Source: an optimization exercise on an open RTL-to-GDS flow (aim: small area and a short achievable clock period). Production flows keep margins and buffers that such runs may drop. At most, simulation tests tie the RTL to the original design; equivalence was not proved. Some runs may be left out. An edit can pass the tests and still lose a function that they never use. For runs 2 to 8, only the layout was checked, not whether the RTL still works.

==> design/flow/design.v <==
`default_nettype none
`timescale 1ns / 1ps
module pe #(
    parameter IN_PRECISION = 16,
    parameter OUT_PRECISION = 32,       
    parameter REG_SIZE = 4
) (
    input wire clk,                     
    input wire rst,                     
    input wire [IN_PRECISION-1:0] act,  
    input wire [IN_PRECISION-1:0] wgt,  
    input wire store,                   
    input wire reuse,                   
    input wire [REG_SIZE-1:0] addr,     
    input wire update_out,              
    output reg [OUT_PRECISION-1:0] out  
);
    reg [OUT_PRECISION-1:0] regfile [REG_SIZE-1:0];
    reg start_new_dot_product; 
    wire addr_ok = (addr < REG_SIZE);
    wire [OUT_PRECISION-1:0] reg_wgt = addr_ok ? regfile[addr] : {OUT_PRECISION{1'b0}};
    always @(posedge clk) begin
        if (rst) begin
            for (int i=0; i<REG_SIZE; i=i+1) begin
                regfile[i] <= 0;
            end
            out <= 0;
            start_new_dot_product <= 0;
        end 
        else begin
            if (store && addr_ok) begin
                regfile[addr] <= wgt;
            end 
            if (start_new_dot_product) begin
                if (reuse) begin                                 
                    regfile[0] <= act * reg_wgt;
                end else begin                                   
                    regfile[0] <= act * wgt;    
                end
                start_new_dot_product <= 0;
            end 
            else begin
                if (reuse) begin                                     
                    regfile[0] <= regfile[0] + act * reg_wgt;
                end else begin                                       
                    regfile[0] <= regfile[0] + act * wgt;
                end
            end
            if (update_out) begin
                out <= regfile[0];
                start_new_dot_product <= 1;  
            end
        end
    end
endmodule
==> design/flow/run.sh <==
#!/bin/bash
# synth_recipe.tcl (not shown) runs the flow's synth.tcl, then flattens the netlist and writes it again
# the make line also repeats each setting of config.mk as NAME=value (left out here)
make -C /OpenROAD-flow-scripts/flow DESIGN_CONFIG=/design/flow/config.mk WORK_HOME=/design/flow/orfs CLKGATE_MAP_FILE= SYNTH_SCRIPT=/design/flow/synth_recipe.tcl finish
==> design/flow/config.mk <==
export PLATFORM = sky130hd
export DESIGN_NAME = pe
export DESIGN_NICKNAME = pe
export VERILOG_FILES = /design/flow/design.v
export SDC_FILE = /design/flow/constraint.sdc
export NUM_CORES = 4
export LEC_CHECK = 0
export CAP_MARGIN = 20
export CORE_MARGIN = 2
export CORE_UTILIZATION = 40
export SLEW_MARGIN = 20
==> design/flow/constraint.sdc <==
create_clock -name core_clock -period 11.0 [get_ports {clk}]
set_input_delay 2.2000 -clock core_clock [delete_from_list [all_inputs] [get_ports {clk}]]
set_output_delay 2.2000 -clock core_clock [all_outputs]
set_load 0.01 [all_outputs]
==> flow_summary.toml, run 1 <==
[cells_and_area]
layout.nonclk_buf_share_pct = 9.765
insertedDiodeCount = 3
layout.cells.most_common = "inv_1"
post_layout_nonfiller_instances = 4422
n_sequential_cell = 113
num-fill-cells = 6806
buffers = 385
final-clk-cell-share_pct = 1.659
final_util_pct = 46.73
dominant-cell-class = "multi-input gates"
nNonClkInverters = 602
multiInputGateArea_sq_um = 22480
multi_input_area_share_pct = 68.69
sh_seq_area_pct = 9.360
final_area_sq_um = 32720
multi_input_cells = 2347
nets = 4239
n_clock_buffer = 18
most-common-layout-cells = "601 x inv_1, 497 x fa_1, 476 x nand2_1"
area_growth_pct = 15.79
layout-drive-gt1-share_pct = 11.93

[sta]
rsz0062_at_grt = "no"
fin_setup_tns_ns = 0
finalHoldViolCount = 0
fin_ws_ns = 0.5087
fin_hold_ws_ns = 0.4893
period_needed_ns = 10.49
setup-violations-final = 0
min_period_over_period_pct = 95.38
finalClockSkew_ns = 0.01025
tightest_slew_ns = 1.106
max_freq_mhz = 95.32
maxSlewViolCount = 0

[logic_synthesis]
syn_avg_cell_area_sq_um = 8.818
synth_top_area_share_pct = 35.42
synth-seq-cells = 113
seq_area_frac_synth_pct = 10.84
syn_area_sq_um = 28260
synth_edf_count = 80
synth_top_cell_by_area = "fa_1"
async_reset_ff_share_pct = 0
syn-instance-count = 3205
synth_area_leaders = "fa_1 35%, ha_1 10%, edfxtp_1 8.5%"
yosysUniqueCellTypes = 73
yosysWarnings = 1

[worst_setup_path]
cp-endpoint = "regfile[0][28]"
worstPathRequired_ns = 11.17
crit_path_start = "addr[3]"
cp-start-kind = "input port"
cp_slowest_stage_delay_ns = 0.54
critPathMaxFanout = 21
reg2reg_depth = 32
crit_family = "adder cells"
r2r-start = "regfile[0][3]"
worstReg2RegEnd = "regfile[0][28]"
crit_cells = 33
cp_common_cell = "fa_1"
cp.arrival_ns = 10.66
worstPathBufferInverterCount = 8
crit_type = "in2reg"
ff2ff_setup_slack_ns = 2.11
cp-end-kind = "register"

[min_path]
hold_path_end = "out[12]"
hold_depth = 2
min_path_type = "reg2reg"
hp-start = "out[12]"

[placed_design]
dp_hpwl_mm = 71.02
place_ws_ns = -0.5430
gp_congestion = 0.8839
dpl_cell_area_sq_um = 32060
placed_cells = 4382

[drt]
drt-pass1-iter-count = 6
drtIter0Drc = 1494
drc = 0
met3WireLength_mm = 7.129
via_per_inst = 5.160
ant_nets = 0
wl_met2_mm = 39.41
met1_length_mm = 37.73
wl_per_cell_um = 19.46

[global_routing]
grt_util_all_layers_pct = 24.47
grtUsageMet3_pct = 5.957
grt_pass1_wl_mm = 137.6
antenna_found_initial = 4
grt_pass1_vias = 24000
grt_max_degree = 50
grt_most_used_layer = "met2"
overflow = 0

[die]
fp-row-count = 97
core_sq_um = 70030
io_pins = 73
start_util_pct = 40.36
die_h_um = 269.8
die_x_um = 269.8
tapCellCount = 940
die-area_sq_um = 72800

[clock_tree]
insertion_delay_ns = 0.46
clock-root-buffer = "clkbuf_16"
cts_buffer_depth = 2
numCtsBuffers = 17
htree_levels = 4
tritoncts = "yes"
clk_pin_slew_ns = 0.06

[job]
cap_violations = 0

[outcome]
run_status = "no timing/DRC/antenna violations"
-- run 1: repair_timing --
item	in CTS	in global routing
setup endpoints to repair	3	11
cloned	0	1
buffers inserted	0	4
hold buffers	0	0
pin swaps	0	6
gates resized for setup	3	17
-- run 1: flip-flops by register name, summed over array words and instances, names as in the netlist --
register	count
out	32
start_new_dot_product	1
regfile	80
-- run 1: cells by family (layout without fill, tap and decap cells) --
group                      count (synthesis)  in the layout  synth area share [%]
AOI/OAI and AO/OA                        364            364                 8.695
xor gates and xnor gates                 120            120                 3.719
adders and majority gates                732            732                 45.69
buffers and inverters                    776           1019                 10.31
DFF                                      113            113                 10.84
muxes                                     70             70                 3.595
other                                      1             35               0.01327
and+or+nand+nor                         1029           1029                 17.15
-- run 1: synth_stat cells, types with 27 or more instances --
cell type and number:
edfxtp_1 80, nand2_1 476, dfxtp_1 33, fa_1 500, and3_1 151, a21oi_1 91
mux2i_1 43, clkbuf_1 167, ha_1 232, xnor2_1 93, nor2_1 139, o21ai_0 66
and2_1 140, nand3_1 35, a21o_1 45, inv_1 601, xor2_1 27
Run 1, M1 wires:
Scale: 2 px per um.
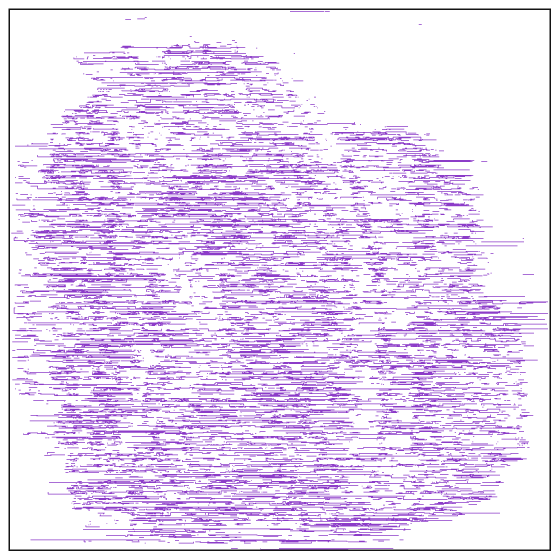
nets with wire on the layer: 3891
share of all routed wire: 44%
final wirelength: 86.07 mm
grt met1 use: 33.30%
Vias: 22820

Run 1, metal 2:
Scale: 1.5 px per um. Cells faint in the background.
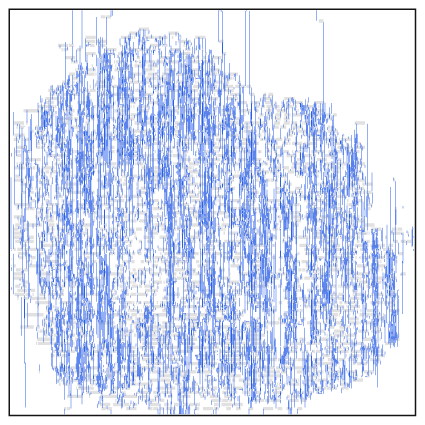
wire length on this layer: 39.4 mm
main direction: vertical
share of all routed wire: 46%
global-route track usage on met2: 39.28%

Run 1, signal wires on met3:
Scale: 2 px per um.
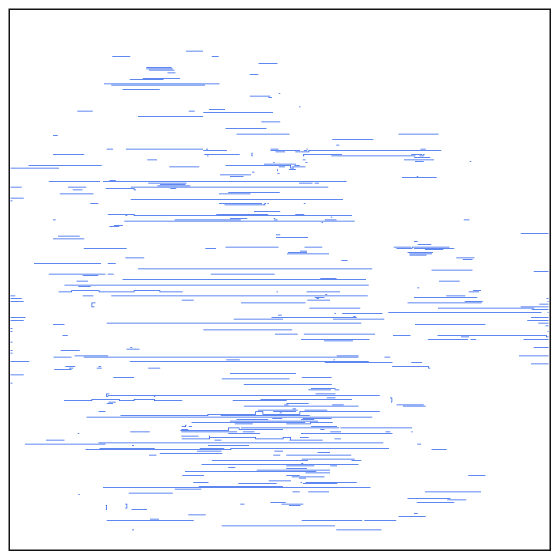
nets with wire on the layer: 254
share of all routed wire: 8.3%
wire length on this layer: 7130 um
main direction: horizontal
longest straight run: 152 um

Run 1, signal wires on met4:
Scale: 1.5 px per um. Cells faint in the background.
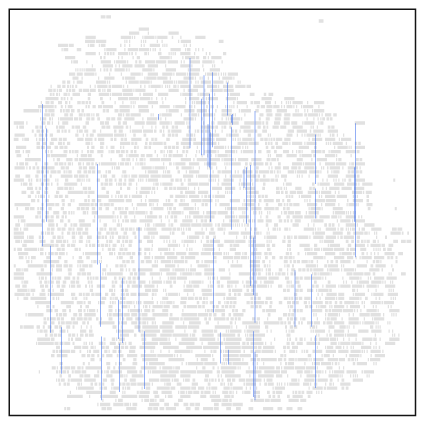
nets with wire on the layer: 33
main direction: vertical
longest straight run: 141 um
wire length on this layer: 1790 um
share of all routed wire: 2.1%

Run 1, wires after detailed routing:
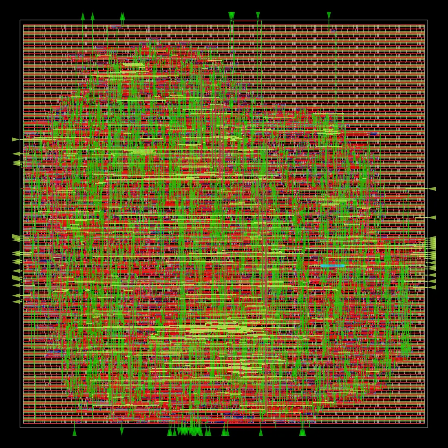

==> run 2: a larger rewrite; changed files in full <==
==> design/flow/design.v <==
`default_nettype none
`timescale 1ns / 1ps
module pe (
    input wire clk,
    input wire rst,
    input wire [15:0] act,
    input wire [15:0] wgt,
    input wire store,
    input wire reuse,
    input wire [3:0] addr,
    input wire update_out,
    output reg [31:0] out
);
    reg [31:0] acc_s;             
    reg [15:0] r1, r2, r3;        
    reg start;
    wire [31:0] acc = acc_s;
    wire a0 = addr == 4'd0;
    wire a1 = addr == 4'd1;
    wire a2 = addr == 4'd2;
    wire a3 = addr == 4'd3;
    wire sw = ~rst & ~reuse;
    wire s0 = ~rst & reuse & a0;
    wire s1 = ~rst & reuse & a1;
    wire s2 = ~rst & reuse & a2;
    wire s3 = ~rst & reuse & a3;
    wire [31:0] B;
    assign B[15:0] = ({16{sw}} & wgt) | ({16{s0}} & acc[15:0]) | ({16{s1}} & r1)
                   | ({16{s2}} & r2) | ({16{s3}} & r3);
    assign B[31:16] = {16{s0}} & acc[31:16];
    wire keep = ~rst & ~start;
    wire [31:0] acc_s_g = {32{keep}} & acc_s;
    wire [17:0] ax = {1'b0, act, 1'b0};
    wire [7:0] one, two, neg;
    genvar g;
    generate for (g = 0; g < 8; g = g + 1) begin : enc
        assign one[g] = ax[2*g+1] ^ ax[2*g];
        assign two[g] = (ax[2*g+2] & ~ax[2*g+1] & ~ax[2*g]) | (~ax[2*g+2] & ax[2*g+1] & ax[2*g]);
        assign neg[g] = ax[2*g+2];
    end endgenerate
    wire [32:0] Bx = {B, 1'b0};
    wire [31:0] pp0;
    wire [29:0] pp1;
    wire [27:0] pp2;
    wire [25:0] pp3;
    wire [23:0] pp4;
    wire [21:0] pp5;
    wire [19:0] pp6;
    wire [17:0] pp7;
    generate for (g = 0; g < 32; g = g + 1) begin : pp
        if (g < 32) pe_bsel b0 (.one(one[0]), .two(two[0]), .neg(neg[0]), .b1(Bx[g+1]), .b0(Bx[g]), .p(pp0[g]));
        if (g < 30) pe_bsel b1 (.one(one[1]), .two(two[1]), .neg(neg[1]), .b1(Bx[g+1]), .b0(Bx[g]), .p(pp1[g]));
        if (g < 28) pe_bsel b2 (.one(one[2]), .two(two[2]), .neg(neg[2]), .b1(Bx[g+1]), .b0(Bx[g]), .p(pp2[g]));
        if (g < 26) pe_bsel b3 (.one(one[3]), .two(two[3]), .neg(neg[3]), .b1(Bx[g+1]), .b0(Bx[g]), .p(pp3[g]));
        if (g < 24) pe_bsel b4 (.one(one[4]), .two(two[4]), .neg(neg[4]), .b1(Bx[g+1]), .b0(Bx[g]), .p(pp4[g]));
        if (g < 22) pe_bsel b5 (.one(one[5]), .two(two[5]), .neg(neg[5]), .b1(Bx[g+1]), .b0(Bx[g]), .p(pp5[g]));
        if (g < 20) pe_bsel b6 (.one(one[6]), .two(two[6]), .neg(neg[6]), .b1(Bx[g+1]), .b0(Bx[g]), .p(pp6[g]));
        if (g < 18) pe_bsel b7 (.one(one[7]), .two(two[7]), .neg(neg[7]), .b1(Bx[g+1]), .b0(Bx[g]), .p(pp7[g]));
    end endgenerate
    wire [15:0] pp8 = {16{act[15]}} & B[15:0];
    wire fs1, fc1;
    pe_fa u0 (.a(acc_s_g[0]), .b(neg[0]), .c(pp0[0]), .s(fs1), .co(fc1));
    wire fs2, fc2;
    pe_fa u1 (.a(acc_s_g[1]), .b(pp0[1]), .c(fc1), .s(fs2), .co(fc2));
    wire fs3, fc3;
    pe_fa u2 (.a(acc_s_g[2]), .b(neg[1]), .c(pp0[2]), .s(fs3), .co(fc3));
    wire fs4, fc4;
    pe_fa u3 (.a(pp1[0]), .b(fs3), .c(fc2), .s(fs4), .co(fc4));
    wire fs5, fc5;
    pe_fa u4 (.a(acc_s_g[3]), .b(pp0[3]), .c(pp1[1]), .s(fs5), .co(fc5));
    wire fs6, fc6;
    pe_fa u5 (.a(fc3), .b(fs5), .c(fc4), .s(fs6), .co(fc6));
    wire fs7, fc7;
    pe_fa u6 (.a(acc_s_g[4]), .b(neg[2]), .c(pp0[4]), .s(fs7), .co(fc7));
    wire fs8, fc8;
    pe_fa u7 (.a(pp1[2]), .b(pp2[0]), .c(fc5), .s(fs8), .co(fc8));
    wire hs1, hc1;
    pe_ha u8 (.a(fs7), .b(fs8), .s(hs1), .co(hc1));
    wire fs9, fc9;
    pe_fa u9 (.a(acc_s_g[5]), .b(pp0[5]), .c(pp1[3]), .s(fs9), .co(fc9));
    wire fs10, fc10;
    pe_fa u10 (.a(pp2[1]), .b(fc7), .c(fs9), .s(fs10), .co(fc10));
    wire fs11, fc11;
    pe_fa u11 (.a(fc8), .b(fs10), .c(hc1), .s(fs11), .co(fc11));
    wire fs12, fc12;
    pe_fa u12 (.a(acc_s_g[6]), .b(neg[3]), .c(pp0[6]), .s(fs12), .co(fc12));
    wire fs13, fc13;
    pe_fa u13 (.a(pp1[4]), .b(pp2[2]), .c(pp3[0]), .s(fs13), .co(fc13));
    wire fs14, fc14;
    pe_fa u14 (.a(fc9), .b(fs12), .c(fs13), .s(fs14), .co(fc14));
    wire hs2, hc2;
    pe_ha u15 (.a(fc10), .b(fs14), .s(hs2), .co(hc2));
    wire fs15, fc15;
    pe_fa u16 (.a(acc_s_g[7]), .b(pp0[7]), .c(pp1[5]), .s(fs15), .co(fc15));
    wire fs16, fc16;
    pe_fa u17 (.a(pp2[3]), .b(pp3[1]), .c(fc12), .s(fs16), .co(fc16));
    wire fs17, fc17;
    pe_fa u18 (.a(fc13), .b(fs15), .c(fc14), .s(fs17), .co(fc17));
    wire fs18, fc18;
    pe_fa u19 (.a(fs16), .b(hc2), .c(fs17), .s(fs18), .co(fc18));
    wire fs19, fc19;
    pe_fa u20 (.a(acc_s_g[8]), .b(neg[4]), .c(pp0[8]), .s(fs19), .co(fc19));
    wire fs20, fc20;
    pe_fa u21 (.a(pp1[6]), .b(pp2[4]), .c(pp3[2]), .s(fs20), .co(fc20));
    wire fs21, fc21;
    pe_fa u22 (.a(pp4[0]), .b(fc15), .c(fs19), .s(fs21), .co(fc21));
    wire fs22, fc22;
    pe_fa u23 (.a(fs20), .b(fc16), .c(fs21), .s(fs22), .co(fc22));
    wire hs3, hc3;
    pe_ha u24 (.a(fc17), .b(fs22), .s(hs3), .co(hc3));
    wire fs23, fc23;
    pe_fa u25 (.a(acc_s_g[9]), .b(pp0[9]), .c(pp1[7]), .s(fs23), .co(fc23));
    wire fs24, fc24;
    pe_fa u26 (.a(pp2[5]), .b(pp3[3]), .c(pp4[1]), .s(fs24), .co(fc24));
    wire fs25, fc25;
    pe_fa u27 (.a(fc19), .b(fc20), .c(fs23), .s(fs25), .co(fc25));
    wire fs26, fc26;
    pe_fa u28 (.a(fs24), .b(fc21), .c(fs25), .s(fs26), .co(fc26));
    wire hs4, hc4;
    pe_ha u29 (.a(fc22), .b(fs26), .s(hs4), .co(hc4));
    wire fs27, fc27;
    pe_fa u30 (.a(acc_s_g[10]), .b(neg[5]), .c(pp0[10]), .s(fs27), .co(fc27));
    wire fs28, fc28;
    pe_fa u31 (.a(pp1[8]), .b(pp2[6]), .c(pp3[4]), .s(fs28), .co(fc28));
    wire fs29, fc29;
    pe_fa u32 (.a(pp4[2]), .b(pp5[0]), .c(fc23), .s(fs29), .co(fc29));
    wire fs30, fc30;
    pe_fa u33 (.a(fc24), .b(fs27), .c(fs28), .s(fs30), .co(fc30));
    wire fs31, fc31;
    pe_fa u34 (.a(fc25), .b(fs29), .c(fs30), .s(fs31), .co(fc31));
    wire hs5, hc5;
    pe_ha u35 (.a(fc26), .b(fs31), .s(hs5), .co(hc5));
    wire fs32, fc32;
    pe_fa u36 (.a(acc_s_g[11]), .b(pp0[11]), .c(pp1[9]), .s(fs32), .co(fc32));
    wire fs33, fc33;
    pe_fa u37 (.a(pp2[7]), .b(pp3[5]), .c(pp4[3]), .s(fs33), .co(fc33));
    wire fs34, fc34;
    pe_fa u38 (.a(pp5[1]), .b(fc27), .c(fc28), .s(fs34), .co(fc34));
    wire fs35, fc35;
    pe_fa u39 (.a(fs32), .b(fs33), .c(fc29), .s(fs35), .co(fc35));
    wire fs36, fc36;
    pe_fa u40 (.a(fc30), .b(fs34), .c(fs35), .s(fs36), .co(fc36));
    wire hs6, hc6;
    pe_ha u41 (.a(fc31), .b(hc5), .s(hs6), .co(hc6));
    wire fs37, fc37;
    pe_fa u42 (.a(acc_s_g[12]), .b(neg[6]), .c(pp0[12]), .s(fs37), .co(fc37));
    wire fs38, fc38;
    pe_fa u43 (.a(pp1[10]), .b(pp2[8]), .c(pp3[6]), .s(fs38), .co(fc38));
    wire fs39, fc39;
    pe_fa u44 (.a(pp4[4]), .b(pp5[2]), .c(pp6[0]), .s(fs39), .co(fc39));
    wire fs40, fc40;
    pe_fa u45 (.a(fc32), .b(fc33), .c(fs37), .s(fs40), .co(fc40));
    wire fs41, fc41;
    pe_fa u46 (.a(fs38), .b(fs39), .c(fc34), .s(fs41), .co(fc41));
    wire fs42, fc42;
    pe_fa u47 (.a(fs40), .b(fc35), .c(fs41), .s(fs42), .co(fc42));
    wire hs7, hc7;
    pe_ha u48 (.a(fc36), .b(fs42), .s(hs7), .co(hc7));
    wire fs43, fc43;
    pe_fa u49 (.a(acc_s_g[13]), .b(pp0[13]), .c(pp1[11]), .s(fs43), .co(fc43));
    wire fs44, fc44;
    pe_fa u50 (.a(pp2[9]), .b(pp3[7]), .c(pp4[5]), .s(fs44), .co(fc44));
    wire fs45, fc45;
    pe_fa u51 (.a(pp5[3]), .b(pp6[1]), .c(fc37), .s(fs45), .co(fc45));
    wire fs46, fc46;
    pe_fa u52 (.a(fc38), .b(fc39), .c(fs43), .s(fs46), .co(fc46));
    wire fs47, fc47;
    pe_fa u53 (.a(fs44), .b(fc40), .c(fs45), .s(fs47), .co(fc47));
    wire fs48, fc48;
    pe_fa u54 (.a(fs46), .b(fc41), .c(fs47), .s(fs48), .co(fc48));
    wire hs8, hc8;
    pe_ha u55 (.a(fc42), .b(fs48), .s(hs8), .co(hc8));
    wire fs49, fc49;
    pe_fa u56 (.a(acc_s_g[14]), .b(neg[7]), .c(pp0[14]), .s(fs49), .co(fc49));
    wire fs50, fc50;
    pe_fa u57 (.a(pp1[12]), .b(pp2[10]), .c(pp3[8]), .s(fs50), .co(fc50));
    wire fs51, fc51;
    pe_fa u58 (.a(pp4[6]), .b(pp5[4]), .c(pp6[2]), .s(fs51), .co(fc51));
    wire fs52, fc52;
    pe_fa u59 (.a(pp7[0]), .b(fc43), .c(fc44), .s(fs52), .co(fc52));
    wire fs53, fc53;
    pe_fa u60 (.a(fs49), .b(fs50), .c(fs51), .s(fs53), .co(fc53));
    wire fs54, fc54;
    pe_fa u61 (.a(fc45), .b(fc46), .c(fs52), .s(fs54), .co(fc54));
    wire fs55, fc55;
    pe_fa u62 (.a(fs53), .b(fc47), .c(fs54), .s(fs55), .co(fc55));
    wire hs9, hc9;
    pe_ha u63 (.a(fc48), .b(fs55), .s(hs9), .co(hc9));
    wire fs56, fc56;
    pe_fa u64 (.a(acc_s_g[15]), .b(pp0[15]), .c(pp1[13]), .s(fs56), .co(fc56));
    wire fs57, fc57;
    pe_fa u65 (.a(pp2[11]), .b(pp3[9]), .c(pp4[7]), .s(fs57), .co(fc57));
    wire fs58, fc58;
    pe_fa u66 (.a(pp5[5]), .b(pp6[3]), .c(pp7[1]), .s(fs58), .co(fc58));
    wire fs59, fc59;
    pe_fa u67 (.a(fc49), .b(fc50), .c(fc51), .s(fs59), .co(fc59));
    wire fs60, fc60;
    pe_fa u68 (.a(fs56), .b(fs57), .c(fs58), .s(fs60), .co(fc60));
    wire fs61, fc61;
    pe_fa u69 (.a(fc52), .b(fc53), .c(fs59), .s(fs61), .co(fc61));
    wire fs62, fc62;
    pe_fa u70 (.a(fs60), .b(fc54), .c(fs61), .s(fs62), .co(fc62));
    wire hs10, hc10;
    pe_ha u71 (.a(fc55), .b(fs62), .s(hs10), .co(hc10));
    wire fs63, fc63;
    pe_fa u72 (.a(acc_s_g[16]), .b(pp8[0]), .c(pp0[16]), .s(fs63), .co(fc63));
    wire fs64, fc64;
    pe_fa u73 (.a(pp1[14]), .b(pp2[12]), .c(pp3[10]), .s(fs64), .co(fc64));
    wire fs65, fc65;
    pe_fa u74 (.a(pp4[8]), .b(pp5[6]), .c(pp6[4]), .s(fs65), .co(fc65));
    wire fs66, fc66;
    pe_fa u75 (.a(pp7[2]), .b(fc56), .c(fc57), .s(fs66), .co(fc66));
    wire fs67, fc67;
    pe_fa u76 (.a(fc58), .b(fs63), .c(fs64), .s(fs67), .co(fc67));
    wire fs68, fc68;
    pe_fa u77 (.a(fs65), .b(fc59), .c(fc60), .s(fs68), .co(fc68));
    wire fs69, fc69;
    pe_fa u78 (.a(fs66), .b(fs67), .c(fc61), .s(fs69), .co(fc69));
    wire fs70, fc70;
    pe_fa u79 (.a(fs68), .b(fc62), .c(fs69), .s(fs70), .co(fc70));
    wire fs71, fc71;
    pe_fa u80 (.a(acc_s_g[17]), .b(pp8[1]), .c(pp0[17]), .s(fs71), .co(fc71));
    wire fs72, fc72;
    pe_fa u81 (.a(pp1[15]), .b(pp2[13]), .c(pp3[11]), .s(fs72), .co(fc72));
    wire fs73, fc73;
    pe_fa u82 (.a(pp4[9]), .b(pp5[7]), .c(pp6[5]), .s(fs73), .co(fc73));
    wire fs74, fc74;
    pe_fa u83 (.a(pp7[3]), .b(fc63), .c(fc64), .s(fs74), .co(fc74));
    wire fs75, fc75;
    pe_fa u84 (.a(fc65), .b(fs71), .c(fs72), .s(fs75), .co(fc75));
    wire fs76, fc76;
    pe_fa u85 (.a(fs73), .b(fc66), .c(fc67), .s(fs76), .co(fc76));
    wire fs77, fc77;
    pe_fa u86 (.a(fs74), .b(fs75), .c(fc68), .s(fs77), .co(fc77));
    wire fs78, fc78;
    pe_fa u87 (.a(fs76), .b(fc69), .c(fs77), .s(fs78), .co(fc78));
    wire fs79, fc79;
    pe_fa u88 (.a(acc_s_g[18]), .b(pp8[2]), .c(pp0[18]), .s(fs79), .co(fc79));
    wire fs80, fc80;
    pe_fa u89 (.a(pp1[16]), .b(pp2[14]), .c(pp3[12]), .s(fs80), .co(fc80));
    wire fs81, fc81;
    pe_fa u90 (.a(pp4[10]), .b(pp5[8]), .c(pp6[6]), .s(fs81), .co(fc81));
    wire fs82, fc82;
    pe_fa u91 (.a(pp7[4]), .b(fc71), .c(fc72), .s(fs82), .co(fc82));
    wire fs83, fc83;
    pe_fa u92 (.a(fc73), .b(fs79), .c(fs80), .s(fs83), .co(fc83));
    wire fs84, fc84;
    pe_fa u93 (.a(fs81), .b(fc74), .c(fc75), .s(fs84), .co(fc84));
    wire fs85, fc85;
    pe_fa u94 (.a(fs82), .b(fs83), .c(fc76), .s(fs85), .co(fc85));
    wire fs86, fc86;
    pe_fa u95 (.a(fs84), .b(fc77), .c(fs85), .s(fs86), .co(fc86));
    wire fs87, fc87;
    pe_fa u96 (.a(acc_s_g[19]), .b(pp8[3]), .c(pp0[19]), .s(fs87), .co(fc87));
    wire fs88, fc88;
    pe_fa u97 (.a(pp1[17]), .b(pp2[15]), .c(pp3[13]), .s(fs88), .co(fc88));
    wire fs89, fc89;
    pe_fa u98 (.a(pp4[11]), .b(pp5[9]), .c(pp6[7]), .s(fs89), .co(fc89));
    wire fs90, fc90;
    pe_fa u99 (.a(pp7[5]), .b(fc79), .c(fc80), .s(fs90), .co(fc90));
    wire fs91, fc91;
    pe_fa u100 (.a(fc81), .b(fs87), .c(fs88), .s(fs91), .co(fc91));
    wire fs92, fc92;
    pe_fa u101 (.a(fs89), .b(fc82), .c(fc83), .s(fs92), .co(fc92));
    wire fs93, fc93;
    pe_fa u102 (.a(fs90), .b(fs91), .c(fc84), .s(fs93), .co(fc93));
    wire fs94, fc94;
    pe_fa u103 (.a(fs92), .b(fc85), .c(fs93), .s(fs94), .co(fc94));
    wire fs95, fc95;
    pe_fa u104 (.a(acc_s_g[20]), .b(pp8[4]), .c(pp0[20]), .s(fs95), .co(fc95));
    wire fs96, fc96;
    pe_fa u105 (.a(pp1[18]), .b(pp2[16]), .c(pp3[14]), .s(fs96), .co(fc96));
    wire fs97, fc97;
    pe_fa u106 (.a(pp4[12]), .b(pp5[10]), .c(pp6[8]), .s(fs97), .co(fc97));
    wire fs98, fc98;
    pe_fa u107 (.a(pp7[6]), .b(fc87), .c(fc88), .s(fs98), .co(fc98));
    wire fs99, fc99;
    pe_fa u108 (.a(fc89), .b(fs95), .c(fs96), .s(fs99), .co(fc99));
    wire fs100, fc100;
    pe_fa u109 (.a(fs97), .b(fc90), .c(fc91), .s(fs100), .co(fc100));
    wire fs101, fc101;
    pe_fa u110 (.a(fs98), .b(fs99), .c(fc92), .s(fs101), .co(fc101));
    wire fs102, fc102;
    pe_fa u111 (.a(fs100), .b(fc93), .c(fs101), .s(fs102), .co(fc102));
    wire fs103, fc103;
    pe_fa u112 (.a(acc_s_g[21]), .b(pp8[5]), .c(pp0[21]), .s(fs103), .co(fc103));
    wire fs104, fc104;
    pe_fa u113 (.a(pp1[19]), .b(pp2[17]), .c(pp3[15]), .s(fs104), .co(fc104));
    wire fs105, fc105;
    pe_fa u114 (.a(pp4[13]), .b(pp5[11]), .c(pp6[9]), .s(fs105), .co(fc105));
    wire fs106, fc106;
    pe_fa u115 (.a(pp7[7]), .b(fc95), .c(fc96), .s(fs106), .co(fc106));
    wire fs107, fc107;
    pe_fa u116 (.a(fc97), .b(fs103), .c(fs104), .s(fs107), .co(fc107));
    wire fs108, fc108;
    pe_fa u117 (.a(fs105), .b(fc98), .c(fc99), .s(fs108), .co(fc108));
    wire fs109, fc109;
    pe_fa u118 (.a(fs106), .b(fs107), .c(fc100), .s(fs109), .co(fc109));
    wire fs110, fc110;
    pe_fa u119 (.a(fs108), .b(fc101), .c(fs109), .s(fs110), .co(fc110));
    wire fs111, fc111;
    pe_fa u120 (.a(acc_s_g[22]), .b(pp8[6]), .c(pp0[22]), .s(fs111), .co(fc111));
    wire fs112, fc112;
    pe_fa u121 (.a(pp1[20]), .b(pp2[18]), .c(pp3[16]), .s(fs112), .co(fc112));
    wire fs113, fc113;
    pe_fa u122 (.a(pp4[14]), .b(pp5[12]), .c(pp6[10]), .s(fs113), .co(fc113));
    wire fs114, fc114;
    pe_fa u123 (.a(pp7[8]), .b(fc103), .c(fc104), .s(fs114), .co(fc114));
    wire fs115, fc115;
    pe_fa u124 (.a(fc105), .b(fs111), .c(fs112), .s(fs115), .co(fc115));
    wire fs116, fc116;
    pe_fa u125 (.a(fs113), .b(fc106), .c(fc107), .s(fs116), .co(fc116));
    wire fs117, fc117;
    pe_fa u126 (.a(fs114), .b(fs115), .c(fc108), .s(fs117), .co(fc117));
    wire fs118, fc118;
    pe_fa u127 (.a(fs116), .b(fc109), .c(fs117), .s(fs118), .co(fc118));
    wire fs119, fc119;
    pe_fa u128 (.a(acc_s_g[23]), .b(pp8[7]), .c(pp0[23]), .s(fs119), .co(fc119));
    wire fs120, fc120;
    pe_fa u129 (.a(pp1[21]), .b(pp2[19]), .c(pp3[17]), .s(fs120), .co(fc120));
    wire fs121, fc121;
    pe_fa u130 (.a(pp4[15]), .b(pp5[13]), .c(pp6[11]), .s(fs121), .co(fc121));
    wire fs122, fc122;
    pe_fa u131 (.a(pp7[9]), .b(fc111), .c(fc112), .s(fs122), .co(fc122));
    wire fs123, fc123;
    pe_fa u132 (.a(fc113), .b(fs119), .c(fs120), .s(fs123), .co(fc123));
    wire fs124, fc124;
    pe_fa u133 (.a(fs121), .b(fc114), .c(fc115), .s(fs124), .co(fc124));
    wire fs125, fc125;
    pe_fa u134 (.a(fs122), .b(fs123), .c(fc116), .s(fs125), .co(fc125));
    wire fs126, fc126;
    pe_fa u135 (.a(fs124), .b(fc117), .c(fs125), .s(fs126), .co(fc126));
    wire fs127, fc127;
    pe_fa u136 (.a(acc_s_g[24]), .b(pp8[8]), .c(pp0[24]), .s(fs127), .co(fc127));
    wire fs128, fc128;
    pe_fa u137 (.a(pp1[22]), .b(pp2[20]), .c(pp3[18]), .s(fs128), .co(fc128));
    wire fs129, fc129;
    pe_fa u138 (.a(pp4[16]), .b(pp5[14]), .c(pp6[12]), .s(fs129), .co(fc129));
    wire fs130, fc130;
    pe_fa u139 (.a(pp7[10]), .b(fc119), .c(fc120), .s(fs130), .co(fc130));
    wire fs131, fc131;
    pe_fa u140 (.a(fc121), .b(fs127), .c(fs128), .s(fs131), .co(fc131));
    wire fs132, fc132;
    pe_fa u141 (.a(fs129), .b(fc122), .c(fc123), .s(fs132), .co(fc132));
    wire fs133, fc133;
    pe_fa u142 (.a(fs130), .b(fs131), .c(fc124), .s(fs133), .co(fc133));
    wire fs134, fc134;
    pe_fa u143 (.a(fs132), .b(fc125), .c(fs133), .s(fs134), .co(fc134));
    wire fs135, fc135;
    pe_fa u144 (.a(acc_s_g[25]), .b(pp8[9]), .c(pp0[25]), .s(fs135), .co(fc135));
    wire fs136, fc136;
    pe_fa u145 (.a(pp1[23]), .b(pp2[21]), .c(pp3[19]), .s(fs136), .co(fc136));
    wire fs137, fc137;
    pe_fa u146 (.a(pp4[17]), .b(pp5[15]), .c(pp6[13]), .s(fs137), .co(fc137));
    wire fs138, fc138;
    pe_fa u147 (.a(pp7[11]), .b(fc127), .c(fc128), .s(fs138), .co(fc138));
    wire fs139, fc139;
    pe_fa u148 (.a(fc129), .b(fs135), .c(fs136), .s(fs139), .co(fc139));
    wire fs140, fc140;
    pe_fa u149 (.a(fs137), .b(fc130), .c(fc131), .s(fs140), .co(fc140));
    wire fs141, fc141;
    pe_fa u150 (.a(fs138), .b(fs139), .c(fc132), .s(fs141), .co(fc141));
    wire fs142, fc142;
    pe_fa u151 (.a(fs140), .b(fc133), .c(fs141), .s(fs142), .co(fc142));
    wire fs143, fc143;
    pe_fa u152 (.a(acc_s_g[26]), .b(pp8[10]), .c(pp0[26]), .s(fs143), .co(fc143));
    wire fs144, fc144;
    pe_fa u153 (.a(pp1[24]), .b(pp2[22]), .c(pp3[20]), .s(fs144), .co(fc144));
    wire fs145, fc145;
    pe_fa u154 (.a(pp4[18]), .b(pp5[16]), .c(pp6[14]), .s(fs145), .co(fc145));
    wire fs146, fc146;
    pe_fa u155 (.a(pp7[12]), .b(fc135), .c(fc136), .s(fs146), .co(fc146));
    wire fs147, fc147;
    pe_fa u156 (.a(fc137), .b(fs143), .c(fs144), .s(fs147), .co(fc147));
    wire fs148, fc148;
    pe_fa u157 (.a(fs145), .b(fc138), .c(fc139), .s(fs148), .co(fc148));
    wire fs149, fc149;
    pe_fa u158 (.a(fs146), .b(fs147), .c(fc140), .s(fs149), .co(fc149));
    wire fs150, fc150;
    pe_fa u159 (.a(fs148), .b(fc141), .c(fs149), .s(fs150), .co(fc150));
    wire fs151, fc151;
    pe_fa u160 (.a(acc_s_g[27]), .b(pp8[11]), .c(pp0[27]), .s(fs151), .co(fc151));
    wire fs152, fc152;
    pe_fa u161 (.a(pp1[25]), .b(pp2[23]), .c(pp3[21]), .s(fs152), .co(fc152));
    wire fs153, fc153;
    pe_fa u162 (.a(pp4[19]), .b(pp5[17]), .c(pp6[15]), .s(fs153), .co(fc153));
    wire fs154, fc154;
    pe_fa u163 (.a(pp7[13]), .b(fc143), .c(fc144), .s(fs154), .co(fc154));
    wire fs155, fc155;
    pe_fa u164 (.a(fc145), .b(fs151), .c(fs152), .s(fs155), .co(fc155));
    wire fs156, fc156;
    pe_fa u165 (.a(fs153), .b(fc146), .c(fc147), .s(fs156), .co(fc156));
    wire fs157, fc157;
    pe_fa u166 (.a(fs154), .b(fs155), .c(fc148), .s(fs157), .co(fc157));
    wire fs158, fc158;
    pe_fa u167 (.a(fs156), .b(fc149), .c(fs157), .s(fs158), .co(fc158));
    wire fs159, fc159;
    pe_fa u168 (.a(acc_s_g[28]), .b(pp8[12]), .c(pp0[28]), .s(fs159), .co(fc159));
    wire fs160, fc160;
    pe_fa u169 (.a(pp1[26]), .b(pp2[24]), .c(pp3[22]), .s(fs160), .co(fc160));
    wire fs161, fc161;
    pe_fa u170 (.a(pp4[20]), .b(pp5[18]), .c(pp6[16]), .s(fs161), .co(fc161));
    wire fs162, fc162;
    pe_fa u171 (.a(pp7[14]), .b(fc151), .c(fc152), .s(fs162), .co(fc162));
    wire fs163, fc163;
    pe_fa u172 (.a(fc153), .b(fs159), .c(fs160), .s(fs163), .co(fc163));
    wire fs164, fc164;
    pe_fa u173 (.a(fs161), .b(fc154), .c(fc155), .s(fs164), .co(fc164));
    wire fs165, fc165;
    pe_fa u174 (.a(fs162), .b(fs163), .c(fc156), .s(fs165), .co(fc165));
    wire fs166, fc166;
    pe_fa u175 (.a(fs164), .b(fc157), .c(fs165), .s(fs166), .co(fc166));
    wire fs167, fc167;
    pe_fa u176 (.a(acc_s_g[29]), .b(pp8[13]), .c(pp0[29]), .s(fs167), .co(fc167));
    wire fs168, fc168;
    pe_fa u177 (.a(pp1[27]), .b(pp2[25]), .c(pp3[23]), .s(fs168), .co(fc168));
    wire fs169, fc169;
    pe_fa u178 (.a(pp4[21]), .b(pp5[19]), .c(pp6[17]), .s(fs169), .co(fc169));
    wire fs170, fc170;
    pe_fa u179 (.a(pp7[15]), .b(fc159), .c(fc160), .s(fs170), .co(fc170));
    wire fs171, fc171;
    pe_fa u180 (.a(fc161), .b(fs167), .c(fs168), .s(fs171), .co(fc171));
    wire fs172, fc172;
    pe_fa u181 (.a(fs169), .b(fc162), .c(fc163), .s(fs172), .co(fc172));
    wire fs173, fc173;
    pe_fa u182 (.a(fs170), .b(fs171), .c(fc164), .s(fs173), .co(fc173));
    wire fs174, fc174;
    pe_fa u183 (.a(fs172), .b(fc165), .c(fs173), .s(fs174), .co(fc174));
    wire fs175, fc175;
    pe_fa u184 (.a(acc_s_g[30]), .b(pp8[14]), .c(pp0[30]), .s(fs175), .co(fc175));
    wire fs176, fc176;
    pe_fa u185 (.a(pp1[28]), .b(pp2[26]), .c(pp3[24]), .s(fs176), .co(fc176));
    wire fs177, fc177;
    pe_fa u186 (.a(pp4[22]), .b(pp5[20]), .c(pp6[18]), .s(fs177), .co(fc177));
    wire fs178, fc178;
    pe_fa u187 (.a(pp7[16]), .b(fc167), .c(fc168), .s(fs178), .co(fc178));
    wire fs179, fc179;
    pe_fa u188 (.a(fc169), .b(fs175), .c(fs176), .s(fs179), .co(fc179));
    wire fs180, fc180;
    pe_fa u189 (.a(fs177), .b(fc170), .c(fc171), .s(fs180), .co(fc180));
    wire fs181, fc181;
    pe_fa u190 (.a(fs178), .b(fs179), .c(fc172), .s(fs181), .co(fc181));
    wire fs182, fc182;
    pe_fa u191 (.a(fs180), .b(fc173), .c(fs181), .s(fs182), .co(fc182));
    wire fs183, fc183;
    pe_fa u192 (.a(acc_s_g[31]), .b(pp8[15]), .c(pp0[31]), .s(fs183), .co(fc183));
    wire fs184, fc184;
    pe_fa u193 (.a(pp1[29]), .b(pp2[27]), .c(pp3[25]), .s(fs184), .co(fc184));
    wire fs185, fc185;
    pe_fa u194 (.a(pp4[23]), .b(pp5[21]), .c(pp6[19]), .s(fs185), .co(fc185));
    wire fs186, fc186;
    pe_fa u195 (.a(pp7[17]), .b(fc175), .c(fc176), .s(fs186), .co(fc186));
    wire fs187, fc187;
    pe_fa u196 (.a(fc177), .b(fs183), .c(fs184), .s(fs187), .co(fc187));
    wire fs188, fc188;
    pe_fa u197 (.a(fs185), .b(fc178), .c(fc179), .s(fs188), .co(fc188));
    wire fs189, fc189;
    pe_fa u198 (.a(fs186), .b(fs187), .c(fc180), .s(fs189), .co(fc189));
    wire fs190, fc190;
    pe_fa u199 (.a(fs188), .b(fc181), .c(fs189), .s(fs190), .co(fc190));
    wire [31:0] row_a = {fc182, fc174, fc166, fc158, fc150, fc142, fc134, fc126, fc118, fc110, fc102, fc94, fc86, fc78, fc70, hc10, hc9, hc8, hc7, hc6, fs36, hc4, hc3, hs3, fs18, hs2, fs11, hs1, fs6, fs4, fs2, fs1};
    wire [31:0] row_b = {fs190, fs182, fs174, fs166, fs158, fs150, fs142, fs134, fs126, fs118, fs110, fs102, fs94, fs86, fs78, fs70, hs10, hs9, hs8, hs7, hs6, hs5, hs4, fc18, 1'b0, fc11, 1'b0, fc6, 1'b0, 1'b0, 1'b0, 1'b0};
    always @(posedge clk) begin
        acc_s <= row_a + row_b;
        if (rst) begin
            r1 <= 16'd0;
            r2 <= 16'd0;
            r3 <= 16'd0;
            out <= 32'd0;
            start <= 1'b0;
        end else begin
            if (store && a1) r1 <= wgt;
            if (store && a2) r2 <= wgt;
            if (store && a3) r3 <= wgt;
            if (update_out) out <= acc;
            start <= update_out;
        end
    end
endmodule
module pe_bsel (input wire one, input wire two, input wire neg, input wire b1, input wire b0, output wire p);
    assign p = ((one & b1) | (two & b0)) ^ neg;
endmodule
module pe_fa (input wire a, input wire b, input wire c, output wire s, output wire co);
    assign s = a ^ b ^ c;
    assign co = (a & b) | (a & c) | (b & c);
endmodule
module pe_ha (input wire a, input wire b, output wire s, output wire co);
    assign s = a ^ b;
    assign co = a & b;
endmodule
==> design/flow/config.mk <==
export PLATFORM = sky130hd
export DESIGN_NAME = pe
export DESIGN_NICKNAME = pe
export VERILOG_FILES = /design/flow/design.v
export SDC_FILE = /design/flow/constraint.sdc
export NUM_CORES = 4
export LEC_CHECK = 0
export CAP_MARGIN = 20
export CORE_MARGIN = 2
export CORE_UTILIZATION = 40
export SLEW_MARGIN = 20
export SYNTH_HIERARCHICAL = 1
Run 2, wires after detailed routing:
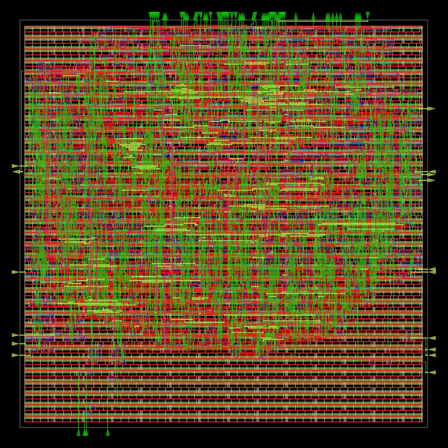
Vias: 11090
wl on met1: 19.62 mm

Run 2, metal 2:
Scale: 2 px per um. Cells faint in the background.
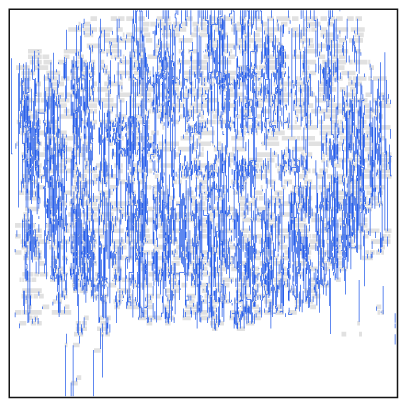
longest straight run: 89.1 um
nets with wire on the layer: 1458
main direction: vertical
share of all routed wire: 49%
wire length on this layer: 21.9 mm
global-route track usage on met2: 41.32%
final wirelength: 44.81 mm

Run 2, signal wires on met3:
Scale: 2 px per um.
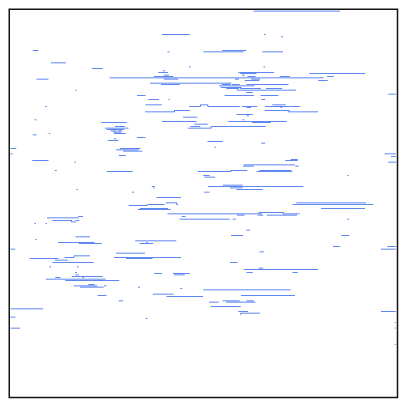
share of all routed wire: 4.4%
nets with wire on the layer: 137
main direction: horizontal

==> flow_summary.toml, run 2 <==
[global_routing]
overflow = 0
grtUsageMet3_pct = 2.493
antenna_found_initial = 0
grt_pass1_vias = 11890
grt_pass1_wl_mm = 71.59
grt_use_met1_pct = 32.87
grt_max_degree = 83
grt_most_used_layer = "met2"

[worst_setup_path]
crit_type = "in2reg"
cp.arrival_ns = 9.66
cp_slowest_stage_delay_ns = 0.81
crit_cells = 20
worstPathBufferInverterCount = 3
cp-start-kind = "input port"
cp_common_cell = "fa_1"
reg2reg_depth = 18
cp-end-kind = "register"

[logic_synthesis]
syn_area_sq_um = 14340
syn_avg_cell_area_sq_um = 10.60
synth_top_area_share_pct = 26.52
synth_top_cell_by_area = "fa_1"
yosysUniqueCellTypes = 57
seq_area_frac_synth_pct = 15.77
synth_edf_count = 0
yosysWarnings = 7
synth-xor-area-share_pct = 14.11
synth_compound_area_share_pct = 24.59
yosys-top-cells-count = "217 x xnor2_1, 200 x a22oi_2, 190 x fa_1"

[sta]
period_needed_ns = 9.366
max_freq_mhz = 106.8
tightest_slew_ns = 1.140
finalHoldViolCount = 0
fin_ws_ns = 1.634
setup-violations-final = 0
fin_setup_tns_ns = 0
maxSlewViolCount = 0

[clock_tree]
postCtsSetupBuffers = 0
clock-root-buffer = "clkbuf_16"
tritoncts = "yes"
numCtsBuffers = 17
cts_resized = 0

[cells_and_area]
insertedDiodeCount = 0
final_util_pct = 46.57
nets = 1716
num-fill-cells = 3379
final_area_sq_um = 16480
layout-drive-gt1-share_pct = 21.44
largestRegisters = "acc_s (32), out (32)"

[min_path]
hold_depth = 2
min_path_type = "reg2reg"

[drt]
drtIter0Drc = 929
drt-pass1-iter-count = 8
ant_nets = 0
wl_per_cell_um = 23.33
via_per_inst = 5.772
drc = 0
wl_met2_mm = 21.92

[placed_design]
place_ws_ns = 1.365

[die]
io_pins = 73
die_x_um = 193.4
die-area_sq_um = 37380
die_h_um = 193.4
core_sq_um = 35400
start_util_pct = 40.52

[job]
cap_violations = 0

[outcome]
run_status = "no timing/DRC/antenna violations"
[run 2: cell types whose count changed in the layout (fill, tap and decap cells not counted), moves of 36 or more]
cell,change
and3_1,-147
edfxtp_1,-80
a22oi_2,+200
nand2_1,-339
inv_1,-579
dfxtp_1,+80
xnor2_1,+124
fa_1,-307
and2_1,-88
ha_1,-196
a21o_1,-36
nor2_1,-85
buf_4,-257
[run 2: modules after synthesis (local to each module, per instance)]
module,cells,times used,cell area (sq um),flops+latches
pe_bsel,2,200,21.27,0
pe_fa,1,190,20.02,0
pe,753,1,6158,113
pe_ha,1,10,12.51,0
[run 2: path summary, 6_finish.rpt]
kind / start / endpoint / slack [ns]
worst max-delay path: addr[3] / acc_s[30] / 1.63
worst min-delay path: r1[6] / r1[6] / 0.45
worst max register to register: acc_s[14] / acc_s[30] / 4.35
worst min register to register: r1[6] / r1[6] / 0.45
[run 2: area by class of cell]
class                      count  area share (%)
clock inverter                10          0.5313
tap                          461           3.499
clock buffer                  20           2.831
sequential                   113           13.72
inverter                      22          0.5010
timing repair buffer         115           6.148
multi-input combinational   1180           72.76
Run 2, M1 wires:
Scale: 2 px per um.
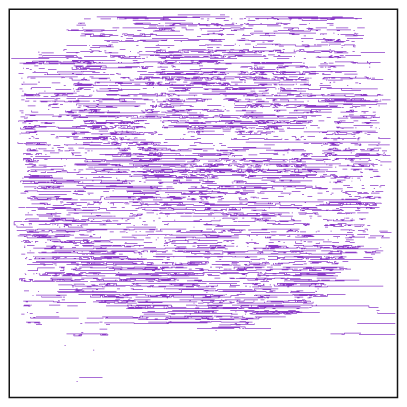

## Run 3: files that changed since run 2, shown whole
==> design/flow/design.v <==
`default_nettype none
`timescale 1ns / 1ps
module pe (
    input wire clk,
    input wire rst,
    input wire [15:0] act,
    input wire [15:0] wgt,
    input wire store,
    input wire reuse,
    input wire [3:0] addr,
    input wire update_out,
    output reg [31:0] out
);
    reg [31:0] acc_s;
    reg [31:0] acc_c;
    reg [15:0] r1, r2, r3;        
    reg start;
    wire [31:0] acc = acc_s + acc_c;
    wire a0 = addr == 4'd0;
    wire a1 = addr == 4'd1;
    wire a2 = addr == 4'd2;
    wire a3 = addr == 4'd3;
    wire sw = ~rst & ~reuse;
    wire s0 = ~rst & reuse & a0;
    wire s1 = ~rst & reuse & a1;
    wire s2 = ~rst & reuse & a2;
    wire s3 = ~rst & reuse & a3;
    wire [31:0] B;
    assign B[15:0] = ({16{sw}} & wgt) | ({16{s0}} & acc[15:0]) | ({16{s1}} & r1)
                   | ({16{s2}} & r2) | ({16{s3}} & r3);
    assign B[31:16] = {16{s0}} & acc[31:16];
    wire keep = ~rst & ~start;
    wire [31:0] acc_s_g = {32{keep}} & acc_s;
    wire [31:0] acc_c_g = {32{keep}} & acc_c;
    wire [17:0] ax = {1'b0, act, 1'b0};
    wire [7:0] one, two, neg;
    genvar g;
    generate for (g = 0; g < 8; g = g + 1) begin : enc
        assign one[g] = ax[2*g+1] ^ ax[2*g];
        assign two[g] = (ax[2*g+2] & ~ax[2*g+1] & ~ax[2*g]) | (~ax[2*g+2] & ax[2*g+1] & ax[2*g]);
        assign neg[g] = ax[2*g+2];
    end endgenerate
    wire [32:0] Bx = {B, 1'b0};
    wire [31:0] pp0;
    wire [29:0] pp1;
    wire [27:0] pp2;
    wire [25:0] pp3;
    wire [23:0] pp4;
    wire [21:0] pp5;
    wire [19:0] pp6;
    wire [17:0] pp7;
    generate for (g = 0; g < 32; g = g + 1) begin : pp
        if (g < 32) pe_bsel b0 (.one(one[0]), .two(two[0]), .neg(neg[0]), .b1(Bx[g+1]), .b0(Bx[g]), .p(pp0[g]));
        if (g < 30) pe_bsel b1 (.one(one[1]), .two(two[1]), .neg(neg[1]), .b1(Bx[g+1]), .b0(Bx[g]), .p(pp1[g]));
        if (g < 28) pe_bsel b2 (.one(one[2]), .two(two[2]), .neg(neg[2]), .b1(Bx[g+1]), .b0(Bx[g]), .p(pp2[g]));
        if (g < 26) pe_bsel b3 (.one(one[3]), .two(two[3]), .neg(neg[3]), .b1(Bx[g+1]), .b0(Bx[g]), .p(pp3[g]));
        if (g < 24) pe_bsel b4 (.one(one[4]), .two(two[4]), .neg(neg[4]), .b1(Bx[g+1]), .b0(Bx[g]), .p(pp4[g]));
        if (g < 22) pe_bsel b5 (.one(one[5]), .two(two[5]), .neg(neg[5]), .b1(Bx[g+1]), .b0(Bx[g]), .p(pp5[g]));
        if (g < 20) pe_bsel b6 (.one(one[6]), .two(two[6]), .neg(neg[6]), .b1(Bx[g+1]), .b0(Bx[g]), .p(pp6[g]));
        if (g < 18) pe_bsel b7 (.one(one[7]), .two(two[7]), .neg(neg[7]), .b1(Bx[g+1]), .b0(Bx[g]), .p(pp7[g]));
    end endgenerate
    wire [15:0] pp8 = {16{act[15]}} & B[15:0];
    wire fs1, fc1;
    pe_fa u0 (.a(acc_s_g[0]), .b(acc_c_g[0]), .c(neg[0]), .s(fs1), .co(fc1));
    wire fs2, fc2;
    pe_fa u1 (.a(acc_s_g[1]), .b(acc_c_g[1]), .c(fc1), .s(fs2), .co(fc2));
    wire fs3, fc3;
    pe_fa u2 (.a(acc_s_g[2]), .b(acc_c_g[2]), .c(neg[1]), .s(fs3), .co(fc3));
    wire fs4, fc4;
    pe_fa u3 (.a(fs3), .b(fc2), .c(pp0[2]), .s(fs4), .co(fc4));
    wire fs5, fc5;
    pe_fa u4 (.a(acc_s_g[3]), .b(acc_c_g[3]), .c(fc3), .s(fs5), .co(fc5));
    wire fs6, fc6;
    pe_fa u5 (.a(fs5), .b(pp0[3]), .c(pp1[1]), .s(fs6), .co(fc6));
    wire fs7, fc7;
    pe_fa u6 (.a(acc_s_g[4]), .b(acc_c_g[4]), .c(neg[2]), .s(fs7), .co(fc7));
    wire fs8, fc8;
    pe_fa u7 (.a(fs7), .b(fc5), .c(pp0[4]), .s(fs8), .co(fc8));
    wire fs9, fc9;
    pe_fa u8 (.a(pp1[2]), .b(pp2[0]), .c(fc6), .s(fs9), .co(fc9));
    wire fs10, fc10;
    pe_fa u9 (.a(acc_s_g[5]), .b(acc_c_g[5]), .c(fc7), .s(fs10), .co(fc10));
    wire fs11, fc11;
    pe_fa u10 (.a(fs10), .b(pp0[5]), .c(pp1[3]), .s(fs11), .co(fc11));
    wire fs12, fc12;
    pe_fa u11 (.a(pp2[1]), .b(fc8), .c(fs11), .s(fs12), .co(fc12));
    wire fs13, fc13;
    pe_fa u12 (.a(acc_s_g[6]), .b(acc_c_g[6]), .c(neg[3]), .s(fs13), .co(fc13));
    wire fs14, fc14;
    pe_fa u13 (.a(fs13), .b(fc10), .c(pp0[6]), .s(fs14), .co(fc14));
    wire fs15, fc15;
    pe_fa u14 (.a(pp1[4]), .b(pp2[2]), .c(pp3[0]), .s(fs15), .co(fc15));
    wire fs16, fc16;
    pe_fa u15 (.a(fc11), .b(fs14), .c(fs15), .s(fs16), .co(fc16));
    wire fs17, fc17;
    pe_fa u16 (.a(acc_s_g[7]), .b(acc_c_g[7]), .c(fc13), .s(fs17), .co(fc17));
    wire fs18, fc18;
    pe_fa u17 (.a(fs17), .b(pp0[7]), .c(pp1[5]), .s(fs18), .co(fc18));
    wire fs19, fc19;
    pe_fa u18 (.a(pp2[3]), .b(pp3[1]), .c(fc14), .s(fs19), .co(fc19));
    wire fs20, fc20;
    pe_fa u19 (.a(fc15), .b(fs18), .c(fc16), .s(fs20), .co(fc20));
    wire fs21, fc21;
    pe_fa u20 (.a(acc_s_g[8]), .b(acc_c_g[8]), .c(neg[4]), .s(fs21), .co(fc21));
    wire fs22, fc22;
    pe_fa u21 (.a(fs21), .b(fc17), .c(pp0[8]), .s(fs22), .co(fc22));
    wire fs23, fc23;
    pe_fa u22 (.a(pp1[6]), .b(pp2[4]), .c(pp3[2]), .s(fs23), .co(fc23));
    wire fs24, fc24;
    pe_fa u23 (.a(pp4[0]), .b(fc18), .c(fs22), .s(fs24), .co(fc24));
    wire fs25, fc25;
    pe_fa u24 (.a(fs23), .b(fc19), .c(fs24), .s(fs25), .co(fc25));
    wire fs26, fc26;
    pe_fa u25 (.a(acc_s_g[9]), .b(acc_c_g[9]), .c(fc21), .s(fs26), .co(fc26));
    wire fs27, fc27;
    pe_fa u26 (.a(fs26), .b(pp0[9]), .c(pp1[7]), .s(fs27), .co(fc27));
    wire fs28, fc28;
    pe_fa u27 (.a(pp2[5]), .b(pp3[3]), .c(pp4[1]), .s(fs28), .co(fc28));
    wire fs29, fc29;
    pe_fa u28 (.a(fc22), .b(fc23), .c(fs27), .s(fs29), .co(fc29));
    wire fs30, fc30;
    pe_fa u29 (.a(fs28), .b(fc24), .c(fs29), .s(fs30), .co(fc30));
    wire fs31, fc31;
    pe_fa u30 (.a(acc_s_g[10]), .b(acc_c_g[10]), .c(neg[5]), .s(fs31), .co(fc31));
    wire fs32, fc32;
    pe_fa u31 (.a(fs31), .b(fc26), .c(pp0[10]), .s(fs32), .co(fc32));
    wire fs33, fc33;
    pe_fa u32 (.a(pp1[8]), .b(pp2[6]), .c(pp3[4]), .s(fs33), .co(fc33));
    wire fs34, fc34;
    pe_fa u33 (.a(pp4[2]), .b(pp5[0]), .c(fc27), .s(fs34), .co(fc34));
    wire fs35, fc35;
    pe_fa u34 (.a(fc28), .b(fs32), .c(fs33), .s(fs35), .co(fc35));
    wire fs36, fc36;
    pe_fa u35 (.a(fc29), .b(fs34), .c(fs35), .s(fs36), .co(fc36));
    wire fs37, fc37;
    pe_fa u36 (.a(acc_s_g[11]), .b(acc_c_g[11]), .c(fc31), .s(fs37), .co(fc37));
    wire fs38, fc38;
    pe_fa u37 (.a(fs37), .b(pp0[11]), .c(pp1[9]), .s(fs38), .co(fc38));
    wire fs39, fc39;
    pe_fa u38 (.a(pp2[7]), .b(pp3[5]), .c(pp4[3]), .s(fs39), .co(fc39));
    wire fs40, fc40;
    pe_fa u39 (.a(pp5[1]), .b(fc32), .c(fc33), .s(fs40), .co(fc40));
    wire fs41, fc41;
    pe_fa u40 (.a(fs38), .b(fs39), .c(fc34), .s(fs41), .co(fc41));
    wire fs42, fc42;
    pe_fa u41 (.a(fc35), .b(fs40), .c(fs41), .s(fs42), .co(fc42));
    wire fs43, fc43;
    pe_fa u42 (.a(acc_s_g[12]), .b(acc_c_g[12]), .c(neg[6]), .s(fs43), .co(fc43));
    wire fs44, fc44;
    pe_fa u43 (.a(fs43), .b(fc37), .c(pp0[12]), .s(fs44), .co(fc44));
    wire fs45, fc45;
    pe_fa u44 (.a(pp1[10]), .b(pp2[8]), .c(pp3[6]), .s(fs45), .co(fc45));
    wire fs46, fc46;
    pe_fa u45 (.a(pp4[4]), .b(pp5[2]), .c(pp6[0]), .s(fs46), .co(fc46));
    wire fs47, fc47;
    pe_fa u46 (.a(fc38), .b(fc39), .c(fs44), .s(fs47), .co(fc47));
    wire fs48, fc48;
    pe_fa u47 (.a(fs45), .b(fs46), .c(fc40), .s(fs48), .co(fc48));
    wire fs49, fc49;
    pe_fa u48 (.a(fs47), .b(fc41), .c(fs48), .s(fs49), .co(fc49));
    wire fs50, fc50;
    pe_fa u49 (.a(acc_s_g[13]), .b(acc_c_g[13]), .c(fc43), .s(fs50), .co(fc50));
    wire fs51, fc51;
    pe_fa u50 (.a(fs50), .b(pp0[13]), .c(pp1[11]), .s(fs51), .co(fc51));
    wire fs52, fc52;
    pe_fa u51 (.a(pp2[9]), .b(pp3[7]), .c(pp4[5]), .s(fs52), .co(fc52));
    wire fs53, fc53;
    pe_fa u52 (.a(pp5[3]), .b(pp6[1]), .c(fc44), .s(fs53), .co(fc53));
    wire fs54, fc54;
    pe_fa u53 (.a(fc45), .b(fc46), .c(fs51), .s(fs54), .co(fc54));
    wire fs55, fc55;
    pe_fa u54 (.a(fs52), .b(fc47), .c(fs53), .s(fs55), .co(fc55));
    wire fs56, fc56;
    pe_fa u55 (.a(fs54), .b(fc48), .c(fs55), .s(fs56), .co(fc56));
    wire fs57, fc57;
    pe_fa u56 (.a(acc_s_g[14]), .b(acc_c_g[14]), .c(neg[7]), .s(fs57), .co(fc57));
    wire fs58, fc58;
    pe_fa u57 (.a(fs57), .b(fc50), .c(pp0[14]), .s(fs58), .co(fc58));
    wire fs59, fc59;
    pe_fa u58 (.a(pp1[12]), .b(pp2[10]), .c(pp3[8]), .s(fs59), .co(fc59));
    wire fs60, fc60;
    pe_fa u59 (.a(pp4[6]), .b(pp5[4]), .c(pp6[2]), .s(fs60), .co(fc60));
    wire fs61, fc61;
    pe_fa u60 (.a(pp7[0]), .b(fc51), .c(fc52), .s(fs61), .co(fc61));
    wire fs62, fc62;
    pe_fa u61 (.a(fs58), .b(fs59), .c(fs60), .s(fs62), .co(fc62));
    wire fs63, fc63;
    pe_fa u62 (.a(fc53), .b(fc54), .c(fs61), .s(fs63), .co(fc63));
    wire fs64, fc64;
    pe_fa u63 (.a(fs62), .b(fc55), .c(fs63), .s(fs64), .co(fc64));
    wire fs65, fc65;
    pe_fa u64 (.a(acc_s_g[15]), .b(acc_c_g[15]), .c(fc57), .s(fs65), .co(fc65));
    wire fs66, fc66;
    pe_fa u65 (.a(fs65), .b(pp0[15]), .c(pp1[13]), .s(fs66), .co(fc66));
    wire fs67, fc67;
    pe_fa u66 (.a(pp2[11]), .b(pp3[9]), .c(pp4[7]), .s(fs67), .co(fc67));
    wire fs68, fc68;
    pe_fa u67 (.a(pp5[5]), .b(pp6[3]), .c(pp7[1]), .s(fs68), .co(fc68));
    wire fs69, fc69;
    pe_fa u68 (.a(fc58), .b(fc59), .c(fc60), .s(fs69), .co(fc69));
    wire fs70, fc70;
    pe_fa u69 (.a(fs66), .b(fs67), .c(fs68), .s(fs70), .co(fc70));
    wire fs71, fc71;
    pe_fa u70 (.a(fc61), .b(fc62), .c(fs69), .s(fs71), .co(fc71));
    wire fs72, fc72;
    pe_fa u71 (.a(fs70), .b(fc63), .c(fs71), .s(fs72), .co(fc72));
    wire fs73, fc73;
    pe_fa u72 (.a(acc_s_g[16]), .b(acc_c_g[16]), .c(pp8[0]), .s(fs73), .co(fc73));
    wire fs74, fc74;
    pe_fa u73 (.a(fc65), .b(pp0[16]), .c(pp1[14]), .s(fs74), .co(fc74));
    wire fs75, fc75;
    pe_fa u74 (.a(pp2[12]), .b(pp3[10]), .c(pp4[8]), .s(fs75), .co(fc75));
    wire fs76, fc76;
    pe_fa u75 (.a(pp5[6]), .b(pp6[4]), .c(pp7[2]), .s(fs76), .co(fc76));
    wire fs77, fc77;
    pe_fa u76 (.a(fs73), .b(fc66), .c(fc67), .s(fs77), .co(fc77));
    wire fs78, fc78;
    pe_fa u77 (.a(fc68), .b(fs74), .c(fs75), .s(fs78), .co(fc78));
    wire fs79, fc79;
    pe_fa u78 (.a(fs76), .b(fc69), .c(fc70), .s(fs79), .co(fc79));
    wire fs80, fc80;
    pe_fa u79 (.a(fs77), .b(fs78), .c(fc71), .s(fs80), .co(fc80));
    wire hs1, hc1;
    pe_ha u80 (.a(fs79), .b(fc72), .s(hs1), .co(hc1));
    wire fs81, fc81;
    pe_fa u81 (.a(acc_s_g[17]), .b(acc_c_g[17]), .c(pp8[1]), .s(fs81), .co(fc81));
    wire fs82, fc82;
    pe_fa u82 (.a(fc73), .b(pp0[17]), .c(pp1[15]), .s(fs82), .co(fc82));
    wire fs83, fc83;
    pe_fa u83 (.a(pp2[13]), .b(pp3[11]), .c(pp4[9]), .s(fs83), .co(fc83));
    wire fs84, fc84;
    pe_fa u84 (.a(pp5[7]), .b(pp6[5]), .c(pp7[3]), .s(fs84), .co(fc84));
    wire fs85, fc85;
    pe_fa u85 (.a(fs81), .b(fc74), .c(fc75), .s(fs85), .co(fc85));
    wire fs86, fc86;
    pe_fa u86 (.a(fc76), .b(fs82), .c(fs83), .s(fs86), .co(fc86));
    wire fs87, fc87;
    pe_fa u87 (.a(fs84), .b(fc77), .c(fc78), .s(fs87), .co(fc87));
    wire fs88, fc88;
    pe_fa u88 (.a(fs85), .b(fs86), .c(fc79), .s(fs88), .co(fc88));
    wire fs89, fc89;
    pe_fa u89 (.a(fs87), .b(fc80), .c(fs88), .s(fs89), .co(fc89));
    wire fs90, fc90;
    pe_fa u90 (.a(acc_s_g[18]), .b(acc_c_g[18]), .c(pp8[2]), .s(fs90), .co(fc90));
    wire fs91, fc91;
    pe_fa u91 (.a(fc81), .b(pp0[18]), .c(pp1[16]), .s(fs91), .co(fc91));
    wire fs92, fc92;
    pe_fa u92 (.a(pp2[14]), .b(pp3[12]), .c(pp4[10]), .s(fs92), .co(fc92));
    wire fs93, fc93;
    pe_fa u93 (.a(pp5[8]), .b(pp6[6]), .c(pp7[4]), .s(fs93), .co(fc93));
    wire fs94, fc94;
    pe_fa u94 (.a(fs90), .b(fc82), .c(fc83), .s(fs94), .co(fc94));
    wire fs95, fc95;
    pe_fa u95 (.a(fc84), .b(fs91), .c(fs92), .s(fs95), .co(fc95));
    wire fs96, fc96;
    pe_fa u96 (.a(fs93), .b(fc85), .c(fc86), .s(fs96), .co(fc96));
    wire fs97, fc97;
    pe_fa u97 (.a(fs94), .b(fs95), .c(fc87), .s(fs97), .co(fc97));
    wire fs98, fc98;
    pe_fa u98 (.a(fs96), .b(fc88), .c(fs97), .s(fs98), .co(fc98));
    wire fs99, fc99;
    pe_fa u99 (.a(acc_s_g[19]), .b(acc_c_g[19]), .c(pp8[3]), .s(fs99), .co(fc99));
    wire fs100, fc100;
    pe_fa u100 (.a(fc90), .b(pp0[19]), .c(pp1[17]), .s(fs100), .co(fc100));
    wire fs101, fc101;
    pe_fa u101 (.a(pp2[15]), .b(pp3[13]), .c(pp4[11]), .s(fs101), .co(fc101));
    wire fs102, fc102;
    pe_fa u102 (.a(pp5[9]), .b(pp6[7]), .c(pp7[5]), .s(fs102), .co(fc102));
    wire fs103, fc103;
    pe_fa u103 (.a(fs99), .b(fc91), .c(fc92), .s(fs103), .co(fc103));
    wire fs104, fc104;
    pe_fa u104 (.a(fc93), .b(fs100), .c(fs101), .s(fs104), .co(fc104));
    wire fs105, fc105;
    pe_fa u105 (.a(fs102), .b(fc94), .c(fc95), .s(fs105), .co(fc105));
    wire fs106, fc106;
    pe_fa u106 (.a(fs103), .b(fs104), .c(fc96), .s(fs106), .co(fc106));
    wire fs107, fc107;
    pe_fa u107 (.a(fs105), .b(fc97), .c(fs106), .s(fs107), .co(fc107));
    wire fs108, fc108;
    pe_fa u108 (.a(acc_s_g[20]), .b(acc_c_g[20]), .c(pp8[4]), .s(fs108), .co(fc108));
    wire fs109, fc109;
    pe_fa u109 (.a(fc99), .b(pp0[20]), .c(pp1[18]), .s(fs109), .co(fc109));
    wire fs110, fc110;
    pe_fa u110 (.a(pp2[16]), .b(pp3[14]), .c(pp4[12]), .s(fs110), .co(fc110));
    wire fs111, fc111;
    pe_fa u111 (.a(pp5[10]), .b(pp6[8]), .c(pp7[6]), .s(fs111), .co(fc111));
    wire fs112, fc112;
    pe_fa u112 (.a(fs108), .b(fc100), .c(fc101), .s(fs112), .co(fc112));
    wire fs113, fc113;
    pe_fa u113 (.a(fc102), .b(fs109), .c(fs110), .s(fs113), .co(fc113));
    wire fs114, fc114;
    pe_fa u114 (.a(fs111), .b(fc103), .c(fc104), .s(fs114), .co(fc114));
    wire fs115, fc115;
    pe_fa u115 (.a(fs112), .b(fs113), .c(fc105), .s(fs115), .co(fc115));
    wire fs116, fc116;
    pe_fa u116 (.a(fs114), .b(fc106), .c(fs115), .s(fs116), .co(fc116));
    wire fs117, fc117;
    pe_fa u117 (.a(acc_s_g[21]), .b(acc_c_g[21]), .c(pp8[5]), .s(fs117), .co(fc117));
    wire fs118, fc118;
    pe_fa u118 (.a(fc108), .b(pp0[21]), .c(pp1[19]), .s(fs118), .co(fc118));
    wire fs119, fc119;
    pe_fa u119 (.a(pp2[17]), .b(pp3[15]), .c(pp4[13]), .s(fs119), .co(fc119));
    wire fs120, fc120;
    pe_fa u120 (.a(pp5[11]), .b(pp6[9]), .c(pp7[7]), .s(fs120), .co(fc120));
    wire fs121, fc121;
    pe_fa u121 (.a(fs117), .b(fc109), .c(fc110), .s(fs121), .co(fc121));
    wire fs122, fc122;
    pe_fa u122 (.a(fc111), .b(fs118), .c(fs119), .s(fs122), .co(fc122));
    wire fs123, fc123;
    pe_fa u123 (.a(fs120), .b(fc112), .c(fc113), .s(fs123), .co(fc123));
    wire fs124, fc124;
    pe_fa u124 (.a(fs121), .b(fs122), .c(fc114), .s(fs124), .co(fc124));
    wire fs125, fc125;
    pe_fa u125 (.a(fs123), .b(fc115), .c(fs124), .s(fs125), .co(fc125));
    wire fs126, fc126;
    pe_fa u126 (.a(acc_s_g[22]), .b(acc_c_g[22]), .c(pp8[6]), .s(fs126), .co(fc126));
    wire fs127, fc127;
    pe_fa u127 (.a(fc117), .b(pp0[22]), .c(pp1[20]), .s(fs127), .co(fc127));
    wire fs128, fc128;
    pe_fa u128 (.a(pp2[18]), .b(pp3[16]), .c(pp4[14]), .s(fs128), .co(fc128));
    wire fs129, fc129;
    pe_fa u129 (.a(pp5[12]), .b(pp6[10]), .c(pp7[8]), .s(fs129), .co(fc129));
    wire fs130, fc130;
    pe_fa u130 (.a(fs126), .b(fc118), .c(fc119), .s(fs130), .co(fc130));
    wire fs131, fc131;
    pe_fa u131 (.a(fc120), .b(fs127), .c(fs128), .s(fs131), .co(fc131));
    wire fs132, fc132;
    pe_fa u132 (.a(fs129), .b(fc121), .c(fc122), .s(fs132), .co(fc132));
    wire fs133, fc133;
    pe_fa u133 (.a(fs130), .b(fs131), .c(fc123), .s(fs133), .co(fc133));
    wire fs134, fc134;
    pe_fa u134 (.a(fs132), .b(fc124), .c(fs133), .s(fs134), .co(fc134));
    wire fs135, fc135;
    pe_fa u135 (.a(acc_s_g[23]), .b(acc_c_g[23]), .c(pp8[7]), .s(fs135), .co(fc135));
    wire fs136, fc136;
    pe_fa u136 (.a(fc126), .b(pp0[23]), .c(pp1[21]), .s(fs136), .co(fc136));
    wire fs137, fc137;
    pe_fa u137 (.a(pp2[19]), .b(pp3[17]), .c(pp4[15]), .s(fs137), .co(fc137));
    wire fs138, fc138;
    pe_fa u138 (.a(pp5[13]), .b(pp6[11]), .c(pp7[9]), .s(fs138), .co(fc138));
    wire fs139, fc139;
    pe_fa u139 (.a(fs135), .b(fc127), .c(fc128), .s(fs139), .co(fc139));
    wire fs140, fc140;
    pe_fa u140 (.a(fc129), .b(fs136), .c(fs137), .s(fs140), .co(fc140));
    wire fs141, fc141;
    pe_fa u141 (.a(fs138), .b(fc130), .c(fc131), .s(fs141), .co(fc141));
    wire fs142, fc142;
    pe_fa u142 (.a(fs139), .b(fs140), .c(fc132), .s(fs142), .co(fc142));
    wire fs143, fc143;
    pe_fa u143 (.a(fs141), .b(fc133), .c(fs142), .s(fs143), .co(fc143));
    wire fs144, fc144;
    pe_fa u144 (.a(acc_s_g[24]), .b(acc_c_g[24]), .c(pp8[8]), .s(fs144), .co(fc144));
    wire fs145, fc145;
    pe_fa u145 (.a(fc135), .b(pp0[24]), .c(pp1[22]), .s(fs145), .co(fc145));
    wire fs146, fc146;
    pe_fa u146 (.a(pp2[20]), .b(pp3[18]), .c(pp4[16]), .s(fs146), .co(fc146));
    wire fs147, fc147;
    pe_fa u147 (.a(pp5[14]), .b(pp6[12]), .c(pp7[10]), .s(fs147), .co(fc147));
    wire fs148, fc148;
    pe_fa u148 (.a(fs144), .b(fc136), .c(fc137), .s(fs148), .co(fc148));
    wire fs149, fc149;
    pe_fa u149 (.a(fc138), .b(fs145), .c(fs146), .s(fs149), .co(fc149));
    wire fs150, fc150;
    pe_fa u150 (.a(fs147), .b(fc139), .c(fc140), .s(fs150), .co(fc150));
    wire fs151, fc151;
    pe_fa u151 (.a(fs148), .b(fs149), .c(fc141), .s(fs151), .co(fc151));
    wire fs152, fc152;
    pe_fa u152 (.a(fs150), .b(fc142), .c(fs151), .s(fs152), .co(fc152));
    wire fs153, fc153;
    pe_fa u153 (.a(acc_s_g[25]), .b(acc_c_g[25]), .c(pp8[9]), .s(fs153), .co(fc153));
    wire fs154, fc154;
    pe_fa u154 (.a(fc144), .b(pp0[25]), .c(pp1[23]), .s(fs154), .co(fc154));
    wire fs155, fc155;
    pe_fa u155 (.a(pp2[21]), .b(pp3[19]), .c(pp4[17]), .s(fs155), .co(fc155));
    wire fs156, fc156;
    pe_fa u156 (.a(pp5[15]), .b(pp6[13]), .c(pp7[11]), .s(fs156), .co(fc156));
    wire fs157, fc157;
    pe_fa u157 (.a(fs153), .b(fc145), .c(fc146), .s(fs157), .co(fc157));
    wire fs158, fc158;
    pe_fa u158 (.a(fc147), .b(fs154), .c(fs155), .s(fs158), .co(fc158));
    wire fs159, fc159;
    pe_fa u159 (.a(fs156), .b(fc148), .c(fc149), .s(fs159), .co(fc159));
    wire fs160, fc160;
    pe_fa u160 (.a(fs157), .b(fs158), .c(fc150), .s(fs160), .co(fc160));
    wire fs161, fc161;
    pe_fa u161 (.a(fs159), .b(fc151), .c(fs160), .s(fs161), .co(fc161));
    wire fs162, fc162;
    pe_fa u162 (.a(acc_s_g[26]), .b(acc_c_g[26]), .c(pp8[10]), .s(fs162), .co(fc162));
    wire fs163, fc163;
    pe_fa u163 (.a(fc153), .b(pp0[26]), .c(pp1[24]), .s(fs163), .co(fc163));
    wire fs164, fc164;
    pe_fa u164 (.a(pp2[22]), .b(pp3[20]), .c(pp4[18]), .s(fs164), .co(fc164));
    wire fs165, fc165;
    pe_fa u165 (.a(pp5[16]), .b(pp6[14]), .c(pp7[12]), .s(fs165), .co(fc165));
    wire fs166, fc166;
    pe_fa u166 (.a(fs162), .b(fc154), .c(fc155), .s(fs166), .co(fc166));
    wire fs167, fc167;
    pe_fa u167 (.a(fc156), .b(fs163), .c(fs164), .s(fs167), .co(fc167));
    wire fs168, fc168;
    pe_fa u168 (.a(fs165), .b(fc157), .c(fc158), .s(fs168), .co(fc168));
    wire fs169, fc169;
    pe_fa u169 (.a(fs166), .b(fs167), .c(fc159), .s(fs169), .co(fc169));
    wire fs170, fc170;
    pe_fa u170 (.a(fs168), .b(fc160), .c(fs169), .s(fs170), .co(fc170));
    wire fs171, fc171;
    pe_fa u171 (.a(acc_s_g[27]), .b(acc_c_g[27]), .c(pp8[11]), .s(fs171), .co(fc171));
    wire fs172, fc172;
    pe_fa u172 (.a(fc162), .b(pp0[27]), .c(pp1[25]), .s(fs172), .co(fc172));
    wire fs173, fc173;
    pe_fa u173 (.a(pp2[23]), .b(pp3[21]), .c(pp4[19]), .s(fs173), .co(fc173));
    wire fs174, fc174;
    pe_fa u174 (.a(pp5[17]), .b(pp6[15]), .c(pp7[13]), .s(fs174), .co(fc174));
    wire fs175, fc175;
    pe_fa u175 (.a(fs171), .b(fc163), .c(fc164), .s(fs175), .co(fc175));
    wire fs176, fc176;
    pe_fa u176 (.a(fc165), .b(fs172), .c(fs173), .s(fs176), .co(fc176));
    wire fs177, fc177;
    pe_fa u177 (.a(fs174), .b(fc166), .c(fc167), .s(fs177), .co(fc177));
    wire fs178, fc178;
    pe_fa u178 (.a(fs175), .b(fs176), .c(fc168), .s(fs178), .co(fc178));
    wire fs179, fc179;
    pe_fa u179 (.a(fs177), .b(fc169), .c(fs178), .s(fs179), .co(fc179));
    wire fs180, fc180;
    pe_fa u180 (.a(acc_s_g[28]), .b(acc_c_g[28]), .c(pp8[12]), .s(fs180), .co(fc180));
    wire fs181, fc181;
    pe_fa u181 (.a(fc171), .b(pp0[28]), .c(pp1[26]), .s(fs181), .co(fc181));
    wire fs182, fc182;
    pe_fa u182 (.a(pp2[24]), .b(pp3[22]), .c(pp4[20]), .s(fs182), .co(fc182));
    wire fs183, fc183;
    pe_fa u183 (.a(pp5[18]), .b(pp6[16]), .c(pp7[14]), .s(fs183), .co(fc183));
    wire fs184, fc184;
    pe_fa u184 (.a(fs180), .b(fc172), .c(fc173), .s(fs184), .co(fc184));
    wire fs185, fc185;
    pe_fa u185 (.a(fc174), .b(fs181), .c(fs182), .s(fs185), .co(fc185));
    wire fs186, fc186;
    pe_fa u186 (.a(fs183), .b(fc175), .c(fc176), .s(fs186), .co(fc186));
    wire fs187, fc187;
    pe_fa u187 (.a(fs184), .b(fs185), .c(fc177), .s(fs187), .co(fc187));
    wire fs188, fc188;
    pe_fa u188 (.a(fs186), .b(fc178), .c(fs187), .s(fs188), .co(fc188));
    wire fs189, fc189;
    pe_fa u189 (.a(acc_s_g[29]), .b(acc_c_g[29]), .c(pp8[13]), .s(fs189), .co(fc189));
    wire fs190, fc190;
    pe_fa u190 (.a(fc180), .b(pp0[29]), .c(pp1[27]), .s(fs190), .co(fc190));
    wire fs191, fc191;
    pe_fa u191 (.a(pp2[25]), .b(pp3[23]), .c(pp4[21]), .s(fs191), .co(fc191));
    wire fs192, fc192;
    pe_fa u192 (.a(pp5[19]), .b(pp6[17]), .c(pp7[15]), .s(fs192), .co(fc192));
    wire fs193, fc193;
    pe_fa u193 (.a(fs189), .b(fc181), .c(fc182), .s(fs193), .co(fc193));
    wire fs194, fc194;
    pe_fa u194 (.a(fc183), .b(fs190), .c(fs191), .s(fs194), .co(fc194));
    wire fs195, fc195;
    pe_fa u195 (.a(fs192), .b(fc184), .c(fc185), .s(fs195), .co(fc195));
    wire fs196, fc196;
    pe_fa u196 (.a(fs193), .b(fs194), .c(fc186), .s(fs196), .co(fc196));
    wire fs197, fc197;
    pe_fa u197 (.a(fs195), .b(fc187), .c(fs196), .s(fs197), .co(fc197));
    wire fs198, fc198;
    pe_fa u198 (.a(acc_s_g[30]), .b(acc_c_g[30]), .c(pp8[14]), .s(fs198), .co(fc198));
    wire fs199, fc199;
    pe_fa u199 (.a(fc189), .b(pp0[30]), .c(pp1[28]), .s(fs199), .co(fc199));
    wire fs200, fc200;
    pe_fa u200 (.a(pp2[26]), .b(pp3[24]), .c(pp4[22]), .s(fs200), .co(fc200));
    wire fs201, fc201;
    pe_fa u201 (.a(pp5[20]), .b(pp6[18]), .c(pp7[16]), .s(fs201), .co(fc201));
    wire fs202, fc202;
    pe_fa u202 (.a(fs198), .b(fc190), .c(fc191), .s(fs202), .co(fc202));
    wire fs203, fc203;
    pe_fa u203 (.a(fc192), .b(fs199), .c(fs200), .s(fs203), .co(fc203));
    wire fs204, fc204;
    pe_fa u204 (.a(fs201), .b(fc193), .c(fc194), .s(fs204), .co(fc204));
    wire fs205, fc205;
    pe_fa u205 (.a(fs202), .b(fs203), .c(fc195), .s(fs205), .co(fc205));
    wire fs206, fc206;
    pe_fa u206 (.a(fs204), .b(fc196), .c(fs205), .s(fs206), .co(fc206));
    wire fs207, fc207;
    pe_fa u207 (.a(acc_s_g[31]), .b(acc_c_g[31]), .c(pp8[15]), .s(fs207), .co(fc207));
    wire fs208, fc208;
    pe_fa u208 (.a(fc198), .b(pp0[31]), .c(pp1[29]), .s(fs208), .co(fc208));
    wire fs209, fc209;
    pe_fa u209 (.a(pp2[27]), .b(pp3[25]), .c(pp4[23]), .s(fs209), .co(fc209));
    wire fs210, fc210;
    pe_fa u210 (.a(pp5[21]), .b(pp6[19]), .c(pp7[17]), .s(fs210), .co(fc210));
    wire fs211, fc211;
    pe_fa u211 (.a(fs207), .b(fc199), .c(fc200), .s(fs211), .co(fc211));
    wire fs212, fc212;
    pe_fa u212 (.a(fc201), .b(fs208), .c(fs209), .s(fs212), .co(fc212));
    wire fs213, fc213;
    pe_fa u213 (.a(fs210), .b(fc202), .c(fc203), .s(fs213), .co(fc213));
    wire fs214, fc214;
    pe_fa u214 (.a(fs211), .b(fs212), .c(fc204), .s(fs214), .co(fc214));
    wire fs215, fc215;
    pe_fa u215 (.a(fs213), .b(fc205), .c(fs214), .s(fs215), .co(fc215));
    wire [31:0] row_a = {fc206, fc197, fc188, fc179, fc170, fc161, fc152, fc143, fc134, fc125, fc116, fc107, fc98, fc89, hc1, fs80, fc64, fc56, fc49, fc42, fc36, fc30, fc25, fc20, fs19, fc12, fc9, fs8, fc4, pp1[0], fs2, fs1};
    wire [31:0] row_b = {fs215, fs206, fs197, fs188, fs179, fs170, fs161, fs152, fs143, fs134, fs125, fs116, fs107, fs98, fs89, hs1, fs72, fs64, fs56, fs49, fs42, fs36, fs30, fs25, fs20, fs16, fs12, fs9, fs6, fs4, pp0[1], pp0[0]};
    always @(posedge clk) begin
        acc_s <= row_a;
        acc_c <= row_b;
        if (rst) begin
            r1 <= 16'd0;
            r2 <= 16'd0;
            r3 <= 16'd0;
            out <= 32'd0;
            start <= 1'b0;
        end else begin
            if (store && a1) r1 <= wgt;
            if (store && a2) r2 <= wgt;
            if (store && a3) r3 <= wgt;
            if (update_out) out <= acc;
            start <= update_out;
        end
    end
endmodule
module pe_bsel (input wire one, input wire two, input wire neg, input wire b1, input wire b0, output wire p);
    assign p = ((one & b1) | (two & b0)) ^ neg;
endmodule
module pe_fa (input wire a, input wire b, input wire c, output wire s, output wire co);
    assign s = a ^ b ^ c;
    assign co = (a & b) | (a & c) | (b & c);
endmodule
module pe_ha (input wire a, input wire b, output wire s, output wire co);
    assign s = a ^ b;
    assign co = a & b;
endmodule
Run 3, M1 wires:
Scale: 2 px per um.
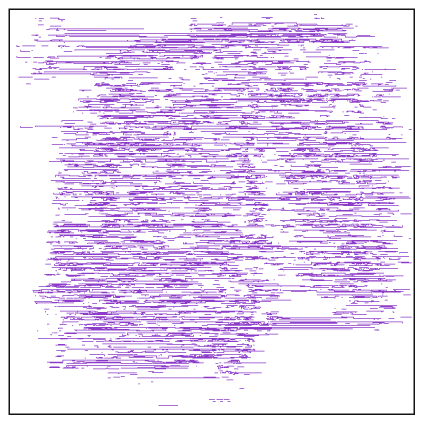
longest straight run: 91.1 um
wire length on this layer: 22.5 mm
grt met1 use: 35.94%
final wirelength: 50.36 mm
Vias: 12130

Run 3, signal wires on met4:
Scale: 2 px per um. Cells faint in the background.
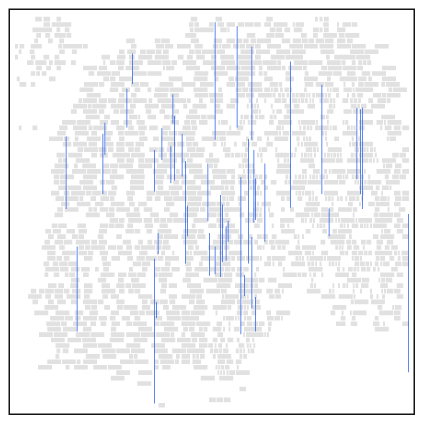
main direction: vertical
nets with wire on the layer: 32
share of all routed wire: 2.8%
wire length on this layer: 1400 um
longest straight run: 78.9 um

==> flow_summary.toml, run 3 <==
[sta]
min_period_over_period_pct = 66.91
setup-violations-final = 0
fin_setup_tns_ns = 0
tightest_slew_ns = 1.146
maxSlewViolCount = 0
finalHoldViolCount = 0
max_freq_mhz = 135.9
period_needed_ns = 7.360

[outcome]
run_status = "no timing/DRC/antenna violations"

[worst_setup_path]
cp_common_cell = "fa_1"
cp.arrival_ns = 7.70
cp-start-kind = "input port"
crit_type = "in2reg"
worstPathBufferInverterCount = 3
cp-end-kind = "register"

[logic_synthesis]
synth_area_leaders = "fa_1 28%, dfxtp_1 19%, a22oi_2 16%"
syn-instance-count = 1470
synth-seq-cells = 145
synth-xor-area-share_pct = 13.22
synth_top_family_by_area = "adder cells"
synth_compound_area_share_pct = 23.53
async_reset_ff_share_pct = 0
yosysMostFrequentCell = "xnor2_1"
yosys.area_share.simple_pct = 11.32
syn_area_sq_um = 15640
synth_top_area_share_pct = 27.65
synth_top_cell_by_area = "fa_1"
syn_avg_cell_area_sq_um = 10.64
synth_fa_ha_area_share_pct = 30.21

[clock_tree]
clock-root-buffer = "clkbuf_16"
cts_resized = 0
clk_pin_slew_ns = 0.07
insertion_delay_ns = 0.46

[die]
io_pins = 73
fp-row-count = 72
die_x_um = 201.7

[global_routing]
antenna_found_initial = 0
grt_max_degree = 90
overflow = 0
grtUsageMet3_pct = 5.134
grt_most_used_layer = "met2"

[drt]
wl_per_cell_um = 23.91
ant_nets = 0
drtIter0Drc = 1069

[cells_and_area]
layout.cells.most_common = "xnor2_1"
most-common-layout-cells = "217 x xnor2_1, 216 x fa_1, 200 x a22oi_2"
final_util_pct = 46.42
largestRegisters = "acc_c (32), acc_s (32), out (32)"
area_growth_pct = 14.71
nets = 1863
layout-drive-gt1-share_pct = 20.67

[placed_design]
dpl_cell_area_sq_um = 17360
dp_hpwl_mm = 34.79
Run 3, wires after detailed routing:
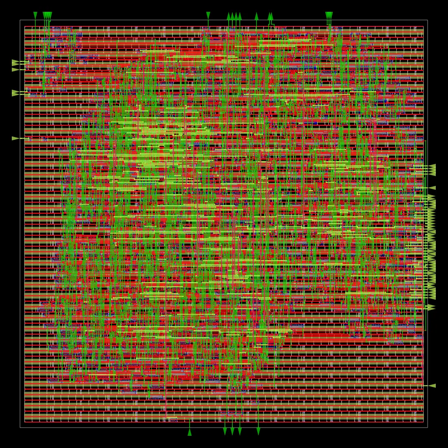
GRT Total Usage: 25.45%
wl on met1: 22.50 mm

## run 3: cell count changes after synthesis, sizes merged, moves of 13 or more
cell	previous run	this run
o21ai	35	22
dfxtp	113	145
nor2	54	68
mux2i	49	17
and2	51	80
clkbuf	31	44
fa	190	216
## run 3: worst paths after layout
check                                from   endpoint  slack [ns]  depth (start not counted)
worst min-delay path               r3[12]     r3[12]        0.46                          2
worst max-delay path              addr[1]  acc_c[31]        3.64                         14
worst min register to register     r3[12]     r3[12]        0.46                          2
worst max register to register  acc_s[10]  acc_c[24]        4.56                         16
## run 3: kinds of logic (layout without fill, tap and decap cells)
kind of cell,count (synthesis),count (layout)
compound gates,382,382
xor+xnor,236,236
fa+ha+maj,248,248
buf+inv,69,179
flops,145,145
mux,22,22
other cells,1,9
simple gates,367,367
## run 3: area by class of cell
cell class	count	area, sq um
fillers	3581	20710
multi-input cells	1263	12660
flip-flops and latches	145	2903
repair buffers	125	1069
well taps	518	648.1
clock buffers	17	425.4
clock inverters	15	147.6
inverters	22	82.58
diodes	1	2.502
## run 3: Yosys stat by module (local to each module, per instance)
module   cells inside  times used
pe                854           1
pe_bsel             2         200
pe_fa               1         215
pe_ha               1           1
Run 3, metal 2:
Scale: 2 px per um. Cells faint in the background.
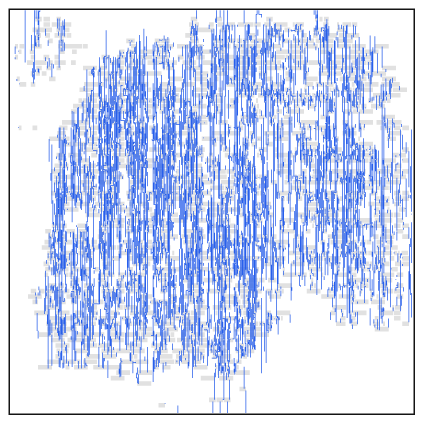

==> run 4: changes to the inputs <==
--- a/design/flow/config.mk
+++ b/design/flow/config.mk
@@ -7,6 +7,7 @@
 export LEC_CHECK = 0
 export CAP_MARGIN = 20
 export CORE_MARGIN = 2
-export CORE_UTILIZATION = 40
+export CORE_UTILIZATION = 55
+export SETUP_SLACK_MARGIN = 3
 export SLEW_MARGIN = 20
 export SYNTH_HIERARCHICAL = 1
Run 4, metal 2:
Scale: 2 px per um. Cells faint in the background.
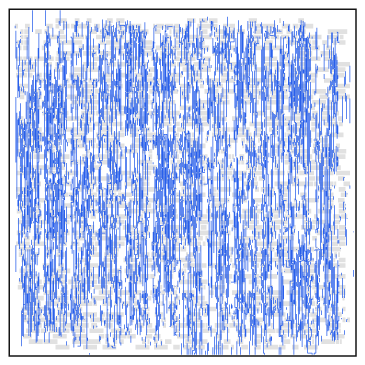
nets with wire on the layer: 1570
longest straight run: 75.8 um
share of all routed wire: 48%
wire length on this layer: 23.1 mm
main direction: vertical
global-route track usage on met2: 53.80%
final wirelength: 47.77 mm
Vias: 12130

Run 4, M1 wires:
Scale: 3 px per um.
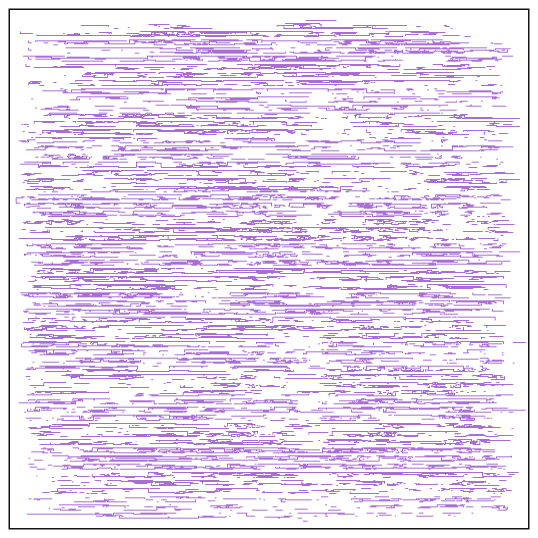
main direction: horizontal
wire length on this layer: 20.7 mm
longest straight run: 87.9 um
share of all routed wire: 43%
nets with wire on the layer: 1642

Run 4, wires after detailed routing:
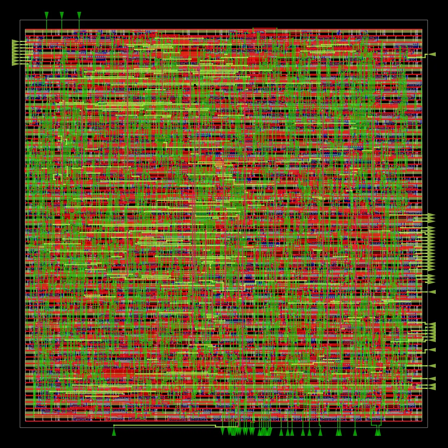
detailed-route wire length per cell: 24.35 um
DR WL met3: 2.888 mm
wl on met1: 20.67 mm
GRT Total Usage: 32.71%

==> flow_summary.toml, run 4 <==
[clock_tree]
clk_pin_slew_ns = 0.06
insertion_delay_ns = 0.44
tritoncts = "yes"
cts_buffer_depth = 2

[cells_and_area]
final_util_pct = 63.91
multi_input_cells = 1263
final_area_sq_um = 17800
n_clock_buffer = 19
num-fill-cells = 2375
buffers = 121
sh_seq_area_pct = 16.30
area_growth_pct = 13.85
layout.cells.most_common = "xnor2_1"
area.sequential_sq_um = 2903
n_sequential_cell = 145
nNonClkInverters = 22

[worst_setup_path]
critPathMaxFanout = 20
cp.arrival_ns = 7.66
crit_type = "in2reg"

[sta]
rsz0062_at_grt = "no"
fin_ws_ns = 3.648
min_period_over_period_pct = 66.84
maxSlewViolCount = 0
finalHoldViolCount = 0
max_freq_mhz = 136.0
setup-violations-final = 0

[logic_synthesis]
synth_fa_ha_area_share_pct = 30.21
yosysUniqueCellTypes = 60
synth_top_cell_by_area = "fa_1"
syn_avg_cell_area_sq_um = 10.64
yosysMostFrequentCell = "xnor2_1"
syn-instance-count = 1470
yosys.area_share.simple_pct = 11.32
synth_compound_area_share_pct = 23.53
async_reset_ff_share_pct = 0

[die]
die-area_sq_um = 29800
fp-row-count = 61
io_pins = 73

[global_routing]
grt_max_degree = 72
grt_pass1_vias = 12760
overflow = 0
antenna_found_initial = 1
grt_pass1_wl_mm = 75.38

[outcome]
run_status = "no timing/DRC/antenna violations"

[drt]
drc = 0
ant_nets = 0

[placed_design]
gp_congestion = 0.8985
placed_cells = 1928
dpl_cell_area_sq_um = 17170
==> run 4: how the worst min path moves through the flow <==
stage	slack, ns	startpoint	cells after the start	end
5_1_grt	0.47	r1[7]	2	r1[7]
6_report	0.46	r1[7]	2	r1[7]
4_1_cts	0.46	r1[7]	2	r1[7]
2_1_floorplan	0.43	r3[0]	2	r3[0]
3_3_place_gp	0.44	r1[7]	2	r1[7]
3_5_place_dp	0.45	r1[7]	2	r1[7]
==> run 4: metal layers <==
metal	up-vias	GRT usage, %	part of all wire (%)
li1	5348	-	-
met1	6278	44.69	43
met2	435	53.80	48
met3	68	5.387	6.0
met4	0	9.544	2.4
met5	-	0	0
==> run 4: critical path, cell delays in order <==
cell and delay [ns]:
clkdlybuf4s50_1 0.46, nor2_1 0.06, nand3b_1 0.26, nand2b_1 0.83, nor2_1 0.13, a221o_1 0.29
a221o_1 0.26, buf_4 0.25, and2_1 0.22, fa_1 0.39, fa_1 0.46, fa_1 0.45
fa_1 0.44, fa_1 0.51, fa_1 0.41
Run 4, signal wires on met4:
Scale: 2 px per um. Cells faint in the background.
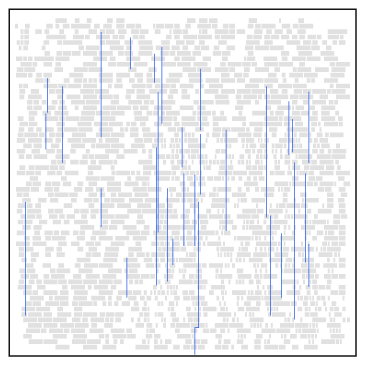

==> run 5: changes to the inputs <==
--- a/design/flow/config.mk
+++ b/design/flow/config.mk
@@ -8,6 +8,6 @@
 export CAP_MARGIN = 20
 export CORE_MARGIN = 2
 export CORE_UTILIZATION = 55
-export SETUP_SLACK_MARGIN = 3
+export SETUP_SLACK_MARGIN = 5
 export SLEW_MARGIN = 20
 export SYNTH_HIERARCHICAL = 1
Run 5, signal wires on met4:
Scale: 2 px per um. Cells faint in the background.
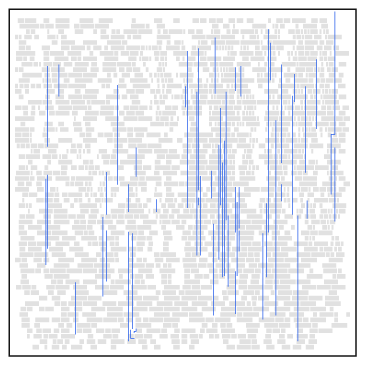
main direction: vertical
longest straight run: 101 um
wire length on this layer: 1980 um
share of all routed wire: 3.6%
nets with wire on the layer: 46
final wirelength: 54.70 mm
Vias: 12980

Run 5, M1 wires:
Scale: 3 px per um.
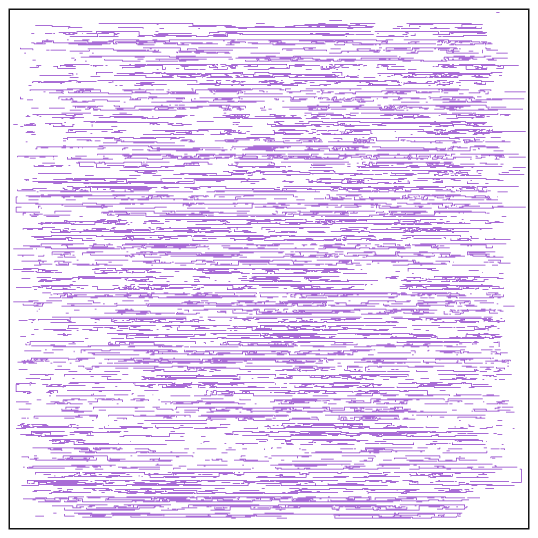
share of all routed wire: 42%
longest straight run: 68.1 um

==> flow_summary.toml, run 5 <==
[die]
start_util_pct = 56.14
io_pins = 73
die_h_um = 172.6
die_x_um = 172.6

[clock_tree]
insertion_delay_ns = 0.44
cts_buffer_depth = 2
cts_hold_buf = 0
cts_resized = 125
tritoncts = "yes"
clock-root-buffer = "clkbuf_16"
postCtsSetupBuffers = 56
htree_levels = 4
numCtsBuffers = 17
clk_pin_slew_ns = 0.07

[sta]
setup-violations-final = 0
period_needed_ns = 6.111
maxSlewViolCount = 0
min_period_over_period_pct = 55.55
finalHoldViolCount = 0
rsz0062_at_grt = "yes"
fin_hold_ws_ns = 0.4546
max_freq_mhz = 163.6
finalClockSkew_ns = 0.01162
fin_setup_tns_ns = 0
fin_ws_ns = 4.889

[placed_design]
dpl_cell_area_sq_um = 17370
gp_congestion = 0.8688
place_ws_ns = 3.369
placed_cells = 1928

[logic_synthesis]
yosysUniqueCellTypes = 60
synth_edf_count = 0
yosysMostFrequentCell = "xnor2_1"
syn-instance-count = 1470
synth_area_leaders = "fa_1 28%, dfxtp_1 19%, a22oi_2 16%"
synth_top_cell_by_area = "fa_1"
async_reset_ff_share_pct = 0
synth_top_area_share_pct = 27.65

[global_routing]
grt_pass1_vias = 13310
grt_use_met1_pct = 51.33
overflow = 0
grt_most_used_layer = "met2"
grtUsageMet3_pct = 10.03
antenna_found_initial = 1
grt_use_met2_pct = 56.79

[worst_setup_path]
r2r-start = "acc_s[9]"
cp_slowest_stage_delay_ns = 0.57
worstReg2RegEnd = "acc_c[31]"
worstPathRequired_ns = 11.33
cpMaxStageDelayCell = "fa_2"
crit_cells = 16
cp-start-kind = "input port"
ff2ff_setup_slack_ns = 5.09
cp_common_cell = "fa_2"
cp-end-kind = "register"
worstPathBufferInverterCount = 5
critPathMaxFanout = 9

[drt]
wl_per_cell_um = 26.64
via_per_inst = 6.321
drc = 0
drt-pass1-iter-count = 6

[min_path]
hold_path_end = "r1[4]"
hold_depth = 2

[job]
cap_violations = 0

[cells_and_area]
layout.cells.most_common = "a22oi_2"
final_area_sq_um = 19550
post_layout_nonfiller_instances = 2053
area_growth_pct = 24.98
most-common-layout-cells = "201 x a22oi_2, 199 x xnor2_1, 145 x dfxtp_1"
largestRegisters = "acc_c (32), acc_s (32), out (32)"
nets = 1951
layout-drive-gt1-share_pct = 34.33

[outcome]
run_status = "no timing/DRC/antenna violations"
Run 5, wires after detailed routing:
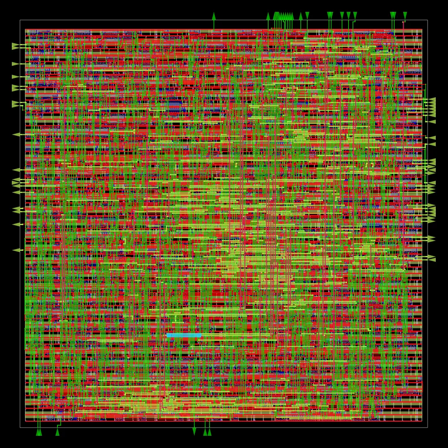
GRT Total Usage: 37.24%
top sig layer: met5
WL met2: 24.56 mm
wl on met1: 23.00 mm
DR WL met3: 5.148 mm

run 5: cell counts after synthesis:
Identical to the previous run, type by type.
run 5: kinds of logic after synthesis:
group,share of synthesized area [%]
buffers and inverters,1.688
muxes,1.448
AOI/OAI and AO/OA,23.53
and+or+nand+nor,11.32
adders and majority gates,30.21
DFF,18.56
xor gates and xnor gates,13.22
other,0.02398
run 5: cell type report:
cell class / count / area (sq um)
sequential: 145 / 2903
clock buffer: 17 / 425.4
tap: 378 / 473.0
multi-input combinational: 1264 / 13320
timing repair buffer: 212 / 2197
fill: 2054 / 8313
inverter: 22 / 82.58
clock inverter: 15 / 143.9
run 5: modules after synthesis, one instance, submodules excluded:
module / cells / area (sq um) / flops+latches
pe: 854 / 7068 / 145
pe_bsel: 2 / 21.27 / 0
pe_fa: 1 / 20.02 / 0
pe_ha: 1 / 12.51 / 0
Run 5, signal wires on met3:
Scale: 3 px per um.
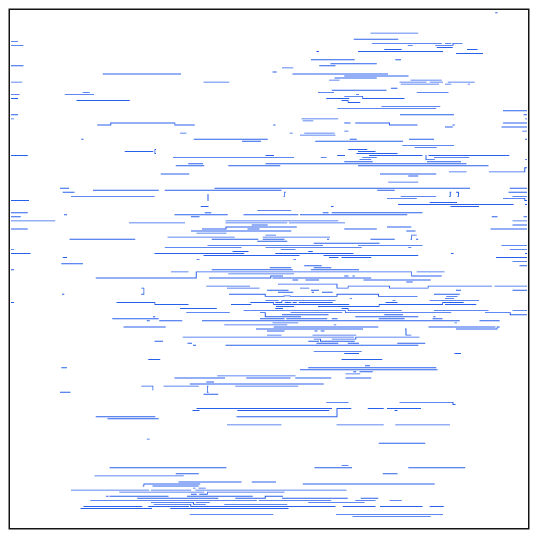

## Run 6: large edit since run 5, in outline
design/flow/design.v: 525 -> 491 lines; modules unchanged: 3
  pe: edited, 512 -> 478 lines
--- a/design/flow/config.mk
+++ b/design/flow/config.mk
@@ -9,5 +9,5 @@
 export CORE_MARGIN = 2
 export CORE_UTILIZATION = 55
-export SETUP_SLACK_MARGIN = 5
+export SETUP_SLACK_MARGIN = 0
 export SLEW_MARGIN = 20
 export SYNTH_HIERARCHICAL = 1
Run 6, signal wires on met3:
Scale: 3 px per um.
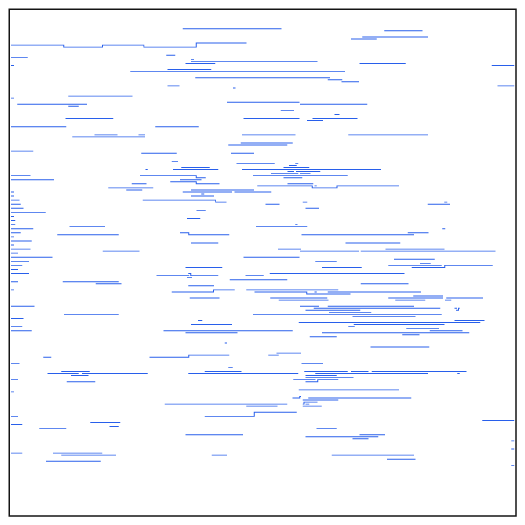
longest straight run: 71.3 um
main direction: horizontal
nets with wire on the layer: 166
share of all routed wire: 7.3%
wire length on this layer: 3090 um

Run 6, wires after detailed routing:
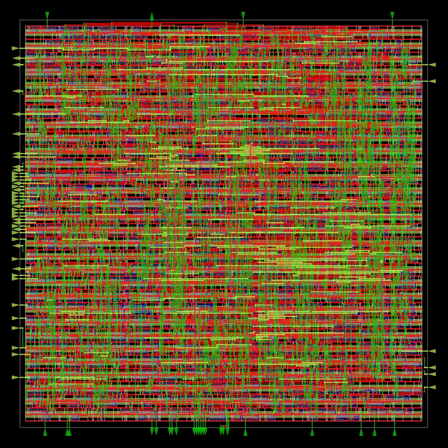
wl on met1: 20.31 mm
WL met2: 18.41 mm
Vias: 11180

==> flow_summary.toml, run 6 <==
[cells_and_area]
area.sequential_sq_um = 2950
most-common-layout-cells = "212 x xnor2_1, 200 x a22oi_2, 193 x fa_1"
multiInputGateArea_sq_um = 11920
layout-drive-gt1-share_pct = 21.49
largestRegisters = "acc (32), out (32)"
nets = 1712
area_growth_pct = 13.34
post_layout_nonfiller_instances = 1803
layout.cells.most_common = "xnor2_1"

[logic_synthesis]
synth_compound_area_share_pct = 23.99
yosysMostFrequentCell = "xnor2_1"
synth_top_area_share_pct = 25.98
yosysWarnings = 7
syn-instance-count = 1363
async_reset_ff_share_pct = 0
syn_avg_cell_area_sq_um = 10.91
synth_area_leaders = "fa_1 26%, dfxtp_1 20%, a22oi_2 17%"
synth_fa_ha_area_share_pct = 28.50
syn_area_sq_um = 14870
seq_area_frac_synth_pct = 19.79
yosysUniqueCellTypes = 58
synth-xor-area-share_pct = 13.55

[sta]
setup-violations-final = 0
fin_setup_tns_ns = 0
tightest_slew_ns = 1.090
fin_hold_ws_ns = 0.3928
finalClockSkew_ns = 0.03459
rsz0062_at_grt = "no"
finalHoldViolCount = 0

[global_routing]
overflow = 0
grt_most_used_layer = "met1"
antenna_found_initial = 0
grt_pass1_wl_mm = 67.63
grt_use_met1_pct = 47.79
grt_max_degree = 99
grt_use_met2_pct = 45.46
grt_util_all_layers_pct = 31.08

[clock_tree]
clock-root-buffer = "clkbuf_16"
htree_levels = 4
cts_buffer_depth = 2
numCtsBuffers = 17
insertion_delay_ns = 0.45
clk_pin_slew_ns = 0.08
cts_hold_buf = 0
cts_resized = 0
postCtsSetupBuffers = 0

[drt]
wl_per_cell_um = 23.54
top_layer_used = "met4"
via_per_inst = 6.201
drt-pass1-iter-count = 5
drtIter0Drc = 1046
wirelength_mm = 42.45
met3WireLength_mm = 3.091

[placed_design]
dpl_cell_area_sq_um = 16240
dp_hpwl_mm = 30.28
placed_cells = 1770

[worst_setup_path]
cp-start-kind = "register"
crit_path_start = "act_r[1]"
worstPathBufferInverterCount = 2
cp-end-kind = "register"
cp.arrival_ns = 7.22
worstPathRequired_ns = 11.33
crit_family = "adder cells"
r2r-start = "act_r[1]"
crit_type = "reg2reg"

[outcome]
run_status = "no timing/DRC/antenna violations"

[die]
die_h_um = 168.4
io_pins = 73
die-area_sq_um = 28370
core_sq_um = 26730

[min_path]
hp-start = "start"
min_path_type = "reg2reg"
Run 6, M1 wires:
Scale: 3 px per um.
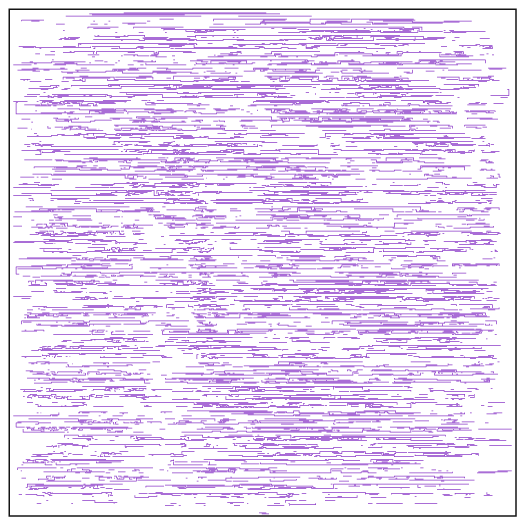
longest straight run: 64.9 um
main direction: horizontal
wire length on this layer: 20.3 mm
nets with wire on the layer: 1556

run 6: cell count changes after synthesis, moves of 11 or more:
cell      previous run  this run
nor3b_1              1        12
nor2_1              68        36
mux2_2               5        16
inv_1               22         6
fa_1               216       193
and2_1              80        68
clkbuf_1            44        30
run 6: path summary, 6_finish.rpt:
check / endpoint / slack [ns] / cells after the start
setup / recovery: out[29] / 4.10 / 18
hold reg to reg: keep_r / 0.39 / 1
setup reg to reg: out[29] / 4.10 / 18
hold / removal: keep_r / 0.39 / 1
run 6: layout make-up:
type	count	share of cell area, %
Multi-Input combinational cell	1176	70.72
Sequential cell	147	17.50
Timing Repair Buffer	100	5.478
Tap cell	341	2.531
Clock buffer	17	2.524
Clock inverter	15	1.091
Inverter	6	0.1336
Antenna cell	1	0.01485
run 6: Yosys stat by module, one instance, submodules excluded:
module | times used | flip-flops and latches | cells inside
pe | 1 | 147 | 763
pe_bsel | 200 | 0 | 2
pe_fa | 193 | 0 | 1
pe_ha | 7 | 0 | 1
Run 6, metal 2:
Scale: 2 px per um. Cells faint in the background.
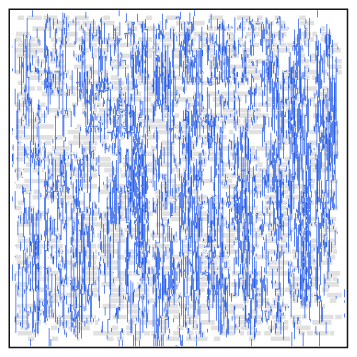

==> run 7: changes to the inputs <==
--- a/design/flow/config.mk
+++ b/design/flow/config.mk
@@ -8,6 +8,6 @@
 export CAP_MARGIN = 20
 export CORE_MARGIN = 2
 export CORE_UTILIZATION = 55
-export SETUP_SLACK_MARGIN = 0
+export SETUP_SLACK_MARGIN = 5
 export SLEW_MARGIN = 20
 export SYNTH_HIERARCHICAL = 1
Run 7, metal 2:
Scale: 2 px per um. Cells faint in the background.
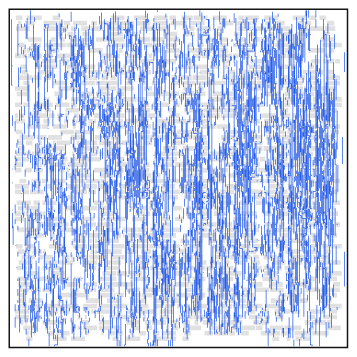
wire length on this layer: 19800 um
longest straight run: 67.8 um
share of all routed wire: 44%
main direction: vertical

Run 7, wires after detailed routing:
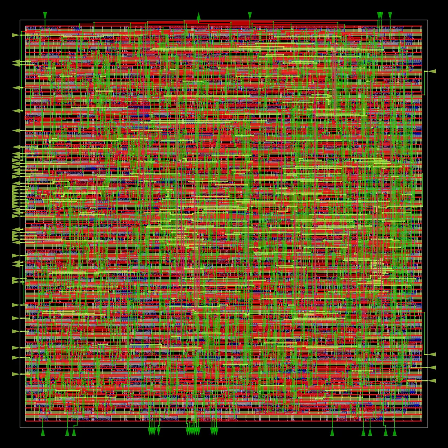
top sig layer: met4
wl on met1: 20.97 mm
DR WL met3: 3.177 mm
detailed-route wire length per cell: 24.30 um
Vias: 11590

==> flow_summary.toml, run 7 <==
[die]
die-area_sq_um = 28370
fp-row-count = 60
io_pins = 73
tapCellCount = 341
start_util_pct = 55.65

[sta]
rsz0062_at_grt = "yes"
maxSlewViolCount = 0
max_freq_mhz = 170.6
fin_setup_tns_ns = 0
setup-violations-final = 0
tightest_slew_ns = 0.9495
period_needed_ns = 5.860

[worst_setup_path]
cp.arrival_ns = 6.19
critPathMaxFanout = 32
cpMaxStageDelayCell = "fa_1"
r2r-start = "s0_r"
crit_family = "adder cells"
worstReg2RegEnd = "out[29]"
cp_common_cell = "fa_1"
cp_slowest_stage_delay_ns = 0.51
path_cells = "buf_12 -> mux2_4 -> buf_4 -> a22oi_2 -> xnor2_1 -> fa_1 -> fa_1 -> fa_1 -> fa_1 -> fa_1 -> ha_1 -> a21oi_1 -> o211ai_1 -> a221oi_1 -> o21ai_1 -> a31o_2 -> a211o_1"
cp-end-kind = "register"
reg2reg_depth = 17
crit_cells = 17
cp-endpoint = "out[29]"
worstPathBufferInverterCount = 2
crit_path_start = "s0_r"

[drt]
ant_nets = 0
drc = 0
wl_met2_mm = 19.82
drtIter0Drc = 1126
drt-pass1-iter-count = 6
via_per_inst = 6.267

[clock_tree]
tritoncts = "yes"
htree_levels = 4
insertion_delay_ns = 0.44

[global_routing]
grt_pass1_wl_mm = 70.51
grtUsageMet3_pct = 5.501
grt_util_all_layers_pct = 32.49
grt_max_degree = 94
overflow = 0
grt_use_met2_pct = 47.49
grt_pass1_vias = 11530

[logic_synthesis]
yosysUniqueCellTypes = 58
synth-seq-cells = 147
synth_edf_count = 0
synth_area_leaders = "fa_1 26%, dfxtp_1 20%, a22oi_2 17%"
seq_area_frac_synth_pct = 19.79
syn-instance-count = 1363
yosys-top-cells-count = "212 x xnor2_1, 200 x a22oi_2, 193 x fa_1"
syn_area_sq_um = 14870
async_reset_ff_share_pct = 0
syn_avg_cell_area_sq_um = 10.91

[cells_and_area]
area_growth_pct = 18.77
final-clk-cell-share_pct = 3.464
multi_input_area_share_pct = 68.95
post_layout_nonfiller_instances = 1850
final_area_sq_um = 17660
multiInputGateArea_sq_um = 12180
area.sequential_sq_um = 2967
multi_input_cells = 1180
n_sequential_cell = 147
layout.nonclk_buf_share_pct = 8.245
insertedDiodeCount = 0
buffers = 144
n_clock_buffer = 17
num-fill-cells = 2128
largestRegisters = "acc (32), out (32)"
layout-drive-gt1-share_pct = 25.45

[placed_design]
place_ws_ns = 4.168
dp_hpwl_mm = 30.37
placed_cells = 1762
dpl_cell_area_sq_um = 16240
gp_congestion = 0.8888

[outcome]
run_status = "no timing/DRC/antenna violations"

[min_path]
min_path_type = "reg2reg"
Run 7, M1 wires:
Scale: 3 px per um.
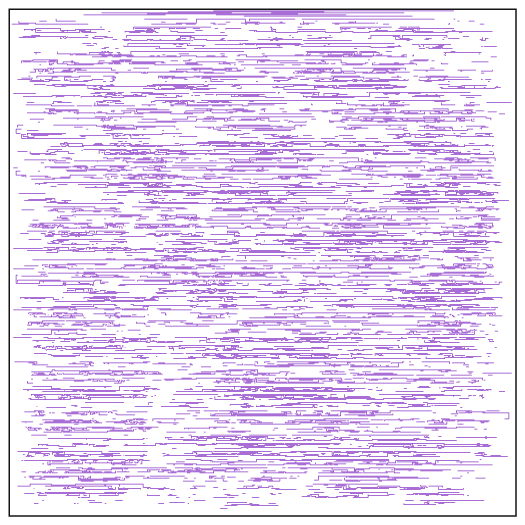
longest straight run: 80.0 um
main direction: horizontal
wire length on this layer: 21.0 mm
final wirelength: 44.95 mm
grt met1 use: 50.21%

[run 7: worst min-delay path by stage]
stage | slack (ns) | cells past startpoint | to | start
2_1_floorplan | 0.36 | 1 | keep_r | start
3_3_place_gp | 0.37 | 1 | keep_r | start
3_5_place_dp | 0.38 | 1 | keep_r | start
4_1_cts | 0.39 | 1 | keep_r | start
5_1_grt | 0.41 | 1 | keep_r | start
6_report | 0.39 | 1 | keep_r | start
[run 7: timing repair]
action,4_1_cts,5_1_grt
gates cloned,4,1
gates resized for setup,42,25
setup buffers,18,33
hold buffers,0,0
setup endpoints to repair,28,21
pin swaps,4,5
[run 7: modules after synthesis (local to each module, per instance)]
module / cell area (sq um) / cells inside
pe_bsel: 21.27 / 2
pe_ha: 12.51 / 1
pe_fa: 20.02 / 1
pe: 6666 / 763
[run 7: logic make-up (layout without fill, tap and decap cells)]
group	Yosys count	after routing	share of synthesized area, %
compound gates	365	367	23.99
xor+xnor	230	232	13.55
fa+ha+maj	223	223	28.50
buf+inv	47	182	1.203
flops	147	147	19.79
mux	34	34	2.423
other cells	1	8	0.02522
simple gates	316	316	10.52
Run 7, signal wires on met4:
Scale: 2 px per um. Cells faint in the background.
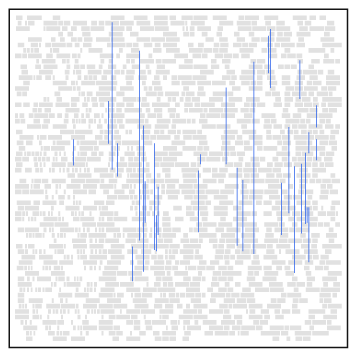

==> run 8: changes to the inputs <==
--- a/design/flow/design.v
+++ b/design/flow/design.v
@@ -11,30 +11,29 @@
     input wire update_out,
     output reg [31:0] out
 );
-    reg [31:0] acc;               
+    reg [31:0] accg;              
+    reg [31:0] bm_r;              
+    reg [15:0] pp8_r;             
+    reg [7:0] one, two, neg;      
     reg [15:0] r1, r2, r3;        
     reg start;
-    reg [15:0] act_r;
-    reg [15:0] bm_r;              
-    reg s0_r;                     
-    reg keep_r;                   
+    wire [31:0] acc_next;
     wire a0 = addr == 4'd0;
     wire a1 = addr == 4'd1;
     wire a2 = addr == 4'd2;
     wire a3 = addr == 4'd3;
     wire [15:0] bm = ({16{~reuse}} & wgt) | ({16{reuse & a1}} & r1)
                    | ({16{reuse & a2}} & r2) | ({16{reuse & a3}} & r3);
-    wire [31:0] B = s0_r ? acc : {16'd0, bm_r};
-    wire [31:0] acc_s_g = {32{keep_r}} & acc;
-    wire [17:0] ax = {1'b0, act_r, 1'b0};
-    wire [7:0] one, two, neg;
+    wire [31:0] bsel = rst ? 32'd0 : (reuse & a0) ? acc_next : {16'd0, bm};
+    wire keep = ~rst & ~start;
+    wire [17:0] ax = {1'b0, act, 1'b0};
+    wire [7:0] one_d, two_d;
     genvar g;
     generate for (g = 0; g < 8; g = g + 1) begin : enc
-        assign one[g] = ax[2*g+1] ^ ax[2*g];
-        assign two[g] = (ax[2*g+2] & ~ax[2*g+1] & ~ax[2*g]) | (~ax[2*g+2] & ax[2*g+1] & ax[2*g]);
-        assign neg[g] = ax[2*g+2];
+        assign one_d[g] = ax[2*g+1] ^ ax[2*g];
+        assign two_d[g] = (ax[2*g+2] & ~ax[2*g+1] & ~ax[2*g]) | (~ax[2*g+2] & ax[2*g+1] & ax[2*g]);
     end endgenerate
-    wire [32:0] Bx = {B, 1'b0};
+    wire [32:0] Bx = {bm_r, 1'b0};
     wire [31:0] pp0;
     wire [29:0] pp1;
     wire [27:0] pp2;
@@ -53,7 +52,8 @@
         if (g < 20) pe_bsel b6 (.one(one[6]), .two(two[6]), .neg(neg[6]), .b1(Bx[g+1]), .b0(Bx[g]), .p(pp6[g]));
         if (g < 18) pe_bsel b7 (.one(one[7]), .two(two[7]), .neg(neg[7]), .b1(Bx[g+1]), .b0(Bx[g]), .p(pp7[g]));
     end endgenerate
-    wire [15:0] pp8 = {16{act_r[15]}} & B[15:0];
+    wire [31:0] acc_s_g = accg;
+    wire [15:0] pp8 = pp8_r;
     wire fs1, fc1;
     pe_fa u0 (.a(neg[0]), .b(acc_s_g[0]), .c(pp0[0]), .s(fs1), .co(fc1));
     wire fs2, fc2;
@@ -199,7 +199,7 @@
     wire hs7, hc7;
     pe_ha u71 (.a(fc58), .b(fs65), .s(hs7), .co(hc7));
     wire fs66, fc66;
-    pe_fa u72 (.a(acc_s_g[16]), .b(pp8[0]), .c(pp0[16]), .s(fs66), .co(fc66));
+    pe_fa u72 (.a(pp8[0]), .b(acc_s_g[16]), .c(pp0[16]), .s(fs66), .co(fc66));
     wire fs67, fc67;
     pe_fa u73 (.a(pp1[14]), .b(pp2[12]), .c(pp3[10]), .s(fs67), .co(fc67));
     wire fs68, fc68;
@@ -215,7 +215,7 @@
     wire fs73, fc73;
     pe_fa u79 (.a(fs71), .b(fs72), .c(fc65), .s(fs73), .co(fc73));
     wire fs74, fc74;
-    pe_fa u80 (.a(acc_s_g[17]), .b(pp8[1]), .c(pp0[17]), .s(fs74), .co(fc74));
+    pe_fa u80 (.a(pp8[1]), .b(acc_s_g[17]), .c(pp0[17]), .s(fs74), .co(fc74));
     wire fs75, fc75;
     pe_fa u81 (.a(pp1[15]), .b(pp2[13]), .c(pp3[11]), .s(fs75), .co(fc75));
     wire fs76, fc76;
@@ -231,7 +231,7 @@
     wire fs81, fc81;
     pe_fa u87 (.a(fs79), .b(fs80), .c(fc72), .s(fs81), .co(fc81));
     wire fs82, fc82;
-    pe_fa u88 (.a(acc_s_g[18]), .b(pp8[2]), .c(pp0[18]), .s(fs82), .co(fc82));
+    pe_fa u88 (.a(pp8[2]), .b(acc_s_g[18]), .c(pp0[18]), .s(fs82), .co(fc82));
     wire fs83, fc83;
     pe_fa u89 (.a(pp1[16]), .b(pp2[14]), .c(pp3[12]), .s(fs83), .co(fc83));
     wire fs84, fc84;
@@ -247,7 +247,7 @@
     wire fs89, fc89;
     pe_fa u95 (.a(fs87), .b(fc80), .c(fs88), .s(fs89), .co(fc89));
     wire fs90, fc90;
-    pe_fa u96 (.a(acc_s_g[19]), .b(pp8[3]), .c(pp0[19]), .s(fs90), .co(fc90));
+    pe_fa u96 (.a(pp8[3]), .b(acc_s_g[19]), .c(pp0[19]), .s(fs90), .co(fc90));
     wire fs91, fc91;
     pe_fa u97 (.a(pp1[17]), .b(pp2[15]), .c(pp3[13]), .s(fs91), .co(fc91));
     wire fs92, fc92;
@@ -263,7 +263,7 @@
     wire fs97, fc97;
     pe_fa u103 (.a(fs95), .b(fc88), .c(fs96), .s(fs97), .co(fc97));
     wire fs98, fc98;
-    pe_fa u104 (.a(acc_s_g[20]), .b(pp8[4]), .c(pp0[20]), .s(fs98), .co(fc98));
+    pe_fa u104 (.a(pp8[4]), .b(acc_s_g[20]), .c(pp0[20]), .s(fs98), .co(fc98));
     wire fs99, fc99;
     pe_fa u105 (.a(pp1[18]), .b(pp2[16]), .c(pp3[14]), .s(fs99), .co(fc99));
     wire fs100, fc100;
@@ -279,7 +279,7 @@
     wire fs105, fc105;
     pe_fa u111 (.a(fs103), .b(fc96), .c(fs104), .s(fs105), .co(fc105));
     wire fs106, fc106;
-    pe_fa u112 (.a(acc_s_g[21]), .b(pp8[5]), .c(pp0[21]), .s(fs106), .co(fc106));
+    pe_fa u112 (.a(pp8[5]), .b(acc_s_g[21]), .c(pp0[21]), .s(fs106), .co(fc106));
     wire fs107, fc107;
     pe_fa u113 (.a(pp1[19]), .b(pp2[17]), .c(pp3[15]), .s(fs107), .co(fc107));
     wire fs108, fc108;
@@ -295,7 +295,7 @@
     wire fs113, fc113;
     pe_fa u119 (.a(fs111), .b(fc104), .c(fs112), .s(fs113), .co(fc113));
     wire fs114, fc114;
-    pe_fa u120 (.a(acc_s_g[22]), .b(pp8[6]), .c(pp0[22]), .s(fs114), .co(fc114));
+    pe_fa u120 (.a(pp8[6]), .b(acc_s_g[22]), .c(pp0[22]), .s(fs114), .co(fc114));
     wire fs115, fc115;
     pe_fa u121 (.a(pp1[20]), .b(pp2[18]), .c(pp3[16]), .s(fs115), .co(fc115));
     wire fs116, fc116;
@@ -311,7 +311,7 @@
     wire fs121, fc121;
     pe_fa u127 (.a(fs119), .b(fc112), .c(fs120), .s(fs121), .co(fc121));
     wire fs122, fc122;
-    pe_fa u128 (.a(acc_s_g[23]), .b(pp8[7]), .c(pp0[23]), .s(fs122), .co(fc122));
+    pe_fa u128 (.a(pp8[7]), .b(acc_s_g[23]), .c(pp0[23]), .s(fs122), .co(fc122));
     wire fs123, fc123;
     pe_fa u129 (.a(pp1[21]), .b(pp2[19]), .c(pp3[17]), .s(fs123), .co(fc123));
     wire fs124, fc124;
@@ -327,7 +327,7 @@
     wire fs129, fc129;
     pe_fa u135 (.a(fs127), .b(fc120), .c(fs128), .s(fs129), .co(fc129));
     wire fs130, fc130;
-    pe_fa u136 (.a(acc_s_g[24]), .b(pp8[8]), .c(pp0[24]), .s(fs130), .co(fc130));
+    pe_fa u136 (.a(pp8[8]), .b(acc_s_g[24]), .c(pp0[24]), .s(fs130), .co(fc130));
     wire fs131, fc131;
     pe_fa u137 (.a(pp1[22]), .b(pp2[20]), .c(pp3[18]), .s(fs131), .co(fc131));
     wire fs132, fc132;
@@ -343,7 +343,7 @@
     wire fs137, fc137;
     pe_fa u143 (.a(fs135), .b(fc128), .c(fs136), .s(fs137), .co(fc137));
     wire fs138, fc138;
-    pe_fa u144 (.a(acc_s_g[25]), .b(pp8[9]), .c(pp0[25]), .s(fs138), .co(fc138));
+    pe_fa u144 (.a(pp8[9]), .b(acc_s_g[25]), .c(pp0[25]), .s(fs138), .co(fc138));
     wire fs139, fc139;
     pe_fa u145 (.a(pp1[23]), .b(pp2[21]), .c(pp3[19]), .s(fs139), .co(fc139));
     wire fs140, fc140;
@@ -359,7 +359,7 @@
     wire fs145, fc145;
     pe_fa u151 (.a(fs143), .b(fc136), .c(fs144), .s(fs145), .co(fc145));
     wire fs146, fc146;
-    pe_fa u152 (.a(acc_s_g[26]), .b(pp8[10]), .c(pp0[26]), .s(fs146), .co(fc146));
+    pe_fa u152 (.a(pp8[10]), .b(acc_s_g[26]), .c(pp0[26]), .s(fs146), .co(fc146));
     wire fs147, fc147;
     pe_fa u153 (.a(pp1[24]), .b(pp2[22]), .c(pp3[20]), .s(fs147), .co(fc147));
     wire fs148, fc148;
@@ -375,7 +375,7 @@
     wire fs153, fc153;
     pe_fa u159 (.a(fs151), .b(fc144), .c(fs152), .s(fs153), .co(fc153));
     wire fs154, fc154;
-    pe_fa u160 (.a(acc_s_g[27]), .b(pp8[11]), .c(pp0[27]), .s(fs154), .co(fc154));
+    pe_fa u160 (.a(pp8[11]), .b(acc_s_g[27]), .c(pp0[27]), .s(fs154), .co(fc154));
     wire fs155, fc155;
     pe_fa u161 (.a(pp1[25]), .b(pp2[23]), .c(pp3[21]), .s(fs155), .co(fc155));
     wire fs156, fc156;
@@ -391,7 +391,7 @@
     wire fs161, fc161;
     pe_fa u167 (.a(fs159), .b(fc152), .c(fs160), .s(fs161), .co(fc161));
     wire fs162, fc162;
-    pe_fa u168 (.a(acc_s_g[28]), .b(pp8[12]), .c(pp0[28]), .s(fs162), .co(fc162));
+    pe_fa u168 (.a(pp8[12]), .b(acc_s_g[28]), .c(pp0[28]), .s(fs162), .co(fc162));
     wire fs163, fc163;
     pe_fa u169 (.a(pp1[26]), .b(pp2[24]), .c(pp3[22]), .s(fs163), .co(fc163));
     wire fs164, fc164;
@@ -407,7 +407,7 @@
     wire fs169, fc169;
     pe_fa u175 (.a(fs167), .b(fc160), .c(fs168), .s(fs169), .co(fc169));
     wire fs170, fc170;
-    pe_fa u176 (.a(acc_s_g[29]), .b(pp8[13]), .c(pp0[29]), .s(fs170), .co(fc170));
+    pe_fa u176 (.a(pp8[13]), .b(acc_s_g[29]), .c(pp0[29]), .s(fs170), .co(fc170));
     wire fs171, fc171;
     pe_fa u177 (.a(pp1[27]), .b(pp2[25]), .c(pp3[23]), .s(fs171), .co(fc171));
     wire fs172, fc172;
@@ -423,7 +423,7 @@
     wire fs177, fc177;
     pe_fa u183 (.a(fs175), .b(fc168), .c(fs176), .s(fs177), .co(fc177));
     wire fs178, fc178;
-    pe_fa u184 (.a(acc_s_g[30]), .b(pp8[14]), .c(pp0[30]), .s(fs178), .co(fc178));
+    pe_fa u184 (.a(pp8[14]), .b(acc_s_g[30]), .c(pp0[30]), .s(fs178), .co(fc178));
     wire fs179, fc179;
     pe_fa u185 (.a(pp1[28]), .b(pp2[26]), .c(pp3[24]), .s(fs179), .co(fc179));
     wire fs180, fc180;
@@ -439,7 +439,7 @@
     wire fs185, fc185;
     pe_fa u191 (.a(fs183), .b(fc176), .c(fs184), .s(fs185), .co(fc185));
     wire fs186, fc186;
-    pe_fa u192 (.a(acc_s_g[31]), .b(pp8[15]), .c(pp0[31]), .s(fs186), .co(fc186));
+    pe_fa u192 (.a(pp8[15]), .b(acc_s_g[31]), .c(pp0[31]), .s(fs186), .co(fc186));
     wire fs187, fc187;
     pe_fa u193 (.a(pp1[29]), .b(pp2[27]), .c(pp3[25]), .s(fs187), .co(fc187));
     wire fs188, fc188;
@@ -456,13 +456,14 @@
     pe_fa u199 (.a(fs191), .b(fc184), .c(fs192), .s(fs193), .co(fc193));
     wire [31:0] row_a = {fc185, fc177, fc169, fc161, fc153, fc145, fc137, fc129, fc121, fc113, fc105, fc97, fc89, fc81, fs81, hc7, hc6, hc5, hc4, hs4, fs39, hs3, fs28, hs2, fs19, fs15, hs1, fs9, fs6, fs4, fs2, fs1};
     wire [31:0] row_b = {fs193, fs185, fs177, fs169, fs161, fs153, fs145, fs137, fs129, fs121, fs113, fs105, fs97, fs89, fc73, fs73, hs7, hs6, hs5, fc39, 1'b0, fc28, 1'b0, fc19, 1'b0, 1'b0, fc9, 1'b0, 1'b0, 1'b0, 1'b0, 1'b0};
-    wire [31:0] acc_next = row_a + row_b;
+    assign acc_next = row_a + row_b;
     always @(posedge clk) begin
-        act_r <= act;
-        bm_r <= rst ? 16'd0 : bm;
-        s0_r <= ~rst & reuse & a0;
-        keep_r <= ~rst & ~start;
-        acc <= acc_next;
+        bm_r <= bsel;
+        pp8_r <= {16{act[15]}} & bsel[15:0];
+        one <= one_d;
+        two <= two_d;
+        neg <= {act[15], act[13], act[11], act[9], act[7], act[5], act[3], act[1]};
+        accg <= {32{keep}} & acc_next;
         if (rst) begin
             r1 <= 16'd0;
             r2 <= 16'd0;
Run 8, signal wires on met4:
Scale: 2 px per um. Cells faint in the background.
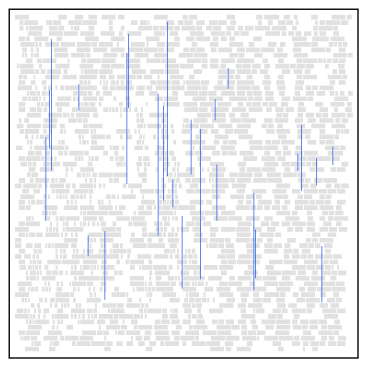
wire length on this layer: 853 um
longest straight run: 76.8 um
main direction: vertical
share of all routed wire: 1.8%

Run 8, signal wires on met3:
Scale: 3 px per um.
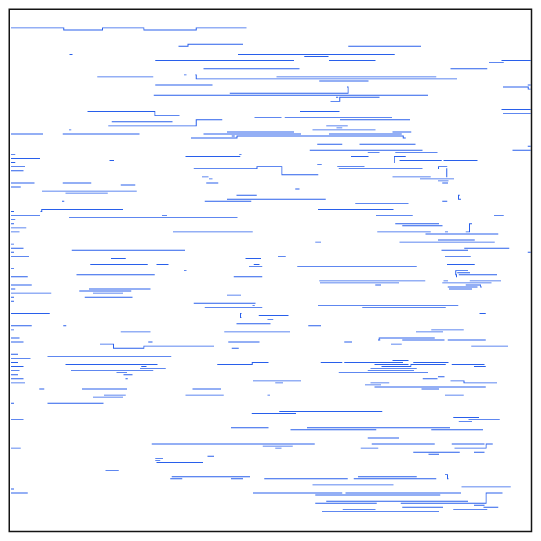
nets with wire on the layer: 195
share of all routed wire: 7.9%
longest straight run: 91.1 um
main direction: horizontal

Run 8, metal 2:
Scale: 2 px per um. Cells faint in the background.
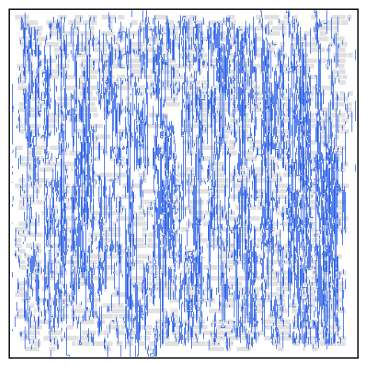
share of all routed wire: 44%
main direction: vertical
wire length on this layer: 21.3 mm
nets with wire on the layer: 1503

==> flow_summary.toml, run 8 <==
[outcome]
run_status = "no timing/DRC/antenna violations"

[logic_synthesis]
syn_avg_cell_area_sq_um = 10.81
yosys-top-cells-count = "212 x xnor2_1, 200 x a22oi_2, 193 x fa_1"
yosysMostFrequentCell = "xnor2_1"
synth_area_leaders = "fa_1 24%, dfxtp_1 23%, a22oi_2 16%"
synth_top_cell_by_area = "fa_1"
synth_top_area_share_pct = 24.42

[worst_setup_path]
worstReg2RegEnd = "out[31]"
cp_common_cell = "fa_1"
ff2ff_setup_slack_ns = 5.18
path_cells = "buf_4 -> a22oi_2 -> xnor2_1 -> fa_1 -> fa_1 -> fa_1 -> fa_1 -> fa_1 -> ha_1 -> nand2_1 -> nor4_1 -> o21ai_1 -> a211oi_1 -> nor3_1 -> o31ai_1"
cp.arrival_ns = 6.17
worstPathBufferInverterCount = 1
reg2reg_depth = 15

[cells_and_area]
layout.cells.most_common = "xnor2_1"
sh_seq_area_pct = 20.87
area_growth_pct = 12.82
n_sequential_cell = 185
multi_input_area_share_pct = 66.59
num-fill-cells = 2442
layout-drive-gt1-share_pct = 19.73
buffers = 115
insertedDiodeCount = 1

[sta]
fin_hold_ws_ns = 0.4532
fin_setup_tns_ns = 0
maxSlewViolCount = 0
max_freq_mhz = 171.9
period_needed_ns = 5.817
finalHoldViolCount = 0

[drt]
via_per_inst = 6.254
drc = 0
wl_per_cell_um = 24.97
ant_nets = 0
wl_met2_mm = 21.33

[die]
die_h_um = 173.6
die_x_um = 173.6
io_pins = 73
fp-row-count = 62

[placed_design]
dp_hpwl_mm = 34.70
placed_cells = 1922
dpl_cell_area_sq_um = 17180

[min_path]
hold_depth = 2
hold_path_end = "r2[2]"

[clock_tree]
insertion_delay_ns = 0.45
clk_pin_slew_ns = 0.08
tritoncts = "yes"
cts_hold_buf = 0
numCtsBuffers = 17

[global_routing]
grt_pass1_wl_mm = 75.47
grt_util_all_layers_pct = 33.12
grt_max_degree = 83
grtUsageMet3_pct = 6.776
[run 8: changes by cell type in the layout (fill, tap and decap cells not counted), sizes merged, moves of 16 or more]
cell,before,now
and2,68,20
nor2,36,76
dfxtp,147,185
buf,72,45
nand2b,7,25
nor3,7,24
a222oi,16,0
[run 8: how the worst max path moves through the flow]
stage	startpoint	endpoint	slack [ns]	cells after the start
4_1_cts	two[1]	accg[30]	5.11	14
3_3_place_gp	two[1]	bm_r[30]	5.17	14
3_5_place_dp	bm_r[3]	out[31]	5.14	14
5_1_grt	two[0]	out[31]	4.95	15
2_1_floorplan	one[0]	out[28]	5.35	15
6_report	two[0]	out[31]	5.18	15
[run 8: kinds of logic (layout without fill, tap and decap cells)]
group | Yosys count | in the layout | synth area share [%]
AOI/OAI and AO/OA | 396 | 396 | 23.92
xor gates and xnor gates | 225 | 225 | 12.46
adders and majority gates | 223 | 223 | 26.80
buffers and inverters | 66 | 167 | 1.653
DFF | 185 | 185 | 23.41
muxes | 17 | 17 | 1.115
other | 1 | 9 | 0.02371
and+or+nand+nor | 350 | 350 | 10.62
[run 8: worst min-delay path, cell delays in order, from the launching register on]
cell and delay [ns]:
dfxtp_1 0.31, nand2_1 0.05, a21oi_1 0.05

## separate check: timing with driven ports
The flow's constraints put no driver on any port. The routed layouts listed below were extracted and timed again, unchanged, in two steps. Step 1, drivers: a clkbuf_16 drives clk and a buf_2 each remaining input, both assumed. Step 2 times the ports against the registers' clock, not the clock port: input delays grow and output delays shrink by t, the midpoint of the rising clock arrivals with the driver on. a / b / c = no drivers / after step 1 / after step 2; a / b = the first two.
run | t, ns | setup slack, ns | worst data-port slew with drivers (ns) | cell pins on the clock port's net
run 1 | 0.501 | 0.509 / 0.536 / 0.035 | 0.08 | 1
run 2 | 0.445 | 1.634 / 1.650 / 1.205 | 0.06 | 1
run 3 | 0.505 | 3.640 / 3.664 / 3.159 | 0.05 | 1
run 4 | 0.475 | 3.648 / 3.664 / 3.189 | 0.04 | 1
run 5 | 0.491 | 4.889 / 4.826 / 4.335 | 0.11 | 1
run 6 | 0.485 | 4.104 / 4.104 / 4.104 | 0.05 | 1
run 7 | 0.480 | 5.140 / 5.140 / 5.140 | 0.04 | 1
run 8 | 0.488 | 5.183 / 5.183 / 5.183 | 0.05 | 1
After both steps setup and hold are still met in every run listed. For run 5, which loses most, drivers alone change the setup slack by -0.063 ns; drivers and shift together by -0.554 ns.
